Source: an optimization exercise on an open RTL-to-GDS flow (aim: small area). Production flows keep margins and buffers that such runs may drop. Where RTL was checked, it was by simulation tests only, not by an equivalence proof against the original. Not every run is shown, and edits may drop behaviour that the tests do not exercise. For run 2, only the layout was checked, not whether the RTL still works.

<file path="flow/config.mk">
export PLATFORM = sky130hd
export DESIGN_NAME = vending_machine
export DESIGN_NICKNAME = vending_machine
export VERILOG_FILES = /design/flow/design.v
export SDC_FILE = /design/flow/constraint.sdc
export NUM_CORES = 4
export LEC_CHECK = 0
export CAP_MARGIN = 20
export CORE_MARGIN = 2
export CORE_UTILIZATION = 40
export SLEW_MARGIN = 20
</file>
<file path="flow/constraint.sdc">
create_clock -name core_clock -period 30.0 [get_ports {clk}]
set_input_delay 6.0000 -clock core_clock [delete_from_list [all_inputs] [get_ports {clk}]]
set_output_delay 6.0000 -clock core_clock [all_outputs]
set_load 0.01 [all_outputs]
</file>
<file path="flow/design.v">
`timescale 1ns/1ps
module vending_machine #(
    parameter int NUM_ITEMS    = 10,
    parameter int MAX_CLIENTS  = 100,
    parameter logic [31:0] ADMIN_PASSWORD = 32'hA5A5_F00D
)(
    input  logic               clk,
    input  logic               rst_n,
    input  logic [31:0]        regs_data_in,
    output logic [31:0]        regs_data_out,
    input  logic               regs_we,
    input  logic [7:0]         regs_addr,
    input  logic               id_valid,
    input  logic [8:0]         client_id,
    input  logic [5:0]         coin_in,
    input  logic [1:0]         currency_type,
    input  logic               coin_insert,
    input  logic [NUM_ITEMS-1:0] item_select,
    input  logic               confirm,
    input  logic               admin_mode,
    input  logic [31:0]        admin_password,
    input  logic               tamper_detect,
    input  logic               jam_detect,
    input  logic               power_loss,
    output logic                 access_error,
    output logic [NUM_ITEMS-1:0] item_out,
    output logic [31:0]          change_out,
    output logic                 no_change,
    output logic [NUM_ITEMS-1:0] item_empty,
    output logic [7:0]           client_points,
    output logic                 alarm
);
    logic        admin_access_granted;
    logic [31:0] r_cfg;             
    logic [7:0]  r_max_clients;
    logic [31:0] r_current_admin_password;
    wire [10:0] r_idle_timeout  = r_cfg[23:13];
    wire [7:0]  r_exchange_rate = r_cfg[31:24];
    always_ff @(posedge clk or negedge rst_n) begin
        if (!rst_n)
            admin_access_granted <= 1'b0;
        else if (admin_mode && admin_password == r_current_admin_password)
            admin_access_granted <= 1'b1;
        else if (!admin_mode)
            admin_access_granted <= 1'b0;
    end
    wire        wr_en    = regs_we && admin_access_granted;
    wire [7:0]  regs_off = regs_addr - 8'h0C;
    wire [3:0]  wr_idx   = regs_off[5:2];
    wire [3:0]  rd_idx   = regs_off[6:3];
    wire [2:0]  rd_field = regs_off[2:0];
    wire        wr_item  = regs_addr >= 8'h0C && regs_addr < 8'h34;
    wire        rd_item  = regs_addr >= 8'h0C && regs_addr < 8'h5C;
    always_ff @(posedge clk or negedge rst_n) begin
        if (!rst_n) begin
            r_cfg                    <= {8'd2, 11'd10, 8'd100, 5'd10};
            r_max_clients            <= 8'd100;
            r_current_admin_password <= ADMIN_PASSWORD;
        end else if (wr_en) begin
            if (regs_addr == 8'h00) r_cfg <= regs_data_in;
            if (regs_addr == 8'h04) r_max_clients <= regs_data_in[7:0];
            if (regs_addr == 8'h08 && |regs_data_in[31:8])
                r_current_admin_password <= regs_data_in;
        end
    end
    logic [7:0] item_rd;
    wire  [3:0] p_idx;
    wire  [7:0] p_base;
    wire        p_empty;
    vm_items u_items (.clk(clk), .rst_n(rst_n), .we(wr_en && wr_item), .wr_idx(wr_idx),
                      .wdata(regs_data_in[23:0]), .rd_idx(rd_idx), .rd_field(rd_field),
                      .rd_data(item_rd), .p_idx(p_idx), .p_base(p_base), .p_empty(p_empty));
    always_comb begin
        regs_data_out = 32'h0;
        if (!admin_access_granted)
            regs_data_out = 32'hDEAD_BEEF;
        else if (regs_addr == 8'h00)
            regs_data_out = r_cfg;
        else if (regs_addr == 8'h04)
            regs_data_out = {24'h0, r_max_clients};
        else if (regs_addr == 8'h08)
            regs_data_out = r_current_admin_password;
        else if (rd_item) begin
            regs_data_out[7:0] = item_rd;
        end
    end
    always_ff @(posedge clk or negedge rst_n) begin
        if (!rst_n)
            access_error <= 1'b0;
        else
            access_error <= regs_we && (!admin_access_granted ||
                            (regs_addr == 8'h08 && regs_data_in[31:8] == 24'h0));
    end
    always_ff @(posedge clk or negedge rst_n) begin
        if (!rst_n) alarm <= 1'b0;
        else if (tamper_detect | jam_detect | power_loss) alarm <= 1'b1;
    end
    logic [3:0] sel_code;
    always_comb begin
        sel_code = 4'd15;
        if (item_select != '0) sel_code = 4'd14;
        if ($countones(item_select) == 1)
            for (int i = 0; i < 10; i++)
                if (item_select[i]) sel_code = 4'(i);
    end
    logic       r_id_ok;           
    logic [7:0] r_client_id;
    logic [5:0] r_coin_in;
    logic [1:0] r_currency_type;
    logic       r_coin_insert;
    logic [3:0] r_sel;
    logic       r_confirm;
    always_ff @(posedge clk or negedge rst_n) begin
        if (!rst_n) begin
            r_id_ok <= 1'b0;
            r_client_id <= '0;
            r_coin_in <= '0;
            r_currency_type <= '0;
            r_coin_insert <= 1'b0;
            r_sel <= 4'd15;
            r_confirm <= 1'b0;
        end else begin
            r_id_ok <= id_valid && !client_id[8];
            r_client_id <= client_id[7:0];
            r_coin_in <= coin_in;
            r_currency_type <= currency_type;
            r_coin_insert <= coin_insert;
            r_sel <= sel_code;
            r_confirm <= confirm;
        end
    end
    wire r_sel_valid = r_sel < 4'd10;
    wire r_sel_nz    = r_sel != 4'd15;
    localparam logic [2:0] S_IDLE    = 3'd0,
                           S_IDLE_C  = 3'd1,    
                           S_ACCEPT  = 3'd2,
                           S_WAIT    = 3'd3,
                           S_DISP    = 3'd4,
                           S_GIVE    = 3'd5,
                           S_GIVE_D  = 3'd6,    
                           S_ERROR   = 3'd7;
    logic [2:0]  state, next_state;
    logic        stay;
    logic [31:0] balance;
    logic [31:0] idle_timer;
    logic [3:0]  d_idx;           
    logic [6:0]  cur_id;          
    logic        cur_nodisc;      
    wire is_idle   = (state == S_IDLE) || (state == S_IDLE_C);
    wire timed_out = idle_timer >= {21'h0, r_idle_timeout};
    wire id_load   = is_idle && r_id_ok && (r_client_id < r_max_clients);
    assign p_idx = (state == S_DISP) ? d_idx : r_sel;
    logic [1:0] cur_k;
    always_comb begin
        cur_k = 2'd0;
        if (!cur_nodisc && cur_id < 7'd100)
            cur_k = 2'(cur_id % 7'd3) + 2'(cur_id % 7'd10 == 7'd0);
    end
    wire [7:0] price;
    wire [3:0] p_points;
    vm_price u_price (.k(cur_k), .base(p_base), .price(price), .points(p_points));
    wire [14:0] coin_val;
    vm_coin u_coin (.coin(r_coin_in), .cur(r_currency_type), .rate(r_exchange_rate), .value(coin_val));
    wire        adding   = (state == S_ACCEPT);
    wire [31:0] add_b    = adding ? {17'd0, coin_val} : ~{24'd0, price};
    wire [32:0] add_res  = {1'b0, balance} + {1'b0, add_b} + {32'd0, !adding};
    wire        enough   = add_res[32];       
    always_comb begin
        next_state = state;
        stay = 1'b0;
        case (state)
            S_IDLE, S_IDLE_C: begin
                stay = !r_coin_insert;
                next_state = r_coin_insert ? S_ACCEPT : S_IDLE;
            end
            S_ACCEPT: begin
                stay = 1'b1;
                if (r_coin_insert) ;
                else if (r_sel_nz) begin next_state = S_WAIT; stay = 1'b0; end
                else if (timed_out) begin next_state = S_GIVE; stay = 1'b0; end
            end
            S_WAIT: begin
                stay = 1'b1;
                if (r_confirm) begin
                    stay = 1'b0;
                    if (!r_sel_valid || p_empty) next_state = S_ERROR;
                    else if (enough) next_state = S_DISP;
                    else if (timed_out) next_state = S_GIVE;
                    else stay = 1'b1;
                end
            end
            S_DISP:   next_state = S_GIVE_D;
            S_GIVE, S_GIVE_D: next_state = S_IDLE_C;
            S_ERROR: begin
                stay = !timed_out;
                if (timed_out) next_state = S_IDLE;
            end
            default: ;
        endcase
    end
    always_ff @(posedge clk or negedge rst_n) begin
        if (!rst_n) state <= S_IDLE;
        else        state <= next_state;
    end
    always_ff @(posedge clk or negedge rst_n) begin
        if (!rst_n) begin
            balance    <= '0;
            idle_timer <= '0;
            d_idx      <= '0;
            item_empty <= '0;
        end else begin
            if (id_load || !stay) idle_timer <= '0;
            else                  idle_timer <= idle_timer + 32'd1;
            if ((adding && r_coin_insert) || state == S_DISP)
                balance <= add_res[31:0];
            else if (state == S_IDLE_C)
                balance <= '0;
            if (state == S_WAIT) d_idx <= r_sel;
            if (state == S_DISP && p_empty)
                item_empty[d_idx] <= 1'b1;
        end
    end
    assign change_out = (state == S_IDLE_C) ? balance : 32'd0;
    assign no_change  = (state == S_IDLE_C) && (balance == 32'd0);
    always_comb begin
        item_out = '0;
        if (state == S_GIVE_D) item_out[d_idx] = 1'b1;
    end
    wire       cur_valid = cur_id < 7'd100;
    wire [8:0] pts_sum   = {1'b0, client_points} + {5'd0, p_points};
    wire [7:0] pts_new   = pts_sum[8] ? 8'hFF : pts_sum[7:0];
    wire       pts_we    = (state == S_DISP) && cur_valid && ({1'b0, cur_id} < r_max_clients);
    wire [7:0] pts_rd;
    vm_client_db u_db (.clk(clk), .rst_n(rst_n), .id(cur_id), .we(pts_we), .wdata(pts_new), .rdata(pts_rd));
    always_ff @(posedge clk or negedge rst_n) begin
        if (!rst_n) begin
            cur_id <= '0;
            cur_nodisc <= 1'b1;
            client_points <= '0;
        end else begin
            if (id_load) cur_nodisc <= 1'b0;
            if (id_load)
                cur_id <= (r_client_id < 8'd100) ? r_client_id[6:0] : 7'd127;
            client_points <= pts_rd;
        end
    end
endmodule
module vm_client_db (
    input  logic       clk,
    input  logic       rst_n,
    input  logic [6:0] id,
    input  logic       we,
    input  logic [7:0] wdata,
    output logic [7:0] rdata
);
    logic [7:0] ring [100];
    logic [6:0] off, ppos, pend_id;
    logic [7:0] pend_data;
    logic       pend_valid;
    wire [7:0] rsum  = {1'b0, id} + {1'b0, off};
    wire [6:0] rpos  = (rsum >= 8'd100) ? 7'(rsum - 8'd100) : rsum[6:0];
    wire [6:0] rpos1 = (rpos == 7'd99) ? 7'd0 : rpos + 7'd1;
    wire       flush = pend_valid && (ppos % 7'd5 == 7'd4);
    always_ff @(posedge clk or negedge rst_n) begin
        if (!rst_n) begin
            for (int i = 0; i < 100; i++) ring[i] <= 8'(i % 20);
        end else begin
            for (int i = 0; i < 100; i++) begin
                if (i % 5 == 0 && flush && ppos == 7'((i + 99) % 100))
                    ring[i] <= pend_data;
                else
                    ring[i] <= ring[(i + 99) % 100];
            end
        end
    end
    always_ff @(posedge clk or negedge rst_n) begin
        if (!rst_n) begin
            off <= '0;
            ppos <= '0;
            pend_id <= '0;
            pend_data <= '0;
            pend_valid <= 1'b0;
        end else begin
            off <= (off == 7'd99) ? 7'd0 : off + 7'd1;
            if (we) begin
                pend_valid <= 1'b1;
                pend_data  <= wdata;
                pend_id    <= id;
                ppos       <= rpos1;
            end else begin
                if (flush) pend_valid <= 1'b0;
                ppos <= (ppos == 7'd99) ? 7'd0 : ppos + 7'd1;
            end
        end
    end
    always_comb begin
        if (pend_valid && pend_id == id) rdata = pend_data;
        else if (id < 7'd100)            rdata = ring[rpos];
        else                             rdata = 8'd0;
    end
endmodule
module vm_items (
    input  logic        clk,
    input  logic        rst_n,
    input  logic        we,
    input  logic [3:0]  wr_idx,
    input  logic [23:0] wdata,
    input  logic [3:0]  rd_idx,
    input  logic [2:0]  rd_field,
    output logic [7:0]  rd_data,
    input  logic [3:0]  p_idx,
    output logic [7:0]  p_base,
    output logic        p_empty
);
    logic [7:0] prices [10];
    logic [7:0] counts [10];
    logic [7:0] discs  [10];
    logic [9:0] written;
    always_ff @(posedge clk) begin
        if (we) begin
            prices[wr_idx] <= wdata[7:0];
            counts[wr_idx] <= wdata[15:8];
            discs[wr_idx]  <= wdata[23:16];
        end
    end
    always_ff @(posedge clk or negedge rst_n) begin
        if (!rst_n)  written <= '0;
        else if (we) written[wr_idx] <= 1'b1;
    end
    logic [7:0] e_price [10];
    logic [7:0] e_count [10];
    logic [7:0] e_disc  [10];
    always_comb begin
        for (int i = 0; i < 10; i++) begin
            e_price[i] = written[i] ? prices[i] : 8'((i+1)*10);
            e_count[i] = written[i] ? counts[i] : 8'd5;
            e_disc[i]  = written[i] ? discs[i]  : 8'd0;
        end
    end
    always_comb begin
        case (rd_field)
            3'd0: rd_data = e_price[rd_idx];
            3'd4: rd_data = e_count[rd_idx];
            3'd6: rd_data = e_disc[rd_idx];
            default: rd_data = 8'd0;
        endcase
    end
    assign p_base  = e_price[p_idx];
    assign p_empty = e_count[p_idx] == 8'd0;
endmodule
module vm_price (
    input  logic [1:0] k,
    input  logic [7:0] base,
    output logic [7:0] price,
    output logic [3:0] points
);
    wire [9:0] kb = (k[0] ? {2'b0, base} : 10'd0) + (k[1] ? {1'b0, base, 1'b0} : 10'd0);
    logic [9:0] q;
    logic [3:0] r;
    always_comb begin
        r = 4'd0;
        for (int i = 9; i >= 0; i--) begin
            logic [4:0] t;
            t = {r, kb[i]};
            q[i] = t >= 5'd10;
            r = q[i] ? 4'(t - 5'd10) : t[3:0];
        end
    end
    assign price = base + ~q[7:0] + {7'd0, r == 4'd0};
    logic [2:0] pr;
    logic [3:0] pq;
    always_comb begin
        pr = 3'd0;
        for (int i = 7; i >= 2; i--) begin
            logic [3:0] t;
            t = {pr, price[i]};
            if (i <= 5) pq[i-2] = t >= 4'd5;
            pr = (t >= 4'd5) ? 3'(t - 4'd5) : t[2:0];
        end
    end
    assign points = pq;
endmodule
module vm_coin (
    input  logic [5:0]  coin,
    input  logic [1:0]  cur,
    input  logic [7:0]  rate,
    output logic [14:0] value
);
    logic [13:0] ar;
    always_comb begin
        ar = 14'd0;
        for (int i = 0; i < 6; i++)
            if (coin[i]) ar = ar + (14'(rate) << i);
    end
    always_comb begin
        case (cur)
            2'd1:    value = {1'b0, ar};
            2'd2:    value = {1'b0, ar} + {2'b0, ar[13:1]};
            default: value = {9'd0, coin};
        endcase
    end
endmodule
</file>
<file path="flow/run.sh">
#!/bin/bash
# synth_recipe.tcl (not shown) runs the flow's synth.tcl, then flattens the netlist and writes it again
# the make line also repeats each setting of config.mk as NAME=value (left out here)
make -C /OpenROAD-flow-scripts/flow DESIGN_CONFIG=/design/flow/config.mk WORK_HOME=/design/flow/orfs CLKGATE_MAP_FILE= SYNTH_SCRIPT=/design/flow/synth_recipe.tcl finish
</file>
**Run 1: sizing map**

Bar = 100 um.
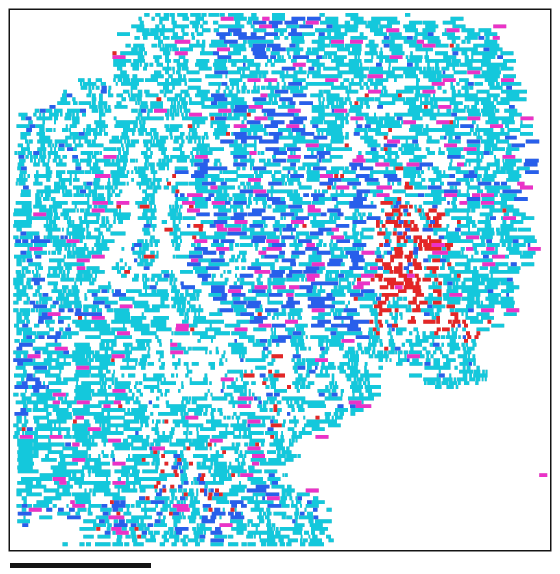
legend:
  x1 and smaller:
    color: cyan
    cells: 4368
    share: 82%
  x6 and larger:
    color: magenta
    cells: 193
    share: 3.6%
  x2:
    color: blue
    cells: 538
    share: 10%
  x3 and x4:
    color: red
    cells: 247
    share: 4.6%

**Run 1: routed clock nets over the placement**

Bar = 100 um.
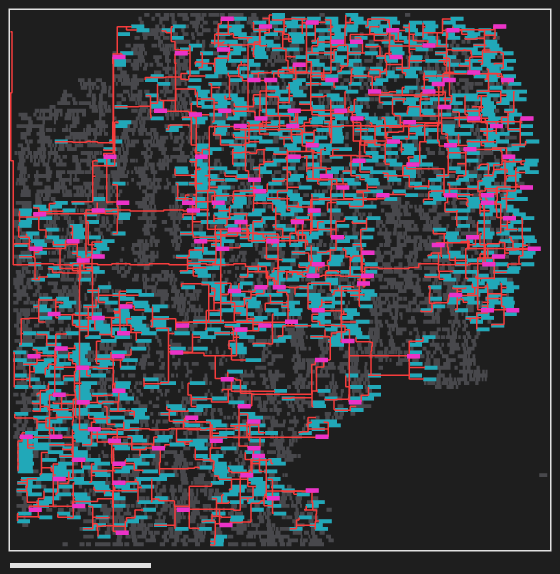
legend:
  clock wires:
    color: red
    length: 16000 um
  clock-net drivers:
    color: magenta
    count: 137
  flip-flops:
    color: cyan
    count: 1275
routed clock nets: 138
insertion delay to the later sink of the worst-skew pair: 0.80 ns
Worst Skew: 0.0423 ns

**Run 1: routing view**

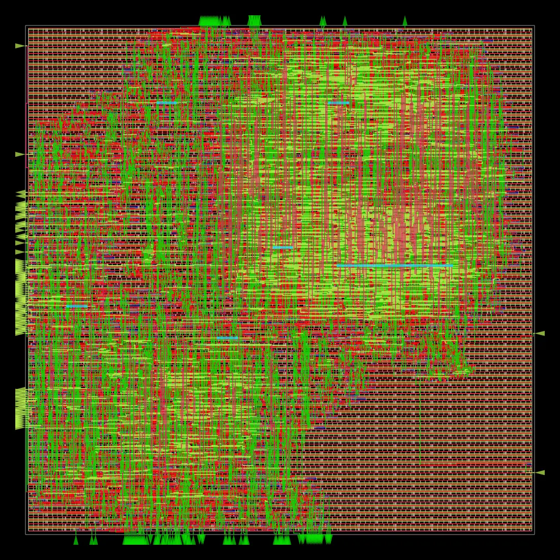
via count: 46000
All-Layer GR Usage: 0.314

-- run 1: through the flow --
step                      setup slack, ns  cell area [um^2]
after floorplan                     14.46             57400
after global placement              12.05             63300
after detailed placement            11.63             63300
after CTS                           11.45             67900
after global routing                 9.83             68100
final                               11.39             68100
-- run 1: critical path: cells and delay by family (launching register included) --
| family | cells | cell delay (ns) |
|---|---|---|
| AO/OA/AOI/OAI | 37 | 9.23 |
| adder cells (fa/ha/maj) | 12 | 3.86 |
| buffers and inverters | 2 | 0.15 |
| XOR/XNOR | 5 | 1.12 |
| flip-flops | 1 | 0.91 |
| multiplexers | 5 | 0.95 |
| AND/OR/NAND/NOR | 11 | 2.18 |
-- run 1: Yosys cell counts, types with 19 or more instances --
cell | instances | area [um^2]
dfrtp_1 | 804 | 20100
nand2_1 | 356 | 1340
a22oi_1 | 340 | 2550
o21ai_0 | 242 | 1210
edfxtp_1 | 240 | 7210
dfstp_2 | 231 | 6070
nor2_1 | 227 | 852
mux2_2 | 200 | 2250
ha_1 | 178 | 2230
inv_1 | 172 | 646
a21oi_1 | 170 | 851
nor3_1 | 170 | 851
nand3_1 | 158 | 791
clkbuf_1 | 156 | 586
xnor2_1 | 124 | 1090
nand4_1 | 89 | 557
nor4_1 | 84 | 526
and3_1 | 72 | 450
nand2b_1 | 54 | 338
xor2_1 | 51 | 447
nor2b_1 | 50 | 313
a221oi_1 | 47 | 412
a21o_1 | 46 | 345
a22o_1 | 39 | 342
a222oi_1 | 35 | 350
and2_1 | 34 | 213
o211ai_1 | 31 | 233
o21bai_1 | 29 | 218
a31oi_1 | 27 | 169
o22ai_1 | 27 | 169
a211oi_1 | 26 | 195
and4_1 | 25 | 219
o31ai_1 | 24 | 180
o21a_1 | 22 | 165
fa_1 | 19 | 380
-- run 1: per-layer routing --
layer  up-vias  share of wire  wire length, um
met5         -        0.00065              152
met4        12          0.068            15800
met3       844           0.11            26500
met2      2907           0.44           102000
li1      19100              -                -
met1     23100           0.38            88800
==> reports/metrics.yaml, run 1 <==
busiest_layer: "met2"
cts_root_buf: "clkbuf_16"
ys_seq_area_frac: 0.582
finalCriticalPeriod_ns: 18.61
gp_congestion: 0.989
async_flop_share: 0.812
synth_seq_cells: 1275
clock_area_frac: 0.0678
synth_compound_area_frac: 0.152
seq_share: 0.490
worst-endpoint-arrival_ns: 19.29
drt_iter0_drc: 6292
taps: 1903
reg2reg_slack_ns: 11.39
rsz0062_at_grt: "false"
met2_usage: 0.470
drtPass1Iterations: 9
met1_usage: 0.394
synth_top_family_by_area: "compound AO/OA/AOI/OAI gates"
n_sequential_cell: 1275
r2r-end: "idle_timer[17]$_DFF_PN0_"
clkbuf_count: 196
cts.sinks: 1275
synth_cells: 4898
largest_reg_flops: 800
r2r_cells: 72
io_buffers: 203
multi_input_area_share: 0.345
setup.worst_path.start: "cur_id[6]$_DFFE_PN0P_"
grt_pass1_wl_mm: 329
run_status: "no timing/DRC/antenna violations"
cpPeakStageDelay_ns: 0.91
yosysUniqueCellTypes: 100
largest_register: "u_db.ring"
hp-class: "reg -> reg"
fillCellCount: 12800
grt_pass1_vias: 45100
final_cell_mix: "804 x dfrtp_1, 356 x nand2_1, 340 x a22oi_1"
ios: 204
route.final.wire_length_mm: 233
cts_made_buffers: 137
dp_cells: 6992
grt_max_degree: 170
tns_ns: 0
final_nets: 5541
## Run 2: files that changed since run 1, shown whole
removed: flow/run.sh
==> flow/design.v <==
`timescale 1ns/1ps
module vending_machine #(
    parameter int NUM_ITEMS    = 10,
    parameter int MAX_CLIENTS  = 100,
    parameter logic [31:0] ADMIN_PASSWORD = 32'hA5A5_F00D
)(
    input  logic               clk,
    input  logic               rst_n,
    input  logic [31:0]        regs_data_in,
    output logic [31:0]        regs_data_out,
    input  logic               regs_we,
    input  logic [7:0]         regs_addr,
    input  logic               id_valid,
    input  logic [8:0]         client_id,
    input  logic [5:0]         coin_in,
    input  logic [1:0]         currency_type,
    input  logic               coin_insert,
    input  logic [NUM_ITEMS-1:0] item_select,
    input  logic               confirm,
    input  logic               admin_mode,
    input  logic [31:0]        admin_password,
    input  logic               tamper_detect,
    input  logic               jam_detect,
    input  logic               power_loss,
    output logic                 access_error,
    output logic [NUM_ITEMS-1:0] item_out,
    output logic [31:0]          change_out,
    output logic                 no_change,
    output logic [NUM_ITEMS-1:0] item_empty,
    output logic [7:0]           client_points,
    output logic                 alarm
);
    logic        admin_access_granted;
    logic [31:0] r_cfg;             
    logic [7:0]  r_max_clients;
    logic [31:0] r_current_admin_password;
    wire [10:0] r_idle_timeout  = r_cfg[23:13];
    wire [7:0]  r_exchange_rate = r_cfg[31:24];
    always_ff @(posedge clk or negedge rst_n) begin
        if (!rst_n)
            admin_access_granted <= 1'b0;
        else if (admin_mode && admin_password == r_current_admin_password)
            admin_access_granted <= 1'b1;
        else if (!admin_mode)
            admin_access_granted <= 1'b0;
    end
    wire        wr_en    = regs_we && admin_access_granted;
    wire [7:0]  regs_off = regs_addr - 8'h0C;
    wire [3:0]  wr_idx   = regs_off[5:2];
    wire [3:0]  rd_idx   = regs_off[6:3];
    wire [2:0]  rd_field = regs_off[2:0];
    wire        wr_item  = regs_addr >= 8'h0C && regs_addr < 8'h34;
    wire        rd_item  = regs_addr >= 8'h0C && regs_addr < 8'h5C;
    always_ff @(posedge clk or negedge rst_n) begin
        if (!rst_n) begin
            r_cfg                    <= {8'd2, 11'd10, 8'd100, 5'd10};
            r_max_clients            <= 8'd100;
            r_current_admin_password <= ADMIN_PASSWORD;
        end else if (wr_en) begin
            if (regs_addr == 8'h00) r_cfg <= regs_data_in;
            if (regs_addr == 8'h04) r_max_clients <= regs_data_in[7:0];
            if (regs_addr == 8'h08 && |regs_data_in[31:8])
                r_current_admin_password <= regs_data_in;
        end
    end
    logic [7:0] item_price [10];
    logic [7:0] item_count [10];
    logic [7:0] item_disc  [10];
    logic [9:0] item_written;
    wire        item_we = wr_en && wr_item;
    always_ff @(posedge clk) begin
        if (item_we) begin
            item_price[wr_idx] <= regs_data_in[7:0];
            item_count[wr_idx] <= regs_data_in[15:8];
            item_disc[wr_idx]  <= regs_data_in[23:16];
        end
    end
    always_ff @(posedge clk or negedge rst_n) begin
        if (!rst_n)       item_written <= '0;
        else if (item_we) item_written[wr_idx] <= 1'b1;
    end
    logic [7:0] e_price [10];
    logic [7:0] e_count [10];
    logic [7:0] e_disc  [10];
    always_comb begin
        for (int i = 0; i < 10; i++) begin
            e_price[i] = item_written[i] ? item_price[i] : 8'((i+1)*10);
            e_count[i] = item_written[i] ? item_count[i] : 8'd5;
            e_disc[i]  = item_written[i] ? item_disc[i]  : 8'd0;
        end
    end
    logic [7:0] item_rd;
    always_comb begin
        case (rd_field)
            3'd0: item_rd = e_price[rd_idx];
            3'd4: item_rd = e_count[rd_idx];
            3'd6: item_rd = e_disc[rd_idx];
            default: item_rd = 8'd0;
        endcase
    end
    always_comb begin
        regs_data_out = 32'h0;
        if (!admin_access_granted)
            regs_data_out = 32'hDEAD_BEEF;
        else if (regs_addr == 8'h00)
            regs_data_out = r_cfg;
        else if (regs_addr == 8'h04)
            regs_data_out = {24'h0, r_max_clients};
        else if (regs_addr == 8'h08)
            regs_data_out = r_current_admin_password;
        else if (rd_item) begin
            regs_data_out[7:0] = item_rd;
        end
    end
    always_ff @(posedge clk or negedge rst_n) begin
        if (!rst_n)
            access_error <= 1'b0;
        else
            access_error <= regs_we && (!admin_access_granted ||
                            (regs_addr == 8'h08 && regs_data_in[31:8] == 24'h0));
    end
    always_ff @(posedge clk or negedge rst_n) begin
        if (!rst_n) alarm <= 1'b0;
        else if (tamper_detect | jam_detect | power_loss) alarm <= 1'b1;
    end
    logic [3:0] sel_code;
    always_comb begin
        sel_code = 4'd15;
        if (item_select != '0) sel_code = 4'd14;
        if ($countones(item_select) == 1)
            for (int i = 0; i < 10; i++)
                if (item_select[i]) sel_code = 4'(i);
    end
    logic       r_id_ok;           
    logic [7:0] r_client_id;
    logic [5:0] r_coin_in;
    logic [1:0] r_currency_type;
    logic       r_coin_insert;
    logic [3:0] r_sel;
    logic       r_confirm;
    always_ff @(posedge clk or negedge rst_n) begin
        if (!rst_n) begin
            r_id_ok <= 1'b0;
            r_client_id <= '0;
            r_coin_in <= '0;
            r_currency_type <= '0;
            r_coin_insert <= 1'b0;
            r_sel <= 4'd15;
            r_confirm <= 1'b0;
        end else begin
            r_id_ok <= id_valid && !client_id[8];
            r_client_id <= client_id[7:0];
            r_coin_in <= coin_in;
            r_currency_type <= currency_type;
            r_coin_insert <= coin_insert;
            r_sel <= sel_code;
            r_confirm <= confirm;
        end
    end
    wire r_sel_valid = r_sel < 4'd10;
    wire r_sel_nz    = r_sel != 4'd15;
    localparam logic [2:0] S_IDLE    = 3'd0,
                           S_IDLE_C  = 3'd1,    
                           S_ACCEPT  = 3'd2,
                           S_WAIT    = 3'd3,
                           S_DISP    = 3'd4,
                           S_GIVE    = 3'd5,
                           S_GIVE_D  = 3'd6,    
                           S_ERROR   = 3'd7;
    logic [2:0]  state, next_state;
    logic        stay;
    logic [31:0] balance;
    logic [31:0] idle_timer;
    logic [3:0]  d_idx;           
    logic [6:0]  cur_id;          
    logic        cur_nodisc;      
    wire is_idle   = (state == S_IDLE) || (state == S_IDLE_C);
    wire timed_out = idle_timer >= {21'h0, r_idle_timeout};
    wire id_load   = is_idle && r_id_ok && (r_client_id < r_max_clients);
    wire [3:0] p_idx   = (state == S_DISP) ? d_idx : r_sel;
    wire [7:0] p_base  = e_price[p_idx];
    wire       p_empty = e_count[p_idx] == 8'd0;
    logic [1:0] cur_k;
    always_comb begin
        cur_k = 2'd0;
        if (!cur_nodisc && cur_id < 7'd100)
            cur_k = 2'(cur_id % 7'd3) + 2'(cur_id % 7'd10 == 7'd0);
    end
    wire [9:0] kb = (cur_k[0] ? {2'b0, p_base} : 10'd0) + (cur_k[1] ? {1'b0, p_base, 1'b0} : 10'd0);
    logic [9:0] kq;
    logic [3:0] kr;
    always_comb begin
        kr = 4'd0;
        for (int i = 9; i >= 0; i--) begin
            logic [4:0] t;
            t = {kr, kb[i]};
            kq[i] = t >= 5'd10;
            kr = kq[i] ? 4'(t - 5'd10) : t[3:0];
        end
    end
    wire [7:0] price = p_base + ~kq[7:0] + {7'd0, kr == 4'd0};
    logic [2:0] pr;
    logic [3:0] p_points;
    always_comb begin
        pr = 3'd0;
        for (int i = 7; i >= 2; i--) begin
            logic [3:0] t;
            t = {pr, price[i]};
            if (i <= 5) p_points[i-2] = t >= 4'd5;
            pr = (t >= 4'd5) ? 3'(t - 4'd5) : t[2:0];
        end
    end
    wire [13:0] coin_ar = r_coin_in * r_exchange_rate;
    logic [14:0] coin_val;
    always_comb begin
        case (r_currency_type)
            2'd1:    coin_val = {1'b0, coin_ar};
            2'd2:    coin_val = {1'b0, coin_ar} + {2'b0, coin_ar[13:1]};
            default: coin_val = {9'd0, r_coin_in};
        endcase
    end
    wire        adding   = (state == S_ACCEPT);
    wire [31:0] add_b    = adding ? {17'd0, coin_val} : ~{24'd0, price};
    wire [32:0] add_res  = {1'b0, balance} + {1'b0, add_b} + {32'd0, !adding};
    wire        enough   = add_res[32];       
    always_comb begin
        next_state = state;
        stay = 1'b0;
        case (state)
            S_IDLE, S_IDLE_C: begin
                stay = !r_coin_insert;
                next_state = r_coin_insert ? S_ACCEPT : S_IDLE;
            end
            S_ACCEPT: begin
                stay = 1'b1;
                if (r_coin_insert) ;
                else if (r_sel_nz) begin next_state = S_WAIT; stay = 1'b0; end
                else if (timed_out) begin next_state = S_GIVE; stay = 1'b0; end
            end
            S_WAIT: begin
                stay = 1'b1;
                if (r_confirm) begin
                    stay = 1'b0;
                    if (!r_sel_valid || p_empty) next_state = S_ERROR;
                    else if (enough) next_state = S_DISP;
                    else if (timed_out) next_state = S_GIVE;
                    else stay = 1'b1;
                end
            end
            S_DISP:   next_state = S_GIVE_D;
            S_GIVE, S_GIVE_D: next_state = S_IDLE_C;
            S_ERROR: begin
                stay = !timed_out;
                if (timed_out) next_state = S_IDLE;
            end
            default: ;
        endcase
    end
    always_ff @(posedge clk or negedge rst_n) begin
        if (!rst_n) state <= S_IDLE;
        else        state <= next_state;
    end
    always_ff @(posedge clk or negedge rst_n) begin
        if (!rst_n) begin
            balance    <= '0;
            idle_timer <= '0;
            d_idx      <= '0;
            item_empty <= '0;
        end else begin
            if (id_load || !stay) idle_timer <= '0;
            else                  idle_timer <= idle_timer + 32'd1;
            if ((adding && r_coin_insert) || state == S_DISP)
                balance <= add_res[31:0];
            else if (state == S_IDLE_C)
                balance <= '0;
            if (state == S_WAIT) d_idx <= r_sel;
            if (state == S_DISP && p_empty)
                item_empty[d_idx] <= 1'b1;
        end
    end
    assign change_out = (state == S_IDLE_C) ? balance : 32'd0;
    assign no_change  = (state == S_IDLE_C) && (balance == 32'd0);
    always_comb begin
        item_out = '0;
        if (state == S_GIVE_D) item_out[d_idx] = 1'b1;
    end
    wire       cur_valid = cur_id < 7'd100;
    wire [8:0] pts_sum   = {1'b0, client_points} + {5'd0, p_points};
    wire [7:0] pts_new   = pts_sum[8] ? 8'hFF : pts_sum[7:0];
    wire       pts_we    = (state == S_DISP) && cur_valid && ({1'b0, cur_id} < r_max_clients);
    wire [7:0] pts_rd;
    vm_client_db u_db (.clk(clk), .rst_n(rst_n), .id(cur_id), .we(pts_we), .wdata(pts_new), .rdata(pts_rd));
    always_ff @(posedge clk or negedge rst_n) begin
        if (!rst_n) begin
            cur_id <= '0;
            cur_nodisc <= 1'b1;
            client_points <= '0;
        end else begin
            if (id_load) cur_nodisc <= 1'b0;
            if (id_load)
                cur_id <= (r_client_id < 8'd100) ? r_client_id[6:0] : 7'd127;
            client_points <= pts_rd;
        end
    end
endmodule
module vm_client_db (
    input  logic       clk,
    input  logic       rst_n,
    input  logic [6:0] id,
    input  logic       we,
    input  logic [7:0] wdata,
    output logic [7:0] rdata
);
    logic [7:0] ring [100];
    logic [6:0] off, ppos, pend_id;
    logic [7:0] pend_data;
    logic       pend_valid;
    wire [7:0] rsum  = {1'b0, id} + {1'b0, off};
    wire [6:0] rpos  = (rsum >= 8'd100) ? 7'(rsum - 8'd100) : rsum[6:0];
    wire [6:0] rpos1 = (rpos == 7'd99) ? 7'd0 : rpos + 7'd1;
    wire       flush = pend_valid && (ppos % 7'd5 == 7'd4);
    always_ff @(posedge clk or negedge rst_n) begin
        if (!rst_n) begin
            for (int i = 0; i < 100; i++) ring[i] <= 8'(i % 20);
        end else begin
            for (int i = 0; i < 100; i++) begin
                if (i % 5 == 0 && flush && ppos == 7'((i + 99) % 100))
                    ring[i] <= pend_data;
                else
                    ring[i] <= ring[(i + 99) % 100];
            end
        end
    end
    always_ff @(posedge clk or negedge rst_n) begin
        if (!rst_n) begin
            off <= '0;
            ppos <= '0;
            pend_id <= '0;
            pend_data <= '0;
            pend_valid <= 1'b0;
        end else begin
            off <= (off == 7'd99) ? 7'd0 : off + 7'd1;
            if (we) begin
                pend_valid <= 1'b1;
                pend_data  <= wdata;
                pend_id    <= id;
                ppos       <= rpos1;
            end else begin
                if (flush) pend_valid <= 1'b0;
                ppos <= (ppos == 7'd99) ? 7'd0 : ppos + 7'd1;
            end
        end
    end
    logic [7:0]  rd_ao;
    logic [7:0]  hi_n;
    logic [15:0] lo_n;
    always_comb begin
        hi_n = '1;
        hi_n[rpos[6:4]] = 1'b0;
        lo_n = '1;
        lo_n[rpos[3:0]] = 1'b0;
    end
    wire [99:0] sel;
    for (genvar p = 0; p < 100; p++) begin : g_sel
        vm_nor2 u_s (.a(hi_n[p/16]), .b(lo_n[p%16]), .y(sel[p]));
    end
    for (genvar b = 0; b < 8; b++) begin : g_bit
        wire [33:0] t;       
        wire [7:0]  u;       
        wire [1:0]  v;
        wire        w;
        for (genvar k = 0; k < 33; k++) begin : g_t
            vm_aoi222 u_a (.a(sel[3*k]),   .b(ring[3*k][b]),
                           .c(sel[3*k+1]), .d(ring[3*k+1][b]),
                           .e(sel[3*k+2]), .f(ring[3*k+2][b]), .y(t[k]));
        end
        vm_nand2 u_t33 (.a(sel[99]), .b(ring[99][b]), .y(t[33]));
        for (genvar k = 0; k < 8; k++) begin : g_u
            vm_nand4 u_n (.a(t[4*k]), .b(t[4*k+1]), .c(t[4*k+2]), .d(t[4*k+3]), .y(u[k]));
        end
        vm_and2 u_w  (.a(t[32]), .b(t[33]), .y(w));
        vm_nor4 u_v0 (.a(u[0]), .b(u[1]), .c(u[2]), .d(u[3]), .y(v[0]));
        vm_nor4 u_v1 (.a(u[4]), .b(u[5]), .c(u[6]), .d(u[7]), .y(v[1]));
        vm_nand3 u_o (.a(v[0]), .b(v[1]), .c(w), .y(rd_ao[b]));
    end
    always_comb begin
        if (pend_valid && pend_id == id) rdata = pend_data;
        else if (id < 7'd100)            rdata = rd_ao;
        else                             rdata = 8'd0;
    end
endmodule
module vm_nor2 (input logic a, input logic b, output logic y);
    assign y = ~(a | b);
endmodule
module vm_nand2 (input logic a, input logic b, output logic y);
    assign y = ~(a & b);
endmodule
module vm_and2 (input logic a, input logic b, output logic y);
    assign y = a & b;
endmodule
module vm_nand3 (input logic a, input logic b, input logic c, output logic y);
    assign y = ~(a & b & c);
endmodule
module vm_nand4 (input logic a, input logic b, input logic c, input logic d, output logic y);
    assign y = ~(a & b & c & d);
endmodule
module vm_nor4 (input logic a, input logic b, input logic c, input logic d, output logic y);
    assign y = ~(a | b | c | d);
endmodule
module vm_aoi222 (input logic a, input logic b, input logic c, input logic d,
                  input logic e, input logic f, output logic y);
    assign y = ~((a & b) | (c & d) | (e & f));
endmodule
==> flow/flow/run.sh <==
#!/bin/bash
# Own layout flow: the standard ORFS flow (standard.sh), run with a
# private copy of the ORFS scripts in which the ABC mapping script is the
# area-oriented one in flow/abc_area.script, and with the ports buffered
# by the smallest buffer. Clock tree: clkbuf_16 leaf clusters of up to 30
# flip-flops, without dummy loads. All of make's output (every tool) goes to
# flow_make.log here; ORFS keeps each step's log under orfs/logs/.
set -euo pipefail
work=$(pwd)
rm -rf "$work/orfs_scripts"
cp -r "$FLOW_HOME/scripts" "$work/orfs_scripts"
cp "$work/flow/abc_area.script" "$work/orfs_scripts/abc_speed.script"
bash "$work/standard.sh" "SCRIPTS_DIR=$work/orfs_scripts" \
    "BUFFER_PORTS_ARGS=-buffer_cell sky130_fd_sc_hd__buf_1" \
    "CTS_ARGS=-sink_clustering_enable -repair_clock_nets -dont_use_dummy_load -buf_list sky130_fd_sc_hd__clkbuf_16 -sink_clustering_size 30 -sink_clustering_max_diameter 60" \
    finish > "$work/flow_make.log" 2>&1
==> flow/flow/abc_area.script <==
strash
dc2
dch -f
amap
strash
dc2
dch -f
amap
topo
==> flow/standard.sh <==
#!/bin/bash
# synth_recipe.tcl (not shown) runs the flow's synth.tcl, then flattens the netlist and writes it again
# the make line also repeats each setting of config.mk as NAME=value (left out here)
make -C /OpenROAD-flow-scripts/flow DESIGN_CONFIG=/design/flow/config.mk WORK_HOME=/design/flow/orfs CLKGATE_MAP_FILE= SYNTH_SCRIPT=/design/flow/synth_recipe.tcl "${@:-finish}"
==> flow/config.mk <==
export PLATFORM = sky130hd
export DESIGN_NAME = vending_machine
export DESIGN_NICKNAME = vending_machine
export VERILOG_FILES = /design/flow/design.v
export SDC_FILE = /design/flow/constraint.sdc
export NUM_CORES = 4
export LEC_CHECK = 0
export CAP_MARGIN = 20
export CORE_MARGIN = 2
export CORE_UTILIZATION = 40
export SLEW_MARGIN = 20
export SYNTH_HIERARCHICAL = 1
**Run 2: sizing map**

Bar = 100 um.
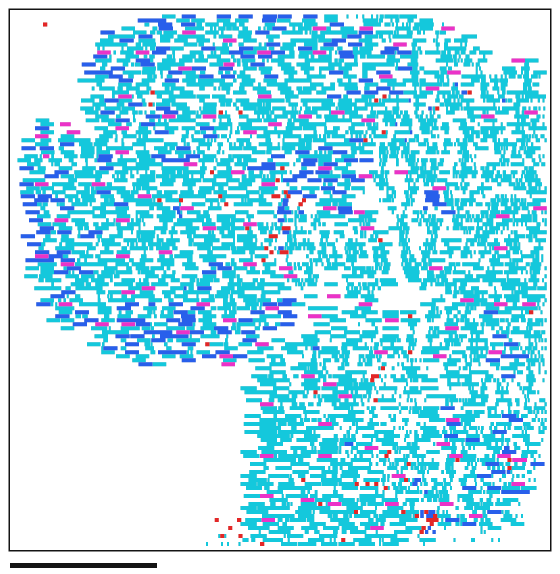
legend:
  x6 and larger:
    color: magenta
    cells: 108
    share: 2.2%
  x3 and x4:
    color: red
    cells: 72
    share: 1.5%
  x1 and smaller:
    color: cyan
    cells: 4474
    share: 91%
  x2:
    color: blue
    cells: 269
    share: 5.5%
Final Cell Area: 59200 um^2
setup ws final: 7.69 ns

**Run 2: logic cells by family**

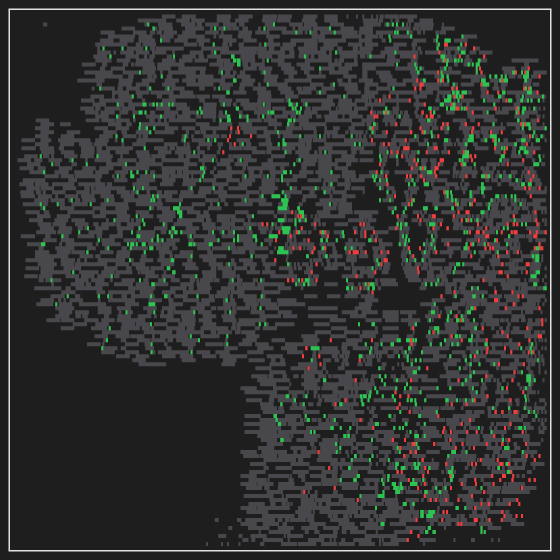
legend:
  nor cells:
    color: green
    cells: 915
    most_used: nor2_1
    where: all over the die
  inv cells:
    color: red
    cells: 442
    most_used: clkinv_1
final cell count without fillers: 6684
multi-input combinational area share: 0.304
most common cell after layout, fill and taps aside: dfrtp_1

**Run 2: routing view**

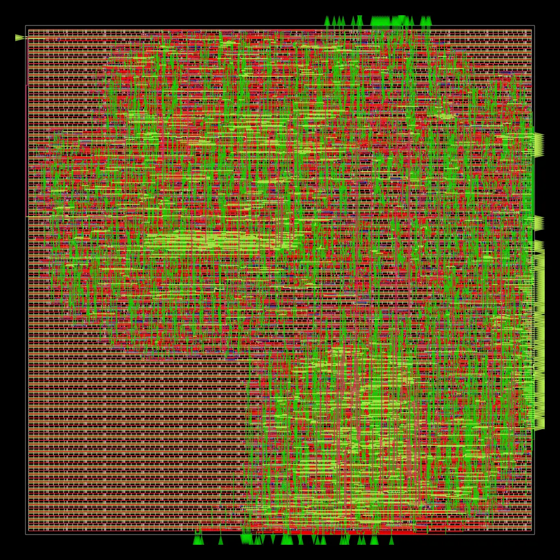
M1 WL: 70.8 mm
via count: 40000
wire length on met2: 75.6 mm
final wirelength: 166 mm

==> reports/metrics.yaml, run 2 <==
ys_seq_area_frac: 0.632  # +0.0503
tns_ns: 0  # unchanged
final_nets: 5240  # -5.4%
route.met3.wl_mm: 13.1  # -50%
synth_top_area_cell: "dfrtp_1"
skew_ns: 0.0902  # +0.0479 ns
ios: 204  # unchanged
largest_register: "u_db.ring"
async_flop_share: 0.812  # unchanged
cts.sinks: 1275  # unchanged
yosysMostFrequentCell: "dfrtp_1"
run_status: "no timing/DRC/antenna violations"
grt_pass1_wl_mm: 251  # -24%
reg2reg_slack_ns: 7.69  # -3.71 ns
cts_root_buf: "clkbuf_16"
grt.total_usage: 0.245  # -0.0695
r2r-end: "idle_timer[21]$_DFF_PN0_"
cpLargestDelayFamily: "compound AO/OA/AOI/OAI gates"
cts_made_buffers: 103  # -25%
synth_seq_cells: 1275  # unchanged
busiest_layer: "met2"
tritoncts: "built"
final_cell_mix: "804 x dfrtp_1, 742 x nor2_1, 438 x clkinv_1"
finalCriticalPeriod_ns: 22.31  # +3.71 ns
largest_reg_flops: 800  # unchanged
io_buffers: 203  # unchanged
dieArea_um2: 135000
rsz0062_at_grt: "false"
drive_gt1_frac: 0.0912
cpPeakStageDelay_ns: 0.84  # -0.07 ns
grt_antenna_before_repair: 8
gp_congestion: 0.967  # -2.2%
drt_iter0_drc: 5414  # -14%
grt_pass1_vias: 39300  # -13%
worst-endpoint-arrival_ns: 22.88  # +3.59 ns
setup.worst_path.start: "cur_id[4]$_DFFE_PN0P_"
grt_max_degree: 189  # +11%
worst-path-buf-inv: 11  # +9
top_layer_used: "met4"
synth_top_area_frac: 0.381  # +0.0303
yosysUniqueCellTypes: 58  # -42%
period_share: 0.744
slew_headroom: 0.251
met1_usage: 0.341  # -0.0536
clock_latency_ns: 0.77  # -0.03 ns
hp-class: "reg -> reg"
r2r_cells: 124  # +72%
synthTopCellsByCount: "804 x dfrtp_1, 758 x nor2_1, 442 x clkinv_1"
yosys-top-cells-area: "dfrtp_1 38%, edfxtp_1 14%, dfstp_2 11%, a222oi_1 5.5%, nor2_1 5.4%"
synth_cells: 4544  # -7.2%
drtPass1Iterations: 9  # unchanged
setup_viol: 0
fmax_mhz: 44.8
## run 2: per-stage QoR
stage               instances  utilization  area [um^2]  setup slack, ns
finish                   6684        0.451        59200             7.69
global route             6684        0.451        59200             5.16
CTS                      6676        0.450        59100             7.93
detailed placement       6573        0.431        56500             7.97
global placement         6571        0.430        56500             8.95
floorplan                4544            -        52900            11.42
## run 2: layout make-up
| type | instances | area [um^2] |
|---|---|---|
| clock buffer | 103 | 2580 |
| multi-input combinational | 2827 | 18000 |
| inverter | 442 | 1660 |
| antenna | 6 | 15.0 |
| sequential | 1275 | 33400 |
| fill | 12100 | 72100 |
| tap | 1755 | 2200 |
| timing repair buffer | 276 | 1370 |
## run 2: kinds of logic after synthesis
kind of cell / after synthesis / synth area share
simple gates: 1398 / 0.115
flops: 1275 / 0.632
compound gates: 1223 / 0.167
buf+inv: 442 / 0.0314
fa+ha+maj: 206 / 0.0543
## run 2: per-module statistics from Yosys, one instance, submodules excluded
module | cells | area, um^2 | flops+latches | times used
vm_nor4 | 1 | 6.26 | 0 | 16
vm_nand2 | 1 | 3.75 | 0 | 8
vm_nor2 | 1 | 3.75 | 0 | 100
vm_client_db | 1476 | 24200 | 830 | 1
vm_aoi222 | 1 | 10.0 | 0 | 264
vm_and2 | 1 | 6.26 | 0 | 8
vm_nand3 | 1 | 5.00 | 0 | 8
vm_nand4 | 1 | 6.26 | 0 | 64
vending_machine | 2600 | 25000 | 445 | 1
## run 2: worst max path at each step
stage                                     to  slack, ns  cells after the start
CTS                 idle_timer[13]$_DFF_PN0_       7.93                    124
floorplan           idle_timer[11]$_DFF_PN0_      11.42                    122
finish              idle_timer[21]$_DFF_PN0_       7.69                    124
detailed placement  idle_timer[13]$_DFF_PN0_       7.97                    124
global route        idle_timer[21]$_DFF_PN0_       5.16                    125
global placement    idle_timer[13]$_DFF_PN0_       8.95                    124
--- run 3 (diff from run 2) ---
--- a/flow/design.v
+++ b/flow/design.v
@@ -79,25 +79,22 @@
         if (!rst_n)       item_written <= '0;
         else if (item_we) item_written[wr_idx] <= 1'b1;
     end
-    logic [7:0] e_price [10];
-    logic [7:0] e_count [10];
-    logic [7:0] e_disc  [10];
+    wire        rf_price = rd_field == 3'd0;
+    wire        rf_count = rd_field == 3'd4;
+    wire        rf_disc  = rd_field == 3'd6;
+    logic [7:0] item_rd;
     always_comb begin
+        item_rd = 8'd0;
         for (int i = 0; i < 10; i++) begin
-            e_price[i] = item_written[i] ? item_price[i] : 8'((i+1)*10);
-            e_count[i] = item_written[i] ? item_count[i] : 8'd5;
-            e_disc[i]  = item_written[i] ? item_disc[i]  : 8'd0;
+            if (rd_idx == 4'(i)) begin
+                if (item_written[i])
+                    item_rd = item_rd | ({8{rf_price}} & item_price[i]) | ({8{rf_count}} & item_count[i])
+                                      | ({8{rf_disc}} & item_disc[i]);
+                else
+                    item_rd = item_rd | ({8{rf_price}} & 8'((i+1)*10)) | ({8{rf_count}} & 8'd5);
+            end
         end
     end
-    logic [7:0] item_rd;
-    always_comb begin
-        case (rd_field)
-            3'd0: item_rd = e_price[rd_idx];
-            3'd4: item_rd = e_count[rd_idx];
-            3'd6: item_rd = e_disc[rd_idx];
-            default: item_rd = 8'd0;
-        endcase
-    end
     always_comb begin
         regs_data_out = 32'h0;
         if (!admin_access_granted)
@@ -178,8 +175,21 @@
     wire timed_out = idle_timer >= {21'h0, r_idle_timeout};
     wire id_load   = is_idle && r_id_ok && (r_client_id < r_max_clients);
     wire [3:0] p_idx   = (state == S_DISP) ? d_idx : r_sel;
-    wire [7:0] p_base  = e_price[p_idx];
-    wire       p_empty = e_count[p_idx] == 8'd0;
+    logic [7:0] p_base;
+    logic       p_empty;
+    always_comb begin
+        p_base  = 8'd0;
+        p_empty = 1'b0;
+        for (int i = 0; i < 10; i++) begin
+            if (p_idx == 4'(i)) begin
+                if (item_written[i]) begin
+                    p_base  = p_base | item_price[i];
+                    p_empty = p_empty | (item_count[i] == 8'd0);
+                end else
+                    p_base  = p_base | 8'((i+1)*10);
+            end
+        end
+    end
     logic [1:0] cur_k;
     always_comb begin
         cur_k = 2'd0;
@@ -315,31 +325,36 @@
     logic [6:0] off, ppos, pend_id;
     logic [7:0] pend_data;
     logic       pend_valid;
+    logic [2:0] init_cnt;        
+    wire        init = init_cnt != 3'd5;
     wire [7:0] rsum  = {1'b0, id} + {1'b0, off};
     wire [6:0] rpos  = (rsum >= 8'd100) ? 7'(rsum - 8'd100) : rsum[6:0];
     wire [6:0] rpos1 = (rpos == 7'd99) ? 7'd0 : rpos + 7'd1;
     wire       flush = pend_valid && (ppos % 7'd5 == 7'd4);
-    always_ff @(posedge clk or negedge rst_n) begin
-        if (!rst_n) begin
-            for (int i = 0; i < 100; i++) ring[i] <= 8'(i % 20);
-        end else begin
-            for (int i = 0; i < 100; i++) begin
-                if (i % 5 == 0 && flush && ppos == 7'((i + 99) % 100))
-                    ring[i] <= pend_data;
-                else
-                    ring[i] <= ring[(i + 99) % 100];
-            end
+    logic [7:0] port_data [4];
+    always_comb begin
+        for (int c = 0; c < 4; c++)
+            port_data[c] = init ? 8'(5*c + 19 - init_cnt) % 8'd20 : pend_data;
+    end
+    always_ff @(posedge clk) begin
+        for (int i = 0; i < 100; i++) begin
+            if (i % 5 == 0 && (init || (flush && ppos == 7'((i + 99) % 100))))
+                ring[i] <= port_data[(i / 5) % 4];
+            else
+                ring[i] <= ring[(i + 99) % 100];
         end
     end
     always_ff @(posedge clk or negedge rst_n) begin
         if (!rst_n) begin
             off <= '0;
+            init_cnt <= '0;
             ppos <= '0;
             pend_id <= '0;
             pend_data <= '0;
             pend_valid <= 1'b0;
         end else begin
             off <= (off == 7'd99) ? 7'd0 : off + 7'd1;
+            if (init) init_cnt <= init_cnt + 3'd1;
             if (we) begin
                 pend_valid <= 1'b1;
                 pend_data  <= wdata;
@@ -385,8 +400,9 @@
     end
     always_comb begin
         if (pend_valid && pend_id == id) rdata = pend_data;
-        else if (id < 7'd100)            rdata = rd_ao;
-        else                             rdata = 8'd0;
+        else if (id >= 7'd100)           rdata = 8'd0;
+        else if (init)                   rdata = 8'(id % 7'd20);
+        else                             rdata = rd_ao;
     end
 endmodule
 module vm_nor2 (input logic a, input logic b, output logic y);
**Run 3: sizing map**

Bar = 100 um.
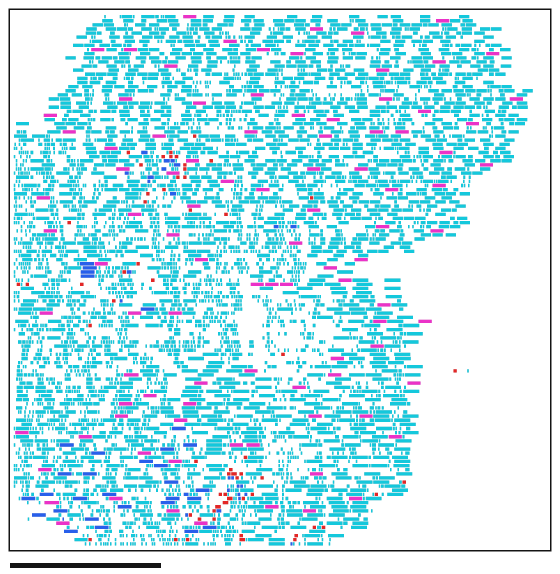
legend:
  x2:
    color: blue
    cells: 57
    share: 1.1%
  x6 and larger:
    color: magenta
    cells: 96
    share: 1.9%
  x1 and smaller:
    color: cyan
    cells: 4870
    share: 96%
  x3 and x4:
    color: red
    cells: 59
    share: 1.2%

**Run 3: routed clock nets over the placement**

Bar = 100 um.
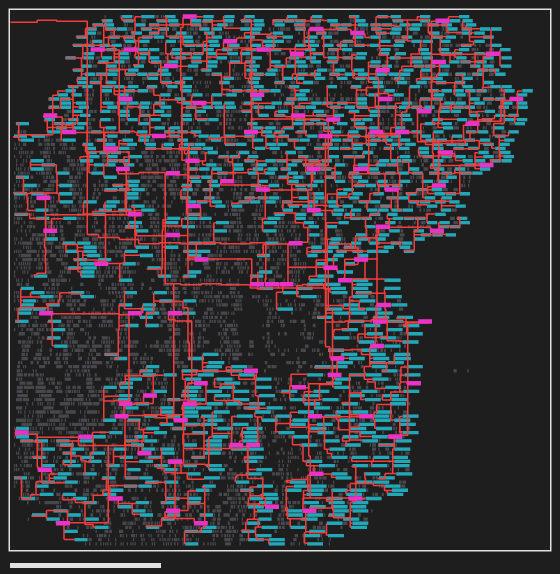
legend:
  flip-flops:
    color: cyan
    count: 1278
  clock-net drivers:
    color: magenta
    count: 94
  clock wires:
    color: red
    length: 13700 um
routed clock nets: 95
flops lie: all over the die

**Run 3: placed cells, one color a class**

Bar = 100 um. Fill, decap, tap and diode cells in gray.
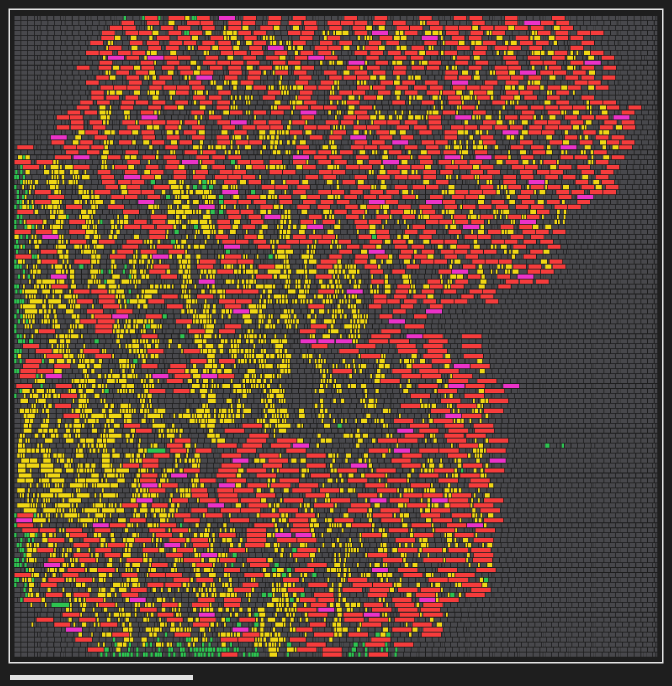
legend:
  remaining logic cells:
    color: yellow
    cells: 3452
    share_of_their_area: 39%
  clock-net drivers:
    color: magenta
    cells: 94
    share_of_their_area: 4.4%
  remaining buffers and delay cells:
    color: green
    cells: 258
    share_of_their_area: 2.3%
  registers:
    color: red
    cells: 1278
    share_of_their_area: 55%

==> reports/metrics.yaml, run 3 <==
run_status: "no timing/DRC/antenna violations"
drt_iter0_drc: 4851  # -10%
grt.total_usage: 0.255  # +0.0109
slew_headroom: 0.196  # -0.0553
io_buffers: 203  # unchanged
ios: 204  # unchanged
final_cell_mix: "800 x dfxtp_1, 566 x nor2_1, 500 x clkinv_1"
final_nets: 5412  # +3.3%
cts_root_buf: "clkbuf_16"
final_hold_viol_count: 0
synth_seq_cells: 1278  # +0.24%
seq_area_um2: 29200  # -13%
gp_congestion: 1.01  # +4.9%
tritoncts: "built"
vias: 40000  # +0.085%
period_share: 0.687  # -0.0570
yosys-top-cells-area: "dfxtp_1 32%, edfxtp_1 14%, dfrtp_1 10%, a222oi_1 5.4%, ha_1 4.5%"
multiInputGateArea_um2: 18800  # +4.4%
dieArea_um2: 127000  # -5.9%
ys_seq_area_frac: 0.587  # -0.0443
hp-class: "reg -> reg"
cts.sinks: 1278  # +0.24%
synth_top_area_frac: 0.322  # -0.0586
synth_top_area_cell: "dfxtp_1"
yosys_warnings: 12
synthTopCellsByCount: "800 x dfxtp_1, 581 x nor2_1, 501 x clkinv_1"
dp_cells: 6624  # +0.78%
synth_edf_count: 240
grt_max_degree: 72  # -62%
final_common_cell: "dfxtp_1"
drive_gt1_frac: 0.0417  # -0.0495
async_flop_share: 0.186  # -0.626
finalCriticalPeriod_ns: 20.61  # -1.71 ns
fmax_mhz: 48.5  # +8.3%
final_cells: 6726  # +0.63%
largest_reg_flops: 800  # unchanged
met1Wirelength_mm: 72.3  # +2.2%
wl_met2_mm: 72.1  # -4.6%
grt_pass1_wl_mm: 245  # -2.5%
largest_register: "u_db.ring"
drtPass1Iterations: 9  # unchanged
yosysUniqueCellTypes: 57  # -1.7%
setup.worst_path.start: "state[2]$_DFFE_PN0P_"
wl_per_cell_um: 24.6
setup_viol: 0  # unchanged
worst-endpoint-arrival_ns: 21.13  # -1.75 ns
top_layer_used: "met4"
yosysMostFrequentCell: "dfxtp_1"
route.met3.wl_mm: 14.1  # +7.0%
clock_latency_ns: 0.73  # -0.04 ns
skew_ns: 0.124  # +0.0341 ns
route.final.wire_length_mm: 165  # -0.67%
min_from: "u_db.ring[26][6]$_DFF_P_"
grt_pass1_vias: 38300  # -2.6%
run 3: per-layer routing:
layer | global-route usage | up-vias
met1 | 0.361 | 19500
met3 | 0.0438 | 341
met4 | 0.102 | 0
met2 | 0.389 | 1782
li1 | - | 18400
met5 | 0 | -
run 3: modules after synthesis, one instance, submodules excluded:
module	flip-flops and latches	copies in the design	cells inside
vm_nor4	0	16	1
vm_client_db	833	1	1623
vm_nand3	0	8	1
vending_machine	445	1	2639
vm_and2	0	8	1
vm_nor2	0	100	1
vm_nand4	0	64	1
vm_aoi222	0	264	1
vm_nand2	0	8	1
run 3: cells by family after synthesis:
| group | synth area share |
|---|---|
| buffers and inverters | 0.0378 |
| flip-flops | 0.587 |
| AND/OR/NAND/NOR | 0.133 |
| adder cells (fa/ha/maj) | 0.0610 |
| AO/OA/AOI/OAI | 0.181 |
run 3: stage by stage:
stage	hold slack, ns	setup WS, ns	utilization	instance area, um^2
global placement	0.331	10.13	0.430	53100
floorplan	0.330	12.29	-	49700
global route	0.284	7.03	0.449	55500
detailed placement	0.336	9.65	0.430	53100
finish	0.268	9.39	0.450	55500
CTS	0.270	9.58	0.449	55500
run 3: area by class of cell:
type,count,share of cell area
timing repair buffer,258,0.0220
sequential,1278,0.526
multi-input combinational,2951,0.338
clock buffer,94,0.0424
inverter,501,0.0339
tap,1637,0.0369
antenna,7,0.000316
run 3: path summary, 6_finish.rpt:
path	endpoint	slack (ns)	cells past startpoint
max	idle_timer[11]$_DFF_PN0_	9.39	117
min	u_db.ring[27][6]$_DFF_P_	0.27	0
max reg2reg	idle_timer[11]$_DFF_PN0_	9.39	117
min reg2reg	u_db.ring[27][6]$_DFF_P_	0.27	0
max in group asynchronous	idle_timer[11]$_DFF_PN0_	22.24	3
min in group asynchronous	item_empty[1]$_DFFE_PN0P_	5.43	1
run 3: worst max-delay path: cells and delay by family, from the launching register on:
family                   cells  cell delay, ns
flip-flops                   1            0.47
AND/OR/NAND/NOR             52            6.83
AO/OA/AOI/OAI               39            8.14
adder cells (fa/ha/maj)     10            2.55
buffers and inverters       16            2.50
--- run 4 (diff from run 3) ---
--- a/flow/design.v
+++ b/flow/design.v
@@ -82,19 +82,31 @@
     wire        rf_price = rd_field == 3'd0;
     wire        rf_count = rd_field == 3'd4;
     wire        rf_disc  = rd_field == 3'd6;
-    logic [7:0] item_rd;
+    logic [9:0] rs_pw, rs_cw, rs_dw;     
+    logic [7:0] rd_const;                
     always_comb begin
-        item_rd = 8'd0;
+        rd_const = 8'd0;
         for (int i = 0; i < 10; i++) begin
-            if (rd_idx == 4'(i)) begin
-                if (item_written[i])
-                    item_rd = item_rd | ({8{rf_price}} & item_price[i]) | ({8{rf_count}} & item_count[i])
-                                      | ({8{rf_disc}} & item_disc[i]);
-                else
-                    item_rd = item_rd | ({8{rf_price}} & 8'((i+1)*10)) | ({8{rf_count}} & 8'd5);
-            end
+            rs_pw[i] = rd_idx == 4'(i) && rf_price && item_written[i];
+            rs_cw[i] = rd_idx == 4'(i) && rf_count && item_written[i];
+            rs_dw[i] = rd_idx == 4'(i) && rf_disc  && item_written[i];
+            if (rd_idx == 4'(i) && !item_written[i])
+                rd_const = rd_const | ({8{rf_price}} & 8'((i+1)*10)) | ({8{rf_count}} & 8'd5);
         end
     end
+    logic [7:0] item_rd;
+    for (genvar b = 0; b < 8; b++) begin : g_ird
+        wire [9:0] t;
+        wire [2:0] u;
+        for (genvar i = 0; i < 10; i++) begin : g_t
+            vm_aoi222 u_a (.a(rs_pw[i]), .b(item_price[i][b]), .c(rs_cw[i]), .d(item_count[i][b]),
+                           .e(rs_dw[i]), .f(item_disc[i][b]), .y(t[i]));
+        end
+        vm_nand4 u_n0 (.a(t[0]), .b(t[1]), .c(t[2]), .d(t[3]), .y(u[0]));
+        vm_nand4 u_n1 (.a(t[4]), .b(t[5]), .c(t[6]), .d(t[7]), .y(u[1]));
+        vm_nand2 u_n2 (.a(t[8]), .b(t[9]), .y(u[2]));
+        vm_or4   u_o  (.a(u[0]), .b(u[1]), .c(u[2]), .d(rd_const[b]), .y(item_rd[b]));
+    end
     always_comb begin
         regs_data_out = 32'h0;
         if (!admin_access_granted)
@@ -175,40 +187,60 @@
     wire timed_out = idle_timer >= {21'h0, r_idle_timeout};
     wire id_load   = is_idle && r_id_ok && (r_client_id < r_max_clients);
     wire [3:0] p_idx   = (state == S_DISP) ? d_idx : r_sel;
-    logic [7:0] p_base;
+    logic [9:0] ps_w;        
+    logic [7:0] p_const;     
     logic       p_empty;
     always_comb begin
-        p_base  = 8'd0;
+        p_const = 8'd0;
         p_empty = 1'b0;
         for (int i = 0; i < 10; i++) begin
-            if (p_idx == 4'(i)) begin
-                if (item_written[i]) begin
-                    p_base  = p_base | item_price[i];
-                    p_empty = p_empty | (item_count[i] == 8'd0);
-                end else
-                    p_base  = p_base | 8'((i+1)*10);
-            end
+            ps_w[i] = p_idx == 4'(i) && item_written[i];
+            if (ps_w[i] && item_count[i] == 8'd0) p_empty = 1'b1;
+            if (p_idx == 4'(i) && !item_written[i]) p_const = p_const | 8'((i+1)*10);
         end
     end
+    logic [7:0] p_base;
+    for (genvar b = 0; b < 8; b++) begin : g_pb
+        wire [3:0] t;
+        wire       u;
+        vm_aoi222 u_a0 (.a(ps_w[0]), .b(item_price[0][b]), .c(ps_w[1]), .d(item_price[1][b]),
+                        .e(ps_w[2]), .f(item_price[2][b]), .y(t[0]));
+        vm_aoi222 u_a1 (.a(ps_w[3]), .b(item_price[3][b]), .c(ps_w[4]), .d(item_price[4][b]),
+                        .e(ps_w[5]), .f(item_price[5][b]), .y(t[1]));
+        vm_aoi222 u_a2 (.a(ps_w[6]), .b(item_price[6][b]), .c(ps_w[7]), .d(item_price[7][b]),
+                        .e(ps_w[8]), .f(item_price[8][b]), .y(t[2]));
+        vm_nand2  u_a3 (.a(ps_w[9]), .b(item_price[9][b]), .y(t[3]));
+        vm_nand4  u_n  (.a(t[0]), .b(t[1]), .c(t[2]), .d(t[3]), .y(u));
+        vm_or2    u_o  (.a(u), .b(p_const[b]), .y(p_base[b]));
+    end
     logic [1:0] cur_k;
     always_comb begin
         cur_k = 2'd0;
         if (!cur_nodisc && cur_id < 7'd100)
             cur_k = 2'(cur_id % 7'd3) + 2'(cur_id % 7'd10 == 7'd0);
     end
-    wire [9:0] kb = (cur_k[0] ? {2'b0, p_base} : 10'd0) + (cur_k[1] ? {1'b0, p_base, 1'b0} : 10'd0);
-    logic [9:0] kq;
-    logic [3:0] kr;
+    logic [4:0] bq;
+    logic [3:0] br;
     always_comb begin
-        kr = 4'd0;
-        for (int i = 9; i >= 0; i--) begin
+        br = 4'd0;
+        for (int i = 7; i >= 0; i--) begin
             logic [4:0] t;
-            t = {kr, kb[i]};
-            kq[i] = t >= 5'd10;
-            kr = kq[i] ? 4'(t - 5'd10) : t[3:0];
+            t = {br, p_base[i]};
+            if (i <= 4) bq[i] = t >= 5'd10;
+            br = (t >= 5'd10) ? 4'(t - 5'd10) : t[3:0];
         end
     end
-    wire [7:0] price = p_base + ~kq[7:0] + {7'd0, kr == 4'd0};
+    logic [1:0] kc;
+    always_comb begin
+        case (cur_k)
+            2'd1:    kc = (br != 4'd0) ? 2'd1 : 2'd0;
+            2'd2:    kc = (br == 4'd0) ? 2'd0 : (br <= 4'd5) ? 2'd1 : 2'd2;
+            2'd3:    kc = (br == 4'd0) ? 2'd0 : (br <= 4'd3) ? 2'd1 : (br <= 4'd6) ? 2'd2 : 2'd3;
+            default: kc = 2'd0;
+        endcase
+    end
+    wire [6:0] kq = (cur_k[0] ? {2'b0, bq} : 7'd0) + (cur_k[1] ? {1'b0, bq, 1'b0} : 7'd0);
+    wire [7:0] price = p_base - 8'(kq) - 8'(kc);
     logic [2:0] pr;
     logic [3:0] p_points;
     always_comb begin
@@ -427,3 +459,9 @@
                   input logic e, input logic f, output logic y);
     assign y = ~((a & b) | (c & d) | (e & f));
 endmodule
+module vm_or2 (input logic a, input logic b, output logic y);
+    assign y = a | b;
+endmodule
+module vm_or4 (input logic a, input logic b, input logic c, input logic d, output logic y);
+    assign y = a | b | c | d;
+endmodule
--- a/flow/config.mk
+++ b/flow/config.mk
@@ -7,6 +7,7 @@
 export LEC_CHECK = 0
 export CAP_MARGIN = 20
 export CORE_MARGIN = 2
-export CORE_UTILIZATION = 40
+export CORE_UTILIZATION = 60
+export PLACE_DENSITY = 0.75
 export SLEW_MARGIN = 20
 export SYNTH_HIERARCHICAL = 1
**Run 4: sizing map**

Bar = 100 um.
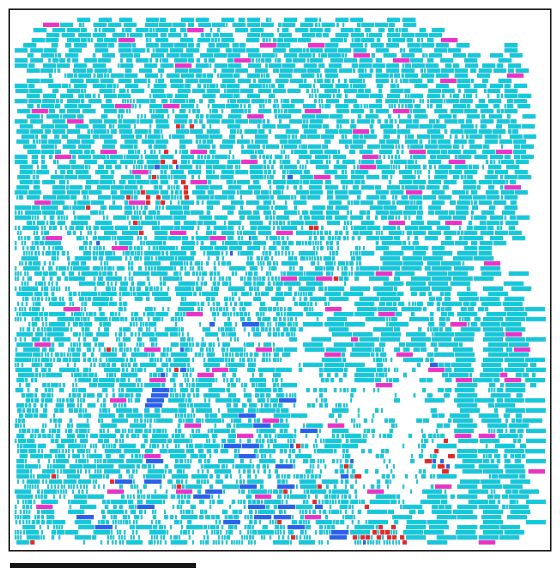
legend:
  x3 and x4:
    color: red
    cells: 56
    share: 1.2%
  x6 and larger:
    color: magenta
    cells: 85
    share: 1.8%
  x2:
    color: blue
    cells: 50
    share: 1.0%
  x1 and smaller:
    color: cyan
    cells: 4622
    share: 96%

**Run 4: routed clock nets over the placement**

Bar = 100 um.
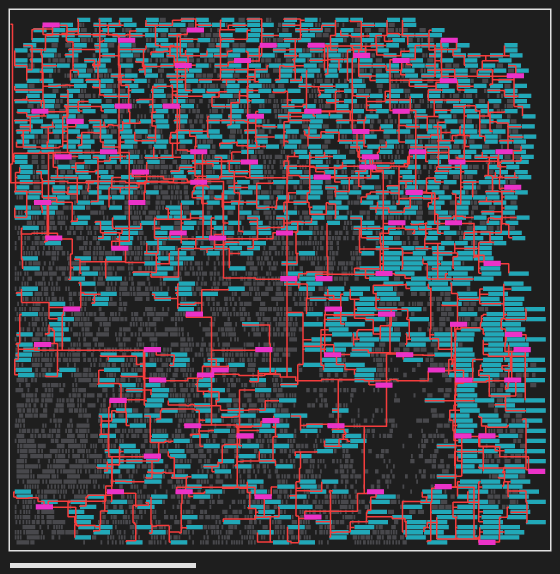
legend:
  clock-net drivers:
    color: magenta
    count: 83
  clock wires:
    color: red
    length: 12500 um
  flip-flops:
    color: cyan
    count: 1278
routed clock nets: 84
flops lie: all over the die

**Run 4: logic cells by family**

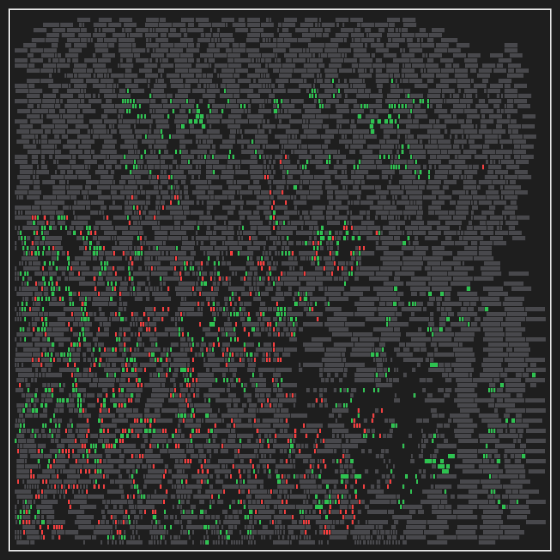
legend:
  nor cells:
    color: green
    cells: 697
    most_used: nor2_1
    where: all over the die
  inv cells:
    color: red
    cells: 460
    most_used: clkinv_1
most common cell after layout, fill and taps aside: dfxtp_1
multi-input combinational area share: 0.337

==> reports/metrics.yaml, run 4 <==
run_status: "no timing/DRC/antenna violations"
synth_top_area_cell: "dfxtp_1"
synth-simple-area-share: 0.123  # -0.00964
ios: 204  # unchanged
ys_seq_area_frac: 0.597  # +0.00974
final_hold_viol_count: 0  # unchanged
met1Wirelength_mm: 63.1  # -13%
wl_met2_mm: 64.5  # -11%
synth_compound_area_frac: 0.181  # about the same
synthXorXnorAreaFrac: 0  # unchanged
setup_slack_ns: 11.79  # +2.40 ns
final_cell_mix: "800 x dfxtp_1, 513 x nor2_1, 458 x clkinv_1"
muxShareOfSynthArea: 0  # unchanged
synthAdderAreaFrac: 0.0634  # +0.00239
vias: 39100  # -2.3%
io_buffers: 203  # unchanged
finalCriticalPeriod_ns: 18.21  # -2.40 ns
yosysUniqueCellTypes: 55  # -3.5%
met2_usage: 0.530  # +0.141
synth_seq_cells: 1278  # unchanged
cts_root_buf: "clkbuf_16"
worst-endpoint-arrival_ns: 18.69  # -2.44 ns
largest_register: "u_db.ring"
hp-class: "reg -> reg"
wl_per_cell_um: 25.5  # +3.8%
grt_pass1_vias: 36800  # -4.0%
gp_congestion: 1.08  # +6.0%
grt.total_usage: 0.355  # +0.0992
cts.sinks: 1278  # unchanged
run 4: changes by cell type in the layout (fill, tap and decap cells not counted), moves of 37 or more:
| cell | previous run | this run |
|---|---|---|
| nand3_1 | 107 | 47 |
| a222oi_1 | 270 | 369 |
| clkinv_1 | 500 | 458 |
| nor2_1 | 566 | 513 |
| a32oi_1 | 37 | 0 |
| nand2_1 | 430 | 348 |
run 4: kinds of logic after synthesis:
| family | count (synthesis) |
|---|---|
| and+or+nand+nor | 1340 |
| DFF | 1278 |
| AOI/OAI and AO/OA | 1171 |
| buffers and inverters | 460 |
| adders and majority gates | 222 |
| other | 1 |
run 4: critical path: cells and delay by family, from the launching register on:
family,cells,cell delay [ns]
compound gates,39,7.52
fa+ha+maj,10,2.88
buf+inv,14,1.93
flops,1,0.44
simple gates,38,5.29
run 4: final timing paths:
path                                          start                      endpoint  slack [ns]  cells past startpoint
min in group asynchronous                     rst_n        r_coin_in[3]$_DFF_PN0_        5.34                      1
max in group asynchronous                     rst_n  r_max_clients[0]$_DFFE_PN0P_       23.28                      2
hold / removal             u_db.ring[52][6]$_DFF_P_      u_db.ring[53][6]$_DFF_P_        0.29                      0
hold reg to reg            u_db.ring[52][6]$_DFF_P_      u_db.ring[53][6]$_DFF_P_        0.29                      0
setup / recovery               state[2]$_DFFE_PN0P_      idle_timer[10]$_DFF_PN0_       11.79                    101
setup reg to reg               state[2]$_DFFE_PN0P_      idle_timer[10]$_DFF_PN0_       11.79                    101
run 4: final cells by class:
| cell class | count | area [um^2] | share of cell area |
|---|---|---|---|
| multi-input combinational | 2736 | 18100 | 0.337 |
| timing repair buffer | 256 | 1170 | 0.0218 |
| antenna | 5 | 12.5 | 0.000233 |
| tap | 1060 | 1330 | 0.0247 |
| inverter | 460 | 1730 | 0.0322 |
| clock buffer | 83 | 2080 | 0.0387 |
| sequential | 1278 | 29200 | 0.545 |
run 4: stage by stage:
stage | cells | hold WS, ns
after global placement | 5785 | 0.331
after detailed placement | 5789 | 0.335
final | 5878 | 0.285
after CTS | 5872 | 0.281
after global routing | 5876 | 0.284
after floorplan | 4474 | 0.330
--- run 5 (diff from run 4) ---
--- a/flow/config.mk
+++ b/flow/config.mk
@@ -7,7 +7,7 @@
 export LEC_CHECK = 0
 export CAP_MARGIN = 20
 export CORE_MARGIN = 2
-export CORE_UTILIZATION = 60
-export PLACE_DENSITY = 0.75
+export CORE_UTILIZATION = 70
+export PLACE_DENSITY = 0.85
 export SLEW_MARGIN = 20
 export SYNTH_HIERARCHICAL = 1
**Run 5: logic cells by family**

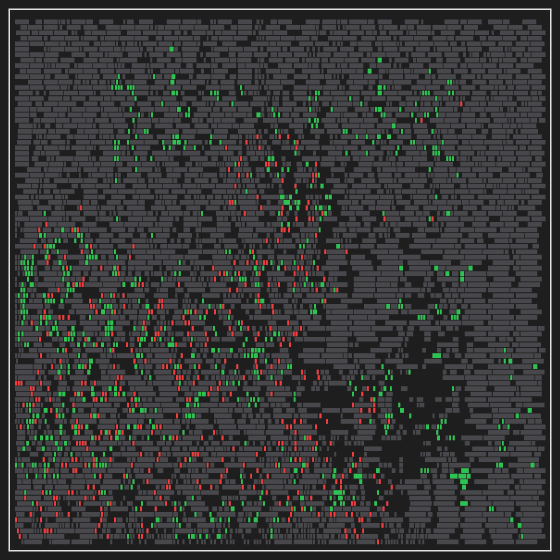
legend:
  inv cells:
    color: red
    cells: 460
    most_used: clkinv_1
  nor cells:
    color: green
    cells: 697
    most_used: nor2_1
    where: all over the die

**Run 5: placed cells, one color a class**

Bar = 100 um. Fill, decap, tap and diode cells in gray.
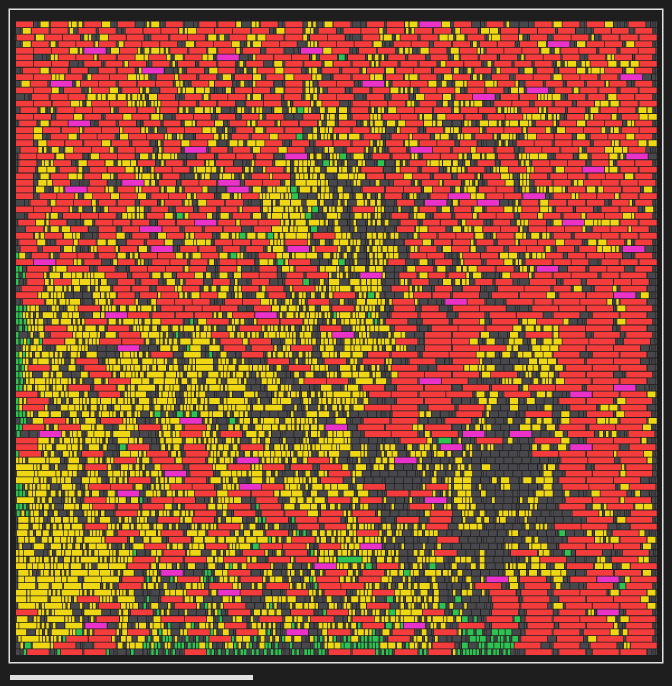
legend:
  registers:
    color: red
    cells: 1278
    share_of_their_area: 56%
  remaining logic cells:
    color: yellow
    cells: 3196
    share_of_their_area: 38%
  clock-net drivers:
    color: magenta
    cells: 66
    share_of_their_area: 3.2%
  remaining buffers and delay cells:
    color: green
    cells: 259
    share_of_their_area: 2.3%

**Run 5: routed clock nets over the placement**

Bar = 100 um.
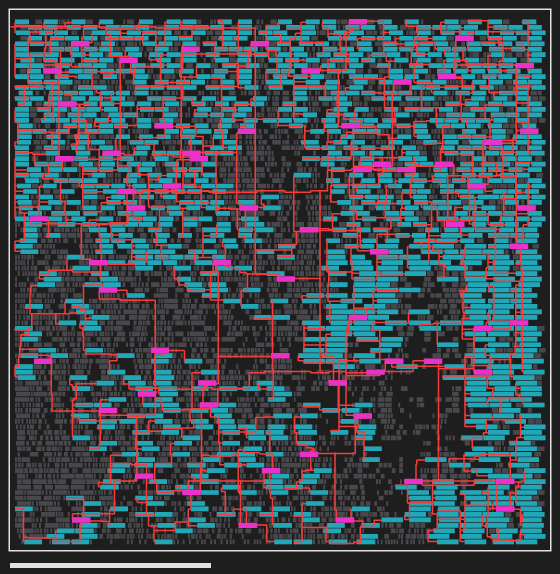
legend:
  clock wires:
    color: red
    length: 11400 um
  flip-flops:
    color: cyan
    count: 1278
  clock-net drivers:
    color: magenta
    count: 66
routed clock nets: 67
flops lie: all over the die

==> reports/metrics.yaml, run 5 <==
run_status: "no timing/DRC/antenna violations"
synthAdderAreaFrac: 0.0634  # unchanged
vias: 40100  # +2.5%
muxShareOfSynthArea: 0  # unchanged
setup_slack_ns: 11.85  # +0.0593 ns
r2r_cells: 101  # unchanged
yosysMostFrequentCell: "dfxtp_1"
critPathKind: "reg -> reg"
synth_edf_count: 240
yosysUniqueCellTypes: 55  # unchanged
synth_top_area_cell: "dfxtp_1"
dp_cells: 5661  # -2.2%
cts.sinks: 1278  # unchanged
synth-simple-area-share: 0.123  # unchanged
largest_register: "u_db.ring"
final_cell_mix: "800 x dfxtp_1, 514 x nor2_1, 460 x clkinv_1"
timing.hold.worst_path_depth: 0  # unchanged
ys_seq_area_frac: 0.597  # unchanged
num_rows: 96
grt_pass1_vias: 37700  # +2.3%
cts_root_buf: "clkbuf_16"
final_hold_viol_count: 0  # unchanged
gp_congestion: 1.10  # +2.7%
min_from: "u_db.ring[50][5]$_DFF_P_"
finalCriticalPeriod_ns: 18.15  # -0.0593 ns
setup.worst_path.start: "state[2]$_DFFE_PN0P_"
final_cells: 5737  # -2.4%
worst-endpoint-arrival_ns: 18.64  # -0.05 ns
wl_per_cell_um: 26.8  # +4.9%
holdWs_ns: 0.297  # +0.0120 ns
ios: 204  # unchanged
ant_nets: 0
hp-class: "reg -> reg"
io_buffers: 203  # unchanged
r2r-start: "state[2]$_DFFE_PN0P_"
-- run 5: kinds of logic after synthesis --
group / after synthesis
AO/OA/AOI/OAI: 1171
adder cells (fa/ha/maj): 222
buffers and inverters: 460
flip-flops: 1278
other: 1
AND/OR/NAND/NOR: 1340
-- run 5: path summary, 6_finish.rpt --
path / end / slack [ns]
worst max-delay path: idle_timer[19]$_DFF_PN0_ / 11.85
min in group asynchronous: balance[25]$_DFFE_PN0P_ / 5.31
worst min register to register: u_db.ring[51][5]$_DFF_P_ / 0.30
max in group asynchronous: u_db.pend_id[6]$_DFFE_PN0P_ / 22.41
worst max register to register: idle_timer[19]$_DFF_PN0_ / 11.85
worst min-delay path: u_db.ring[51][5]$_DFF_P_ / 0.30
-- run 5: cell type report --
type,instances,area (um^2),share of cell area
flip-flops and latches,1278,29200,0.550
multi-input cells,2736,18100,0.341
inverters,460,1730,0.0325
clock buffers,66,1650,0.0311
repair buffers,259,1210,0.0229
well taps,931,1160,0.0219
diodes,7,17.5,0.000330
-- run 5: Yosys stat by module (local to each module, per instance) --
module	cells	cell area, um^2	times used	flip-flops and latches
vm_nand2	1	3.75	24	0
vm_and2	1	6.26	8	0
vm_aoi222	1	10.0	368	0
vending_machine	2251	23200	1	445
vm_nand4	1	6.26	88	0
vm_nor4	1	6.26	16	0
vm_client_db	1593	20700	1	833
vm_or4	1	7.51	8	0
vm_nand3	1	5.00	8	0
vm_nor2	1	3.75	100	0
vm_or2	1	6.26	8	0
-- run 5: worst max-delay path, delay by kind of cell (launching register included) --
family	cells	cell delay, ns
compound gates	39	7.62
simple gates	38	5.20
fa+ha+maj	10	2.84
buf+inv	14	1.90
flops	1	0.44
-- run 5: routing by layer --
metal / part of all wire / track usage / wire length (um) / vias to the layer above
li1: - / - / - / 17600
met1: 0.38 / 0.580 / 58200 / 19000
met2: 0.43 / 0.624 / 65400 / 2860
met3: 0.13 / 0.114 / 20500 / 628
met4: 0.061 / 0.213 / 9400 / 2
met5: 0.000046 / 0 / 7 / -
--- run 6 (diff from run 5) ---
--- a/flow/config.mk
+++ b/flow/config.mk
@@ -7,7 +7,6 @@
 export LEC_CHECK = 0
 export CAP_MARGIN = 20
 export CORE_MARGIN = 2
-export CORE_UTILIZATION = 70
-export PLACE_DENSITY = 0.85
+export CORE_UTILIZATION = 40
 export SLEW_MARGIN = 20
 export SYNTH_HIERARCHICAL = 1
**Run 6: placed cells, one color a class**

Bar = 100 um. Fill, decap, tap and diode cells in gray.
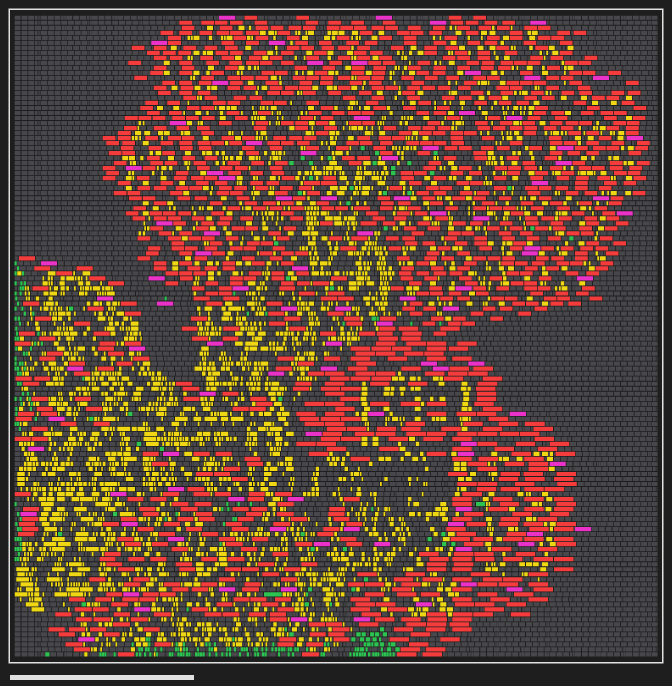
legend:
  clock-net drivers:
    color: magenta
    cells: 99
    share_of_their_area: 4.7%
  registers:
    color: red
    cells: 1278
    share_of_their_area: 55%
  remaining buffers and delay cells:
    color: green
    cells: 269
    share_of_their_area: 2.4%
  remaining logic cells:
    color: yellow
    cells: 3196
    share_of_their_area: 38%
Seq area share: 0.533
area of the core: 122000 um^2
Finished Core Util: 0.451
Cell Rows: 128

**Run 6: routed clock nets over the placement**

Bar = 100 um.
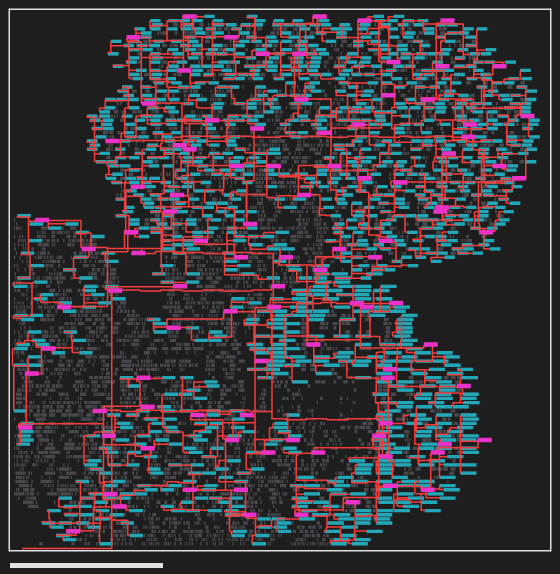
legend:
  flip-flops:
    color: cyan
    count: 1278
  clock wires:
    color: red
    length: 14100 um
  clock-net drivers:
    color: magenta
    count: 99
routed clock nets: 100
Worst Skew: 0.154 ns
insertion delay to the later sink of the worst-skew pair: 0.78 ns

**Run 6: sizing map**

Bar = 100 um.
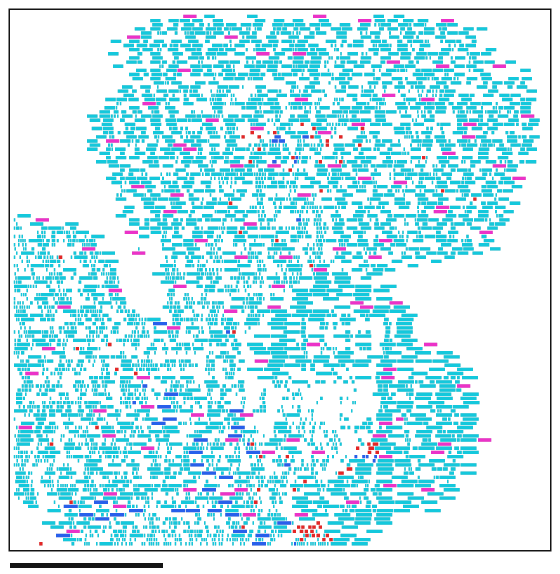
legend:
  x2:
    color: blue
    cells: 50
    share: 1.0%
  x6 and larger:
    color: magenta
    cells: 101
    share: 2.1%
  x3 and x4:
    color: red
    cells: 69
    share: 1.4%
  x1 and smaller:
    color: cyan
    cells: 4622
    share: 95%

==> reports/metrics.yaml, run 6 <==
cpLargestDelayFamily: "compound AO/OA/AOI/OAI gates"
final_hold_viol_count: 0  # unchanged
yosysMostFrequentCell: "dfxtp_1"
io_buffers: 203  # unchanged
worst-endpoint-arrival_ns: 18.73  # +0.09 ns
wl_per_cell_um: 24.2  # -9.6%
largest_register: "u_db.ring"
grt_pass1_vias: 36700  # -2.6%
hold_path_end: "u_db.ring[56][7]$_DFF_P_"
reg2reg_slack_ns: 11.82  # -0.03 ns
largest_reg_flops: 800
grt_max_degree: 69
r2r_cells: 101  # unchanged
synthTopCellsByCount: "800 x dfxtp_1, 523 x nor2_1, 460 x clkinv_1"
cts.sinks: 1278  # unchanged
setup.worst_path.start: "state[2]$_DFFE_PN0P_"
run_status: "no timing/DRC/antenna violations"
r2r-end: "idle_timer[19]$_DFF_PN0_"
setup_slack_ns: 11.82  # -0.0328 ns
cts_root_buf: "clkbuf_16"
grt_overflow: 0
tns_ns: 0
finalCriticalPeriod_ns: 18.18  # +0.0328 ns
timing.hold.worst_path_depth: 0  # unchanged
synth_edf_count: 240  # unchanged
r2r-start: "state[2]$_DFFE_PN0P_"
cts_made_buffers: 99
ant_nets: 0  # unchanged
synth_top_area_cell: "dfxtp_1"
final_cell_mix: "800 x dfxtp_1, 512 x nor2_1, 460 x clkinv_1"
vias: 38300  # -4.4%
worst-path-buf-inv: 14  # unchanged
hp-class: "reg -> reg"
critPathKind: "reg -> reg"
ios: 204  # unchanged
run 6: cell counts after synthesis:
Identical to the previous run, type by type.
run 6: metal layers:
metal | part of all wire | GRT usage
met2 | 0.44 | 0.373
met1 | 0.45 | 0.354
met3 | 0.086 | 0.0436
met5 | 0.00017 | 0
met4 | 0.032 | 0.0728
run 6: stage by stage:
step	hold slack, ns	util	cells	cell area, um^2
after floorplan	0.330	-	4474	48900
after global placement	0.331	0.430	6366	52300
after detailed placement	0.335	0.430	6367	52300
after CTS	0.249	0.451	6466	54800
after global routing	0.261	0.451	6469	54800
final	0.250	0.451	6470	54800
run 6: final cells by class:
cell class	instances	area, um^2
Timing Repair Buffer	269	1290
Multi-Input combinational cell	2736	18100
Inverter	460	1730
Sequential cell	1278	29200
Fill cell	11400	66700
Antenna cell	3	7.51
Tap cell	1625	2030
Clock buffer	99	2480
run 6: worst max path at each step:
stage                                to  cells after the start  slack [ns]
4_1_cts        idle_timer[19]$_DFF_PN0_                    101       11.87
2_1_floorplan  idle_timer[10]$_DFF_PN0_                    101       14.82
6_report       idle_timer[19]$_DFF_PN0_                    101       11.82
5_1_grt        idle_timer[13]$_DFF_PN0_                    101        9.94
3_5_place_dp   idle_timer[19]$_DFF_PN0_                    101       11.94
3_3_place_gp   idle_timer[17]$_DFF_PN0_                    101       12.35
run 6: per-module statistics from Yosys, one instance, submodules excluded:
module | cells inside | area [um^2]
vending_machine | 2251 | 23200
vm_client_db | 1593 | 20700
vm_aoi222 | 1 | 10.0
vm_or4 | 1 | 7.51
vm_and2 | 1 | 6.26
vm_nand4 | 1 | 6.26
vm_nor4 | 1 | 6.26
vm_or2 | 1 | 6.26
vm_nand3 | 1 | 5.00
vm_nand2 | 1 | 3.75
vm_nor2 | 1 | 3.75
run 6: kinds of logic after synthesis:
| kind of cell | after synthesis | synth area share |
|---|---|---|
| AND/OR/NAND/NOR | 1340 | 0.123 |
| flip-flops | 1278 | 0.597 |
| AO/OA/AOI/OAI | 1171 | 0.181 |
| buffers and inverters | 460 | 0.0353 |
| adder cells (fa/ha/maj) | 222 | 0.0634 |
| other | 1 | 0.0000767 |
--- run 7 (diff from run 6) ---
--- a/flow/design.v
+++ b/flow/design.v
@@ -134,11 +134,17 @@
     end
     logic [3:0] sel_code;
     always_comb begin
-        sel_code = 4'd15;
-        if (item_select != '0) sel_code = 4'd14;
-        if ($countones(item_select) == 1)
-            for (int i = 0; i < 10; i++)
-                if (item_select[i]) sel_code = 4'(i);
+        logic seen, multi;
+        logic [3:0] enc;
+        seen  = 1'b0;
+        multi = 1'b0;
+        enc   = 4'd0;
+        for (int i = 0; i < 10; i++) begin
+            multi = multi | (item_select[i] & seen);
+            seen  = seen | item_select[i];
+            enc   = enc | ({4{item_select[i]}} & 4'(i));
+        end
+        sel_code = multi ? 4'd14 : (!seen ? 4'd15 : enc);
     end
     logic       r_id_ok;           
     logic [7:0] r_client_id;
@@ -213,11 +219,16 @@
         vm_nand4  u_n  (.a(t[0]), .b(t[1]), .c(t[2]), .d(t[3]), .y(u));
         vm_or2    u_o  (.a(u), .b(p_const[b]), .y(p_base[b]));
     end
+    function automatic logic [1:0] k_of_id(input logic [6:0] id);
+        k_of_id = 2'd0;
+        for (int i = 0; i < 100; i++)
+            if (id == 7'(i)) k_of_id = 2'(i % 3) + 2'(i % 10 == 0);
+    endfunction
     logic [1:0] cur_k;
     always_comb begin
         cur_k = 2'd0;
         if (!cur_nodisc && cur_id < 7'd100)
-            cur_k = 2'(cur_id % 7'd3) + 2'(cur_id % 7'd10 == 7'd0);
+            cur_k = k_of_id(cur_id);
     end
     logic [4:0] bq;
     logic [3:0] br;
@@ -362,11 +373,17 @@
     wire [7:0] rsum  = {1'b0, id} + {1'b0, off};
     wire [6:0] rpos  = (rsum >= 8'd100) ? 7'(rsum - 8'd100) : rsum[6:0];
     wire [6:0] rpos1 = (rpos == 7'd99) ? 7'd0 : rpos + 7'd1;
-    wire       flush = pend_valid && (ppos % 7'd5 == 7'd4);
+    logic      ppos_port;    
+    always_comb begin
+        ppos_port = 1'b0;
+        for (int i = 4; i < 100; i += 5)
+            if (ppos == 7'(i)) ppos_port = 1'b1;
+    end
+    wire       flush = pend_valid && ppos_port;
     logic [7:0] port_data [4];
     always_comb begin
         for (int c = 0; c < 4; c++)
-            port_data[c] = init ? 8'(5*c + 19 - init_cnt) % 8'd20 : pend_data;
+            port_data[c] = init ? 8'((c == 0 ? 19 : 5*c - 1) - init_cnt) : pend_data;
     end
     always_ff @(posedge clk) begin
         for (int i = 0; i < 100; i++) begin
@@ -430,10 +447,16 @@
         vm_nor4 u_v1 (.a(u[4]), .b(u[5]), .c(u[6]), .d(u[7]), .y(v[1]));
         vm_nand3 u_o (.a(v[0]), .b(v[1]), .c(w), .y(rd_ao[b]));
     end
+    logic [7:0] id_mod20;
+    always_comb begin
+        id_mod20 = 8'd0;
+        for (int i = 0; i < 100; i++)
+            if (id == 7'(i)) id_mod20 = 8'(i % 20);
+    end
     always_comb begin
         if (pend_valid && pend_id == id) rdata = pend_data;
         else if (id >= 7'd100)           rdata = 8'd0;
-        else if (init)                   rdata = 8'(id % 7'd20);
+        else if (init)                   rdata = id_mod20;
         else                             rdata = rd_ao;
     end
 endmodule
--- a/flow/config.mk
+++ b/flow/config.mk
@@ -7,6 +7,7 @@
 export LEC_CHECK = 0
 export CAP_MARGIN = 20
 export CORE_MARGIN = 2
-export CORE_UTILIZATION = 40
+export CORE_UTILIZATION = 70
+export PLACE_DENSITY = 0.85
 export SLEW_MARGIN = 20
 export SYNTH_HIERARCHICAL = 1
**Run 7: routing view**

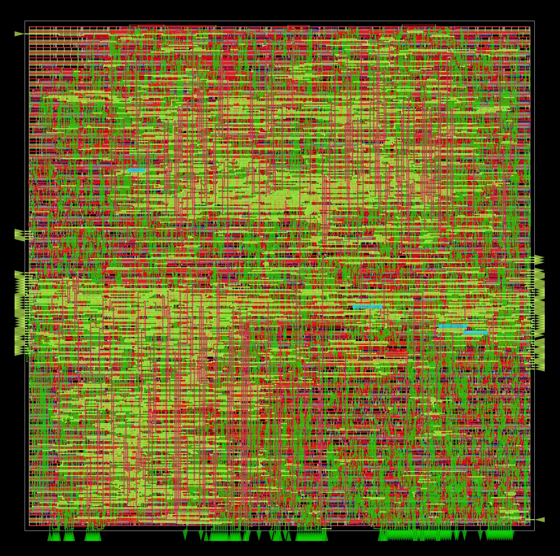
wire length per cell: 27.3 um
All-Layer GR Usage: 0.423
highest metal used: met5
final wirelength: 153 mm
wire length on met2: 63.8 mm

**Run 7: sizing map**

Bar = 100 um.
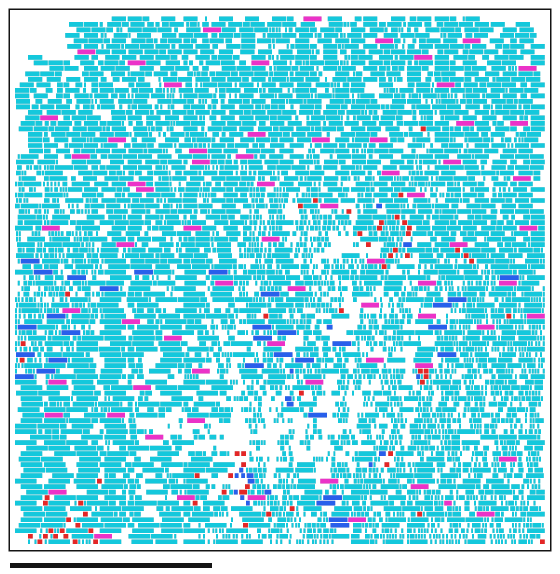
legend:
  x1 and smaller:
    color: cyan
    cells: 4524
    share: 96%
  x2:
    color: blue
    cells: 49
    share: 1.0%
  x6 and larger:
    color: magenta
    cells: 69
    share: 1.5%
  x3 and x4:
    color: red
    cells: 64
    share: 1.4%
Non-clock buffers: 267
setup ws final: 11.86 ns
Layout area overhead: 8.57%
Final Cell Area: 52500 um^2

**Run 7: placed cells, one color a class**

Bar = 100 um. Fill, decap, tap and diode cells in gray.
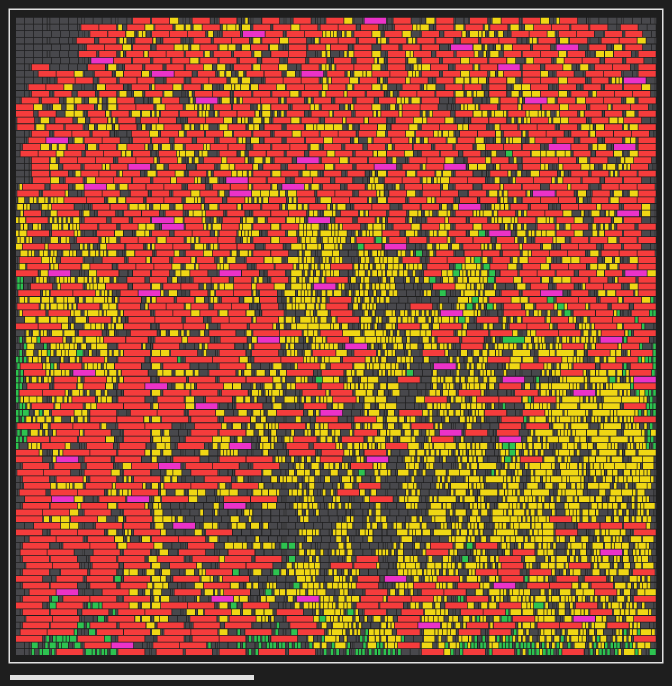
legend:
  clock-net drivers:
    color: magenta
    cells: 67
    share_of_their_area: 3.3%
  remaining logic cells:
    color: yellow
    cells: 3094
    share_of_their_area: 37%
  registers:
    color: red
    cells: 1278
    share_of_their_area: 57%
  remaining buffers and delay cells:
    color: green
    cells: 267
    share_of_their_area: 2.5%
Cell Rows: 96
area of the core: 68500 um^2
Seq area share: 0.556
Finished Core Util: 0.767

==> reports/metrics.yaml, run 7 <==
muxShareOfSynthArea: 0  # unchanged
synthAdderAreaFrac: 0.0567  # -0.00668
cts.sinks: 1278  # unchanged
ios: 204  # unchanged
vias: 39800  # +4.0%
run_status: "no timing/DRC/antenna violations"
synth_edf_count: 240  # unchanged
final_cell_mix: "800 x dfxtp_1, 547 x nor2_1, 437 x clkinv_1"
grt_pass1_vias: 37400  # +2.1%
finalCriticalPeriod_ns: 18.14  # -0.0436 ns
synth_top_area_cell: "dfxtp_1"
cpLargestDelayFamily: "simple AND/OR/NAND/NOR gates"
synth_top_family_by_area: "compound AO/OA/AOI/OAI gates"
synthTopCellsByCount: "800 x dfxtp_1, 556 x nor2_1, 437 x clkinv_1"
synth_compound_area_frac: 0.181  # -0.000249
place_area_um2: 50800  # -2.9%
cts_made_buffers: 67  # -32%
io_buffers: 203  # unchanged
tns_ns: 0  # unchanged
synthXorXnorAreaFrac: 0  # unchanged
clock_latency_ns: 0.67  # -0.11 ns
worst-endpoint-arrival_ns: 18.64  # -0.09 ns
critPathKind: "reg -> reg"
grt_overflow: 0  # unchanged
reg2reg_slack_ns: 11.86  # +0.04 ns
yosysMostFrequentCell: "dfxtp_1"
final_hold_viol_count: 0  # unchanged
ant_nets: 0  # unchanged
cts_root_buf: "clkbuf_16"
grt_max_degree: 76  # +10%
synth-simple-area-share: 0.125  # +0.00153
[run 7: final timing paths]
path	startpoint	to	cells after the start
worst max-delay path	state[2]$_DFFE_PN0P_	idle_timer[16]$_DFF_PN0_	98
worst min-delay path	u_db.ring[37][6]$_DFF_P_	u_db.ring[38][6]$_DFF_P_	0
worst max register to register	state[2]$_DFFE_PN0P_	idle_timer[16]$_DFF_PN0_	98
worst min register to register	u_db.ring[37][6]$_DFF_P_	u_db.ring[38][6]$_DFF_P_	0
max in group asynchronous	rst_n	idle_timer[19]$_DFF_PN0_	3
min in group asynchronous	rst_n	balance[1]$_DFFE_PN0P_	1
[run 7: kinds of logic after synthesis]
group                    Yosys count
AO/OA/AOI/OAI                   1131
adder cells (fa/ha/maj)          197
buffers and inverters            437
flip-flops                      1278
other                              1
AND/OR/NAND/NOR                 1326
[run 7: through the flow]
stage          instances  hold WS (ns)   util
2_1_floorplan       4372         0.330      -
3_3_place_gp        5518         0.331  0.742
3_5_place_dp        5519         0.335  0.742
4_1_cts             5586         0.301  0.766
5_1_grt             5588         0.303  0.767
6_report            5595         0.306  0.767
[run 7: layout make-up]
| class | instances | area [um^2] |
|---|---|---|
| Sequential cell | 1278 | 29200 |
| Multi-Input combinational cell | 2657 | 17600 |
| Timing Repair Buffer | 267 | 1270 |
| Tap cell | 882 | 1100 |
| Clock buffer | 67 | 1680 |
| Antenna cell | 7 | 17.5 |
| Inverter | 437 | 1640 |
| Fill cell | 4502 | 15900 |
[run 7: Yosys stat by module (local to each module, per instance)]
module           flops+latches  area [um^2]
vm_nor4                      0         6.26
vm_aoi222                    0         10.0
vending_machine            445        22800
vm_nand4                     0         6.26
vm_and2                      0         6.26
vm_client_db               833        20600
vm_nand2                     0         3.75
vm_or4                       0         7.51
vm_nor2                      0         3.75
vm_nand3                     0         5.00
vm_or2                       0         6.26
[run 7: metal layers]
| layer | up-vias | global-route usage | share of wire |
|---|---|---|---|
| met5 | - | 0 | 0.00029 |
| met4 | 8 | 0.217 | 0.062 |
| met3 | 606 | 0.148 | 0.15 |
| met2 | 2921 | 0.614 | 0.42 |
| met1 | 19000 | 0.564 | 0.37 |
| li1 | 17300 | - | - |
--- run 8 (diff from run 7) ---
--- a/flow/config.mk
+++ b/flow/config.mk
@@ -7,7 +7,7 @@
 export LEC_CHECK = 0
 export CAP_MARGIN = 20
 export CORE_MARGIN = 2
-export CORE_UTILIZATION = 70
-export PLACE_DENSITY = 0.85
+export CORE_UTILIZATION = 60
+export PLACE_DENSITY = 0.75
 export SLEW_MARGIN = 20
 export SYNTH_HIERARCHICAL = 1
**Run 8: logic cells by family**

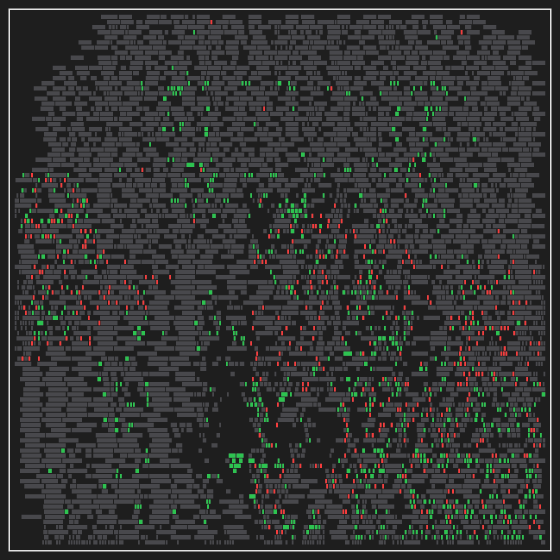
legend:
  inv cells:
    color: red
    cells: 437
    most_used: clkinv_1
  nor cells:
    color: green
    cells: 727
    most_used: nor2_1
    where: all over the die
multi-input combinational area share: 0.332
final cell count without fillers: 5785

**Run 8: sizing map**

Bar = 100 um.
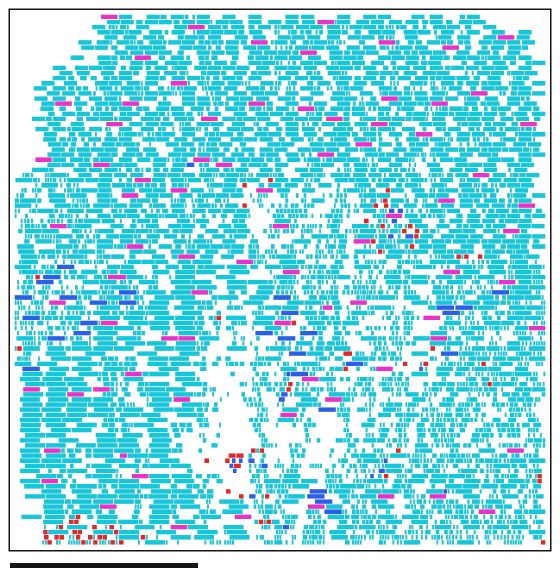
legend:
  x2:
    color: blue
    cells: 53
    share: 1.1%
  x3 and x4:
    color: red
    cells: 72
    share: 1.5%
  x6 and larger:
    color: magenta
    cells: 80
    share: 1.7%
  x1 and smaller:
    color: cyan
    cells: 4517
    share: 96%

**Run 8: placed cells, one color a class**

Bar = 100 um. Fill, decap, tap and diode cells in gray.
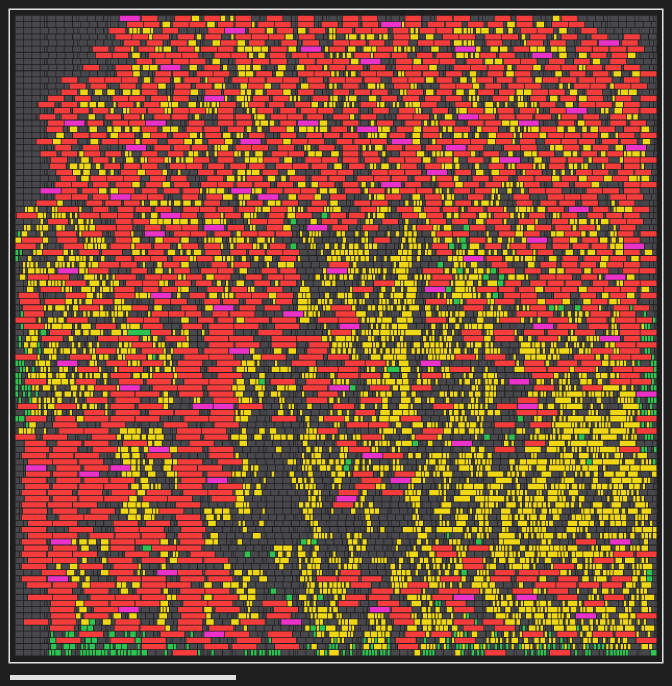
legend:
  remaining logic cells:
    color: yellow
    cells: 3094
    share_of_their_area: 37%
  registers:
    color: red
    cells: 1278
    share_of_their_area: 56%
  remaining buffers and delay cells:
    color: green
    cells: 273
    share_of_their_area: 2.6%
  clock-net drivers:
    color: magenta
    cells: 77
    share_of_their_area: 3.7%
Cell Rows: 104
Seq area share: 0.550
Final Cell Area: 53100 um^2
Finished Core Util: 0.662

==> reports/metrics.yaml, run 8 <==
synthTopCellsByCount: "800 x dfxtp_1, 556 x nor2_1, 437 x clkinv_1"
core_area_um2: 80200  # +17%
grt_use_met3: 0.111  # -0.0373
holdWs_ns: 0.300  # -0.00587 ns
avgViaCountPerCell: 6.69
cts_made_buffers: 77  # +15%
ant_nets: 0  # unchanged
tns_ns: 0  # unchanged
grt_pass1_vias: 35600  # -4.9%
grt.total_usage: 0.361  # -0.0623
syn2layout_area_growth_pct: 9.73
path_depth: 100  # +2.0%
clock_latency_ns: 0.66  # about the same
worst-endpoint-arrival_ns: 18.70  # +0.06 ns
worstMarginPinSlew_ns: 1.22
grt_overflow: 0  # unchanged
cpPeakStageDelay_ns: 0.66
worst-path-buf-inv: 11
cpLargestDelayFamily: "simple AND/OR/NAND/NOR gates"
synth_seq_cells: 1278
yosysMostFrequentCell: "dfxtp_1"
r2r_cells: 100  # +2.0%
cts.sinks: 1278  # unchanged
seq_area_um2: 29200  # unchanged
ios: 204  # unchanged
met1_usage: 0.518  # -0.0457
vias: 38700  # -2.8%
finalCriticalPeriod_ns: 18.15  # +0.0150 ns
run_status: "no timing/DRC/antenna violations"
synth_edf_count: 240  # unchanged
clockBufferDepth: 3
cts_root_buf: "clkbuf_16"
met2_usage: 0.516  # -0.0980
final_cell_mix: "800 x dfxtp_1, 547 x nor2_1, 437 x clkinv_1"
fillCellCount: 6251  # +39%
io_buffers: 203  # unchanged
critPathKind: "reg -> reg"
route.final.wire_length_mm: 152  # -0.22%
final_hold_viol_count: 0  # unchanged
grt_antenna_before_repair: 9
multiInputGateArea_um2: 17600  # +0.23%
busiest_layer: "met1"
grt_max_degree: 78  # +2.6%
wl_per_cell_um: 26.3  # -3.5%
## run 8: cell counts after synthesis
No cell type changed its count.
## run 8: final timing paths
| check | slack (ns) | startpoint | to |
|---|---|---|---|
| worst max-delay path | 11.85 | state[2]$_DFFE_PN0P_ | idle_timer[16]$_DFF_PN0_ |
| worst min-delay path | 0.30 | u_db.ring[6][6]$_DFF_P_ | u_db.ring[7][6]$_DFF_P_ |
| worst max register to register | 11.85 | state[2]$_DFFE_PN0P_ | idle_timer[16]$_DFF_PN0_ |
| worst min register to register | 0.30 | u_db.ring[6][6]$_DFF_P_ | u_db.ring[7][6]$_DFF_P_ |
| max in group asynchronous | 21.90 | rst_n | r_current_admin_password[15]$_DFFE_PN1P_ |
| min in group asynchronous | 5.41 | rst_n | balance[17]$_DFFE_PN0P_ |
## run 8: final cells by class
class	instances	share of cell area
diodes	3	0.000141
multi-input cells	2657	0.332
flip-flops and latches	1278	0.550
clock buffers	77	0.0363
well taps	1060	0.0250
inverters	437	0.0309
repair buffers	273	0.0249
## run 8: worst reg2reg max path, delay by kind of cell, from the launching register on
family / cells / cell delay (ns)
AO/OA/AOI/OAI: 33 / 6.53
adder cells (fa/ha/maj): 9 / 2.56
buffers and inverters: 11 / 1.80
flip-flops: 1 / 0.45
AND/OR/NAND/NOR: 47 / 6.72
## run 8: layer usage
metal	wire, um	share of wire	vias up
li1	-	-	17300
met5	95	0.00062	-
met3	19900	0.13	373
met4	6300	0.041	8
met2	63400	0.42	2347
met1	62700	0.41	18600
## run 8: stage by stage
step,setup slack (ns),util,cells,cell area (um^2)
2_1_floorplan,14.49,-,4372,48400
3_3_place_gp,12.47,0.637,5702,51100
3_5_place_dp,12.07,0.638,5704,51100
4_1_cts,12.03,0.662,5781,53000
5_1_grt,9.45,0.662,5782,53100
6_report,11.85,0.662,5785,53100
## run 8: kinds of logic after synthesis
family	after synthesis	synth area share
DFF	1278	0.604
other	1	0.0000775
adders and majority gates	197	0.0567
AOI/OAI and AO/OA	1131	0.181
buffers and inverters	437	0.0339
and+or+nand+nor	1326	0.125
--- run 9 (diff from run 8) ---
--- a/flow/design.v
+++ b/flow/design.v
@@ -263,12 +263,20 @@
             pr = (t >= 4'd5) ? 3'(t - 4'd5) : t[2:0];
         end
     end
-    wire [13:0] coin_ar = r_coin_in * r_exchange_rate;
+    wire [13:0] coin_ar;
+    vm_mul6x8 u_mul (.a(r_coin_in), .b(r_exchange_rate), .p(coin_ar));
+    wire [14:0] coin_eur;
+    wire [13:0] eur_c;
+    vm_ha u_eur0 (.a(coin_ar[0]), .b(coin_ar[1]), .s(coin_eur[0]), .co(eur_c[0]));
+    for (genvar i = 1; i < 13; i++) begin : g_eur
+        vm_fa u_eur (.a(coin_ar[i]), .b(coin_ar[i+1]), .c(eur_c[i-1]), .s(coin_eur[i]), .co(eur_c[i]));
+    end
+    vm_ha u_eur13 (.a(coin_ar[13]), .b(eur_c[12]), .s(coin_eur[13]), .co(coin_eur[14]));
     logic [14:0] coin_val;
     always_comb begin
         case (r_currency_type)
             2'd1:    coin_val = {1'b0, coin_ar};
-            2'd2:    coin_val = {1'b0, coin_ar} + {2'b0, coin_ar[13:1]};
+            2'd2:    coin_val = coin_eur;
             default: coin_val = {9'd0, r_coin_in};
         endcase
     end
@@ -488,3 +496,102 @@
 module vm_or4 (input logic a, input logic b, input logic c, input logic d, output logic y);
     assign y = a | b | c | d;
 endmodule
+module vm_ha (input logic a, input logic b, output logic s, output logic co);
+    assign {co, s} = a + b;
+endmodule
+module vm_fa (input logic a, input logic b, input logic c, output logic s, output logic co);
+    assign {co, s} = a + b + c;
+endmodule
+module vm_mul6x8 (input logic [5:0] a, input logic [7:0] b, output logic [13:0] p);
+    wire pp_0_0, pp_0_1, pp_0_2, pp_0_3, pp_0_4, pp_0_5, pp_0_6, pp_0_7, pp_1_0, pp_1_1, pp_1_2, pp_1_3, pp_1_4, pp_1_5, pp_1_6, pp_1_7, pp_2_0, pp_2_1, pp_2_2, pp_2_3, pp_2_4, pp_2_5, pp_2_6, pp_2_7, pp_3_0, pp_3_1, pp_3_2, pp_3_3, pp_3_4, pp_3_5, pp_3_6, pp_3_7, pp_4_0, pp_4_1, pp_4_2, pp_4_3, pp_4_4, pp_4_5, pp_4_6, pp_4_7, pp_5_0, pp_5_1, pp_5_2, pp_5_3, pp_5_4, pp_5_5, pp_5_6, pp_5_7, s1, c2, s3, c4, s5, c6, s7, c8, s9, c10, s11, c12, s13, c14, s15, c16, s17, c18, s19, c20, s21, c22, s23, c24, s25, c26, s27, c28, s29, c30, s31, c32, s33, c34, s35, c36, s37, c38, s39, c40, s41, c42, s43, c44, s45, c46, s47, c48, s49, c50, s51, c52, s53, c54, s55, c56, r57, r58, r59, r60, r61, r62, r63, r64, r65, r66, r67, r68;
+    vm_and2 u_pp_0_0 (.a(a[0]), .b(b[0]), .y(pp_0_0));
+    vm_and2 u_pp_0_1 (.a(a[0]), .b(b[1]), .y(pp_0_1));
+    vm_and2 u_pp_0_2 (.a(a[0]), .b(b[2]), .y(pp_0_2));
+    vm_and2 u_pp_0_3 (.a(a[0]), .b(b[3]), .y(pp_0_3));
+    vm_and2 u_pp_0_4 (.a(a[0]), .b(b[4]), .y(pp_0_4));
+    vm_and2 u_pp_0_5 (.a(a[0]), .b(b[5]), .y(pp_0_5));
+    vm_and2 u_pp_0_6 (.a(a[0]), .b(b[6]), .y(pp_0_6));
+    vm_and2 u_pp_0_7 (.a(a[0]), .b(b[7]), .y(pp_0_7));
+    vm_and2 u_pp_1_0 (.a(a[1]), .b(b[0]), .y(pp_1_0));
+    vm_and2 u_pp_1_1 (.a(a[1]), .b(b[1]), .y(pp_1_1));
+    vm_and2 u_pp_1_2 (.a(a[1]), .b(b[2]), .y(pp_1_2));
+    vm_and2 u_pp_1_3 (.a(a[1]), .b(b[3]), .y(pp_1_3));
+    vm_and2 u_pp_1_4 (.a(a[1]), .b(b[4]), .y(pp_1_4));
+    vm_and2 u_pp_1_5 (.a(a[1]), .b(b[5]), .y(pp_1_5));
+    vm_and2 u_pp_1_6 (.a(a[1]), .b(b[6]), .y(pp_1_6));
+    vm_and2 u_pp_1_7 (.a(a[1]), .b(b[7]), .y(pp_1_7));
+    vm_and2 u_pp_2_0 (.a(a[2]), .b(b[0]), .y(pp_2_0));
+    vm_and2 u_pp_2_1 (.a(a[2]), .b(b[1]), .y(pp_2_1));
+    vm_and2 u_pp_2_2 (.a(a[2]), .b(b[2]), .y(pp_2_2));
+    vm_and2 u_pp_2_3 (.a(a[2]), .b(b[3]), .y(pp_2_3));
+    vm_and2 u_pp_2_4 (.a(a[2]), .b(b[4]), .y(pp_2_4));
+    vm_and2 u_pp_2_5 (.a(a[2]), .b(b[5]), .y(pp_2_5));
+    vm_and2 u_pp_2_6 (.a(a[2]), .b(b[6]), .y(pp_2_6));
+    vm_and2 u_pp_2_7 (.a(a[2]), .b(b[7]), .y(pp_2_7));
+    vm_and2 u_pp_3_0 (.a(a[3]), .b(b[0]), .y(pp_3_0));
+    vm_and2 u_pp_3_1 (.a(a[3]), .b(b[1]), .y(pp_3_1));
+    vm_and2 u_pp_3_2 (.a(a[3]), .b(b[2]), .y(pp_3_2));
+    vm_and2 u_pp_3_3 (.a(a[3]), .b(b[3]), .y(pp_3_3));
+    vm_and2 u_pp_3_4 (.a(a[3]), .b(b[4]), .y(pp_3_4));
+    vm_and2 u_pp_3_5 (.a(a[3]), .b(b[5]), .y(pp_3_5));
+    vm_and2 u_pp_3_6 (.a(a[3]), .b(b[6]), .y(pp_3_6));
+    vm_and2 u_pp_3_7 (.a(a[3]), .b(b[7]), .y(pp_3_7));
+    vm_and2 u_pp_4_0 (.a(a[4]), .b(b[0]), .y(pp_4_0));
+    vm_and2 u_pp_4_1 (.a(a[4]), .b(b[1]), .y(pp_4_1));
+    vm_and2 u_pp_4_2 (.a(a[4]), .b(b[2]), .y(pp_4_2));
+    vm_and2 u_pp_4_3 (.a(a[4]), .b(b[3]), .y(pp_4_3));
+    vm_and2 u_pp_4_4 (.a(a[4]), .b(b[4]), .y(pp_4_4));
+    vm_and2 u_pp_4_5 (.a(a[4]), .b(b[5]), .y(pp_4_5));
+    vm_and2 u_pp_4_6 (.a(a[4]), .b(b[6]), .y(pp_4_6));
+    vm_and2 u_pp_4_7 (.a(a[4]), .b(b[7]), .y(pp_4_7));
+    vm_and2 u_pp_5_0 (.a(a[5]), .b(b[0]), .y(pp_5_0));
+    vm_and2 u_pp_5_1 (.a(a[5]), .b(b[1]), .y(pp_5_1));
+    vm_and2 u_pp_5_2 (.a(a[5]), .b(b[2]), .y(pp_5_2));
+    vm_and2 u_pp_5_3 (.a(a[5]), .b(b[3]), .y(pp_5_3));
+    vm_and2 u_pp_5_4 (.a(a[5]), .b(b[4]), .y(pp_5_4));
+    vm_and2 u_pp_5_5 (.a(a[5]), .b(b[5]), .y(pp_5_5));
+    vm_and2 u_pp_5_6 (.a(a[5]), .b(b[6]), .y(pp_5_6));
+    vm_and2 u_pp_5_7 (.a(a[5]), .b(b[7]), .y(pp_5_7));
+    vm_ha u_ha2 (.a(pp_0_4), .b(pp_1_3), .s(s1), .co(c2));
+    vm_fa u_fa4 (.a(pp_0_5), .b(pp_1_4), .c(pp_2_3), .s(s3), .co(c4));
+    vm_ha u_ha6 (.a(pp_3_2), .b(pp_4_1), .s(s5), .co(c6));
+    vm_fa u_fa8 (.a(pp_0_6), .b(pp_1_5), .c(pp_2_4), .s(s7), .co(c8));
+    vm_fa u_fa10 (.a(pp_3_3), .b(pp_4_2), .c(pp_5_1), .s(s9), .co(c10));
+    vm_fa u_fa12 (.a(pp_0_7), .b(pp_1_6), .c(pp_2_5), .s(s11), .co(c12));
+    vm_fa u_fa14 (.a(pp_3_4), .b(pp_4_3), .c(pp_5_2), .s(s13), .co(c14));
+    vm_fa u_fa16 (.a(pp_1_7), .b(pp_2_6), .c(pp_3_5), .s(s15), .co(c16));
+    vm_ha u_ha18 (.a(pp_4_4), .b(pp_5_3), .s(s17), .co(c18));
+    vm_fa u_fa20 (.a(pp_2_7), .b(pp_3_6), .c(pp_4_5), .s(s19), .co(c20));
+    vm_ha u_ha22 (.a(pp_0_3), .b(pp_1_2), .s(s21), .co(c22));
+    vm_fa u_fa24 (.a(s1), .b(pp_2_2), .c(pp_3_1), .s(s23), .co(c24));
+    vm_fa u_fa26 (.a(s3), .b(s5), .c(pp_5_0), .s(s25), .co(c26));
+    vm_fa u_fa28 (.a(s7), .b(s9), .c(c4), .s(s27), .co(c28));
+    vm_fa u_fa30 (.a(s11), .b(s13), .c(c8), .s(s29), .co(c30));
+    vm_fa u_fa32 (.a(s15), .b(s17), .c(c12), .s(s31), .co(c32));
+    vm_fa u_fa34 (.a(s19), .b(pp_5_4), .c(c16), .s(s33), .co(c34));
+    vm_fa u_fa36 (.a(pp_3_7), .b(pp_4_6), .c(pp_5_5), .s(s35), .co(c36));
+    vm_ha u_ha38 (.a(pp_0_2), .b(pp_1_1), .s(s37), .co(c38));
+    vm_fa u_fa40 (.a(s21), .b(pp_2_1), .c(pp_3_0), .s(s39), .co(c40));
+    vm_fa u_fa42 (.a(s23), .b(pp_4_0), .c(c22), .s(s41), .co(c42));
+    vm_fa u_fa44 (.a(s25), .b(c2), .c(c24), .s(s43), .co(c44));
+    vm_fa u_fa46 (.a(s27), .b(c6), .c(c26), .s(s45), .co(c46));
+    vm_fa u_fa48 (.a(s29), .b(c10), .c(c28), .s(s47), .co(c48));
+    vm_fa u_fa50 (.a(s31), .b(c14), .c(c30), .s(s49), .co(c50));
+    vm_fa u_fa52 (.a(s33), .b(c18), .c(c32), .s(s51), .co(c52));
+    vm_fa u_fa54 (.a(s35), .b(c20), .c(c34), .s(s53), .co(c54));
+    vm_fa u_fa56 (.a(pp_4_7), .b(pp_5_6), .c(c36), .s(s55), .co(c56));
+    assign p[0] = pp_0_0;
+    vm_ha u_rha1 (.a(pp_0_1), .b(pp_1_0), .s(p[1]), .co(r57));
+    vm_fa u_rfa2 (.a(s37), .b(pp_2_0), .c(r57), .s(p[2]), .co(r58));
+    vm_fa u_rfa3 (.a(s39), .b(c38), .c(r58), .s(p[3]), .co(r59));
+    vm_fa u_rfa4 (.a(s41), .b(c40), .c(r59), .s(p[4]), .co(r60));
+    vm_fa u_rfa5 (.a(s43), .b(c42), .c(r60), .s(p[5]), .co(r61));
+    vm_fa u_rfa6 (.a(s45), .b(c44), .c(r61), .s(p[6]), .co(r62));
+    vm_fa u_rfa7 (.a(s47), .b(c46), .c(r62), .s(p[7]), .co(r63));
+    vm_fa u_rfa8 (.a(s49), .b(c48), .c(r63), .s(p[8]), .co(r64));
+    vm_fa u_rfa9 (.a(s51), .b(c50), .c(r64), .s(p[9]), .co(r65));
+    vm_fa u_rfa10 (.a(s53), .b(c52), .c(r65), .s(p[10]), .co(r66));
+    vm_fa u_rfa11 (.a(s55), .b(c54), .c(r66), .s(p[11]), .co(r67));
+    vm_fa u_rfa12 (.a(pp_5_7), .b(c56), .c(r67), .s(p[12]), .co(r68));
+    assign p[13] = r68;
+endmodule
**Run 9: placed cells, one color a class**

Bar = 100 um. Fill, decap, tap and diode cells in gray.
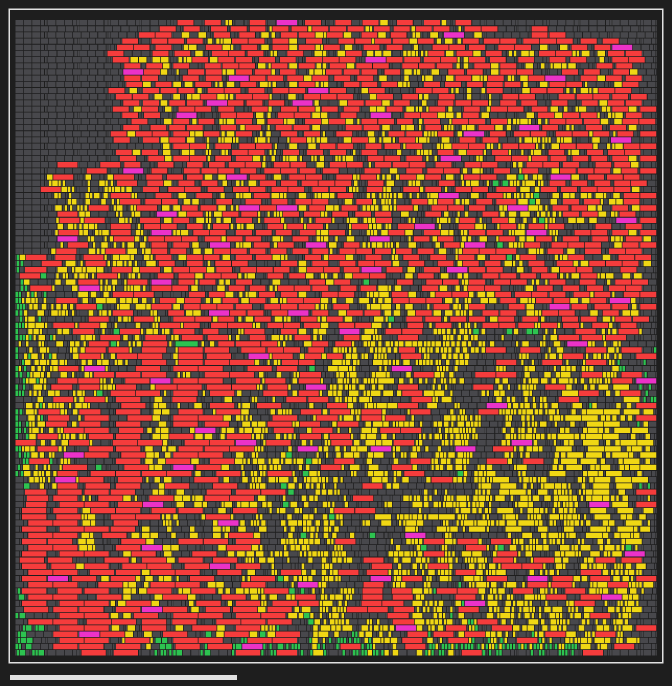
legend:
  registers:
    color: red
    cells: 1278
    share_of_their_area: 57%
  remaining logic cells:
    color: yellow
    cells: 2994
    share_of_their_area: 37%
  clock-net drivers:
    color: magenta
    cells: 76
    share_of_their_area: 3.7%
  remaining buffers and delay cells:
    color: green
    cells: 263
    share_of_their_area: 2.4%
Seq area share: 0.555
area of the core: 79100 um^2
Cell Rows: 103
Finished Core Util: 0.665

**Run 9: routing view**

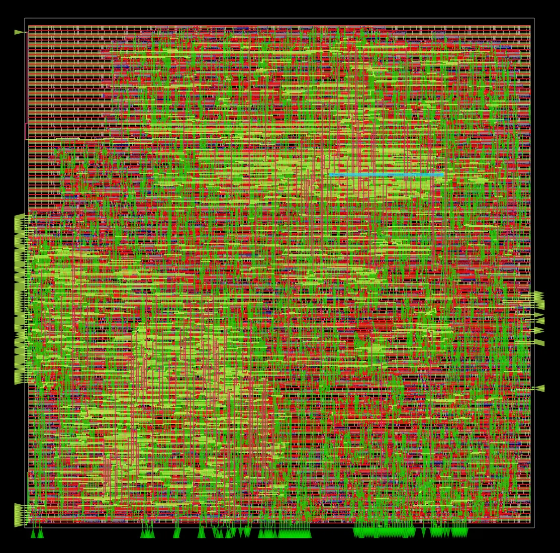
wire length on met2: 62.0 mm
WL met3: 18.4 mm
via count: 38200
All-Layer GR Usage: 0.343
M1 WL: 58.2 mm

**Run 9: sizing map**

Bar = 100 um.
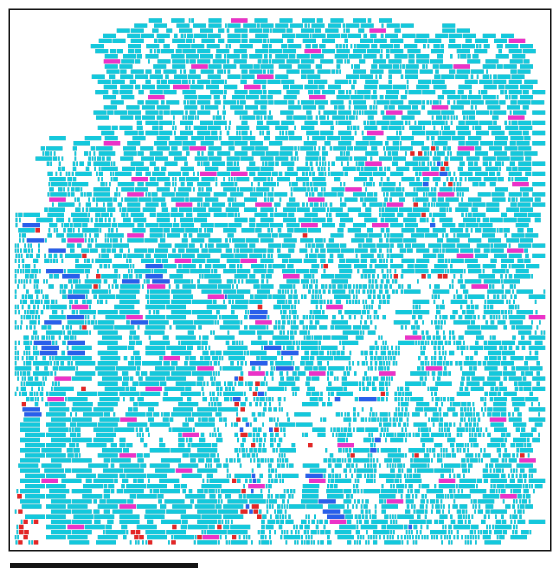
legend:
  x3 and x4:
    color: red
    cells: 62
    share: 1.3%
  x6 and larger:
    color: magenta
    cells: 77
    share: 1.7%
  x1 and smaller:
    color: cyan
    cells: 4421
    share: 96%
  x2:
    color: blue
    cells: 51
    share: 1.1%
setup ws final: 12.29 ns
Final Cell Area: 52600 um^2

==> reports/metrics.yaml, run 9 <==
clock_latency_ns: 0.66  # about the same
avgViaCountPerCell: 6.74  # +0.76%
grt_pass1_vias: 35500  # -0.23%
run_status: "no timing/DRC/antenna violations"
synthAdderAreaFrac: 0.0578  # +0.00112
wl_per_cell_um: 25.5  # -3.2%
synth_top_family_by_area: "compound AO/OA/AOI/OAI gates"
cpPeakStageDelay_ns: 0.61  # -0.05 ns
ios: 204  # unchanged
ant_nets: 0  # unchanged
synth-simple-area-share: 0.127  # +0.00179
synth_edf_count: 240  # unchanged
synthTopCellsByCount: "800 x dfxtp_1, 500 x nor2_1, 382 x clkinv_1"
grt_overflow: 0  # unchanged
finalCriticalPeriod_ns: 17.71  # -0.438 ns
syn2layout_area_growth_pct: 9.42
grt_max_degree: 73  # -6.4%
synthXorXnorAreaFrac: 0  # unchanged
cts_root_buf: "clkbuf_16"
cpLargestDelayFamily: "compound AO/OA/AOI/OAI gates"
worst-endpoint-arrival_ns: 18.21  # -0.49 ns
yosysMostFrequentCell: "dfxtp_1"
worstMarginPinSlew_ns: 1.27  # +0.0525 ns
final_cell_mix: "800 x dfxtp_1, 489 x nor2_1, 381 x clkinv_1"
min_from: "u_db.ring[26][6]$_DFF_P_"
final_hold_viol_count: 0  # unchanged
top_layer_used: "met5"
synth_seq_cells: 1278  # unchanged
tns_ns: 0  # unchanged
io_buffers: 203  # unchanged
reg2reg_slack_ns: 12.29  # +0.44 ns
r2r-start: "state[0]$_DFFE_PN0P_"
synth_compound_area_frac: 0.178  # -0.00279
cts_made_buffers: 76  # -1.3%
holdWs_ns: 0.266  # -0.0340 ns
muxShareOfSynthArea: 0  # unchanged
setup.worst_path.start: "state[0]$_DFFE_PN0P_"
worst-path-buf-inv: 10  # -1
dp_worst_setup_slack_ns: 12.70  # +0.631 ns
-- run 9: changes by cell type after synthesis, moves of 14 or more --
cell | previous run | this run
nor2_1 | 556 | 500
o21ai_0 | 182 | 204
nand3_1 | 60 | 77
and2_0 | 14 | 56
ha_1 | 160 | 131
a21oi_1 | 104 | 90
clkinv_1 | 437 | 382
fa_1 | 37 | 57
a22o_1 | 22 | 6
-- run 9: cell families (layout without fill, tap and decap cells) --
family                   after synthesis  count (layout)
flip-flops                          1278            1278
AND/OR/NAND/NOR                     1315            1315
buffers and inverters                384             721
adder cells (fa/ha/maj)              188             188
AO/OA/AOI/OAI                       1106            1106
other                                  1               5
-- run 9: final timing paths --
check / endpoint / cells after the start
max: idle_timer[11]$_DFF_PN0_ / 95
min: u_db.ring[27][6]$_DFF_P_ / 0
max reg2reg: idle_timer[11]$_DFF_PN0_ / 95
min reg2reg: u_db.ring[27][6]$_DFF_P_ / 0
max in group asynchronous: balance[12]$_DFFE_PN0P_ / 3
min in group asynchronous: r_current_admin_password[25]$_DFFE_PN0P_ / 1
-- run 9: stage by stage --
| stage | area [um^2] | cells | util |
|---|---|---|---|
| finish | 52600 | 5663 | 0.665 |
| CTS | 52600 | 5659 | 0.664 |
| global route | 52600 | 5661 | 0.665 |
| floorplan | 48100 | 4274 | - |
| detailed placement | 50700 | 5583 | 0.640 |
| global placement | 50600 | 5583 | 0.640 |
-- run 9: per-layer routing --
layer	GRT usage	vias to the layer above
met5	0.00581	-
met4	0.120	2
met3	0.0844	390
met2	0.511	2410
met1	0.490	18400
li1	-	17000
-- run 9: final cells by class --
class                      count  area, um^2
antenna                        2        5.00
clock buffer                  76        1900
fill                        6017       26500
inverter                     382        1430
multi-input combinational   2612       17500
sequential                  1278       29200
tap                         1050        1310
timing repair buffer         263        1230

[what the ideal ports hide]
Ports are ideal in the flow. The routed layouts listed here were re-timed in OpenROAD.
Step 1 sets driving cells, clkbuf_16 on the clock port and buf_2 on the other inputs (assumed; they add their load-dependent delay and slew).
Step 2 adds t to the input delays and takes it off the output delays; t is the mean of the earliest and latest rising clock arrival at the registers after step 1. Input paths then give back, and output paths get back, about the clock's delay inside the block.
Slacks: ideal ports / drivers / drivers and shift; pairs: ideal ports / drivers.
| run | t (ns) | slack for setup (ns) | clock arrival spread, ns |
|---|---|---|---|
| run 1 | 0.860 | 11.392 / 11.392 / 11.392 | 0.043 / 0.044 |
| run 2 | 0.780 | 7.685 / 7.685 / 7.685 | 0.132 / 0.132 |
| run 3 | 0.746 | 9.395 / 9.395 / 9.395 | 0.128 / 0.128 |
| run 4 | 0.694 | 11.793 / 11.793 / 11.793 | 0.108 / 0.107 |
| run 5 | 0.686 | 11.853 / 11.853 / 11.853 | 0.094 / 0.095 |
| run 6 | 0.783 | 11.820 / 11.820 / 11.820 | 0.154 / 0.154 |
| run 7 | 0.684 | 11.863 / 11.863 / 11.863 | 0.101 / 0.102 |
| run 8 | 0.698 | 11.848 / 11.848 / 11.848 | 0.098 / 0.097 |
| run 9 | 0.685 | 12.287 / 12.287 / 12.287 | 0.102 / 0.102 |
After both steps setup and hold are still met in every run listed.
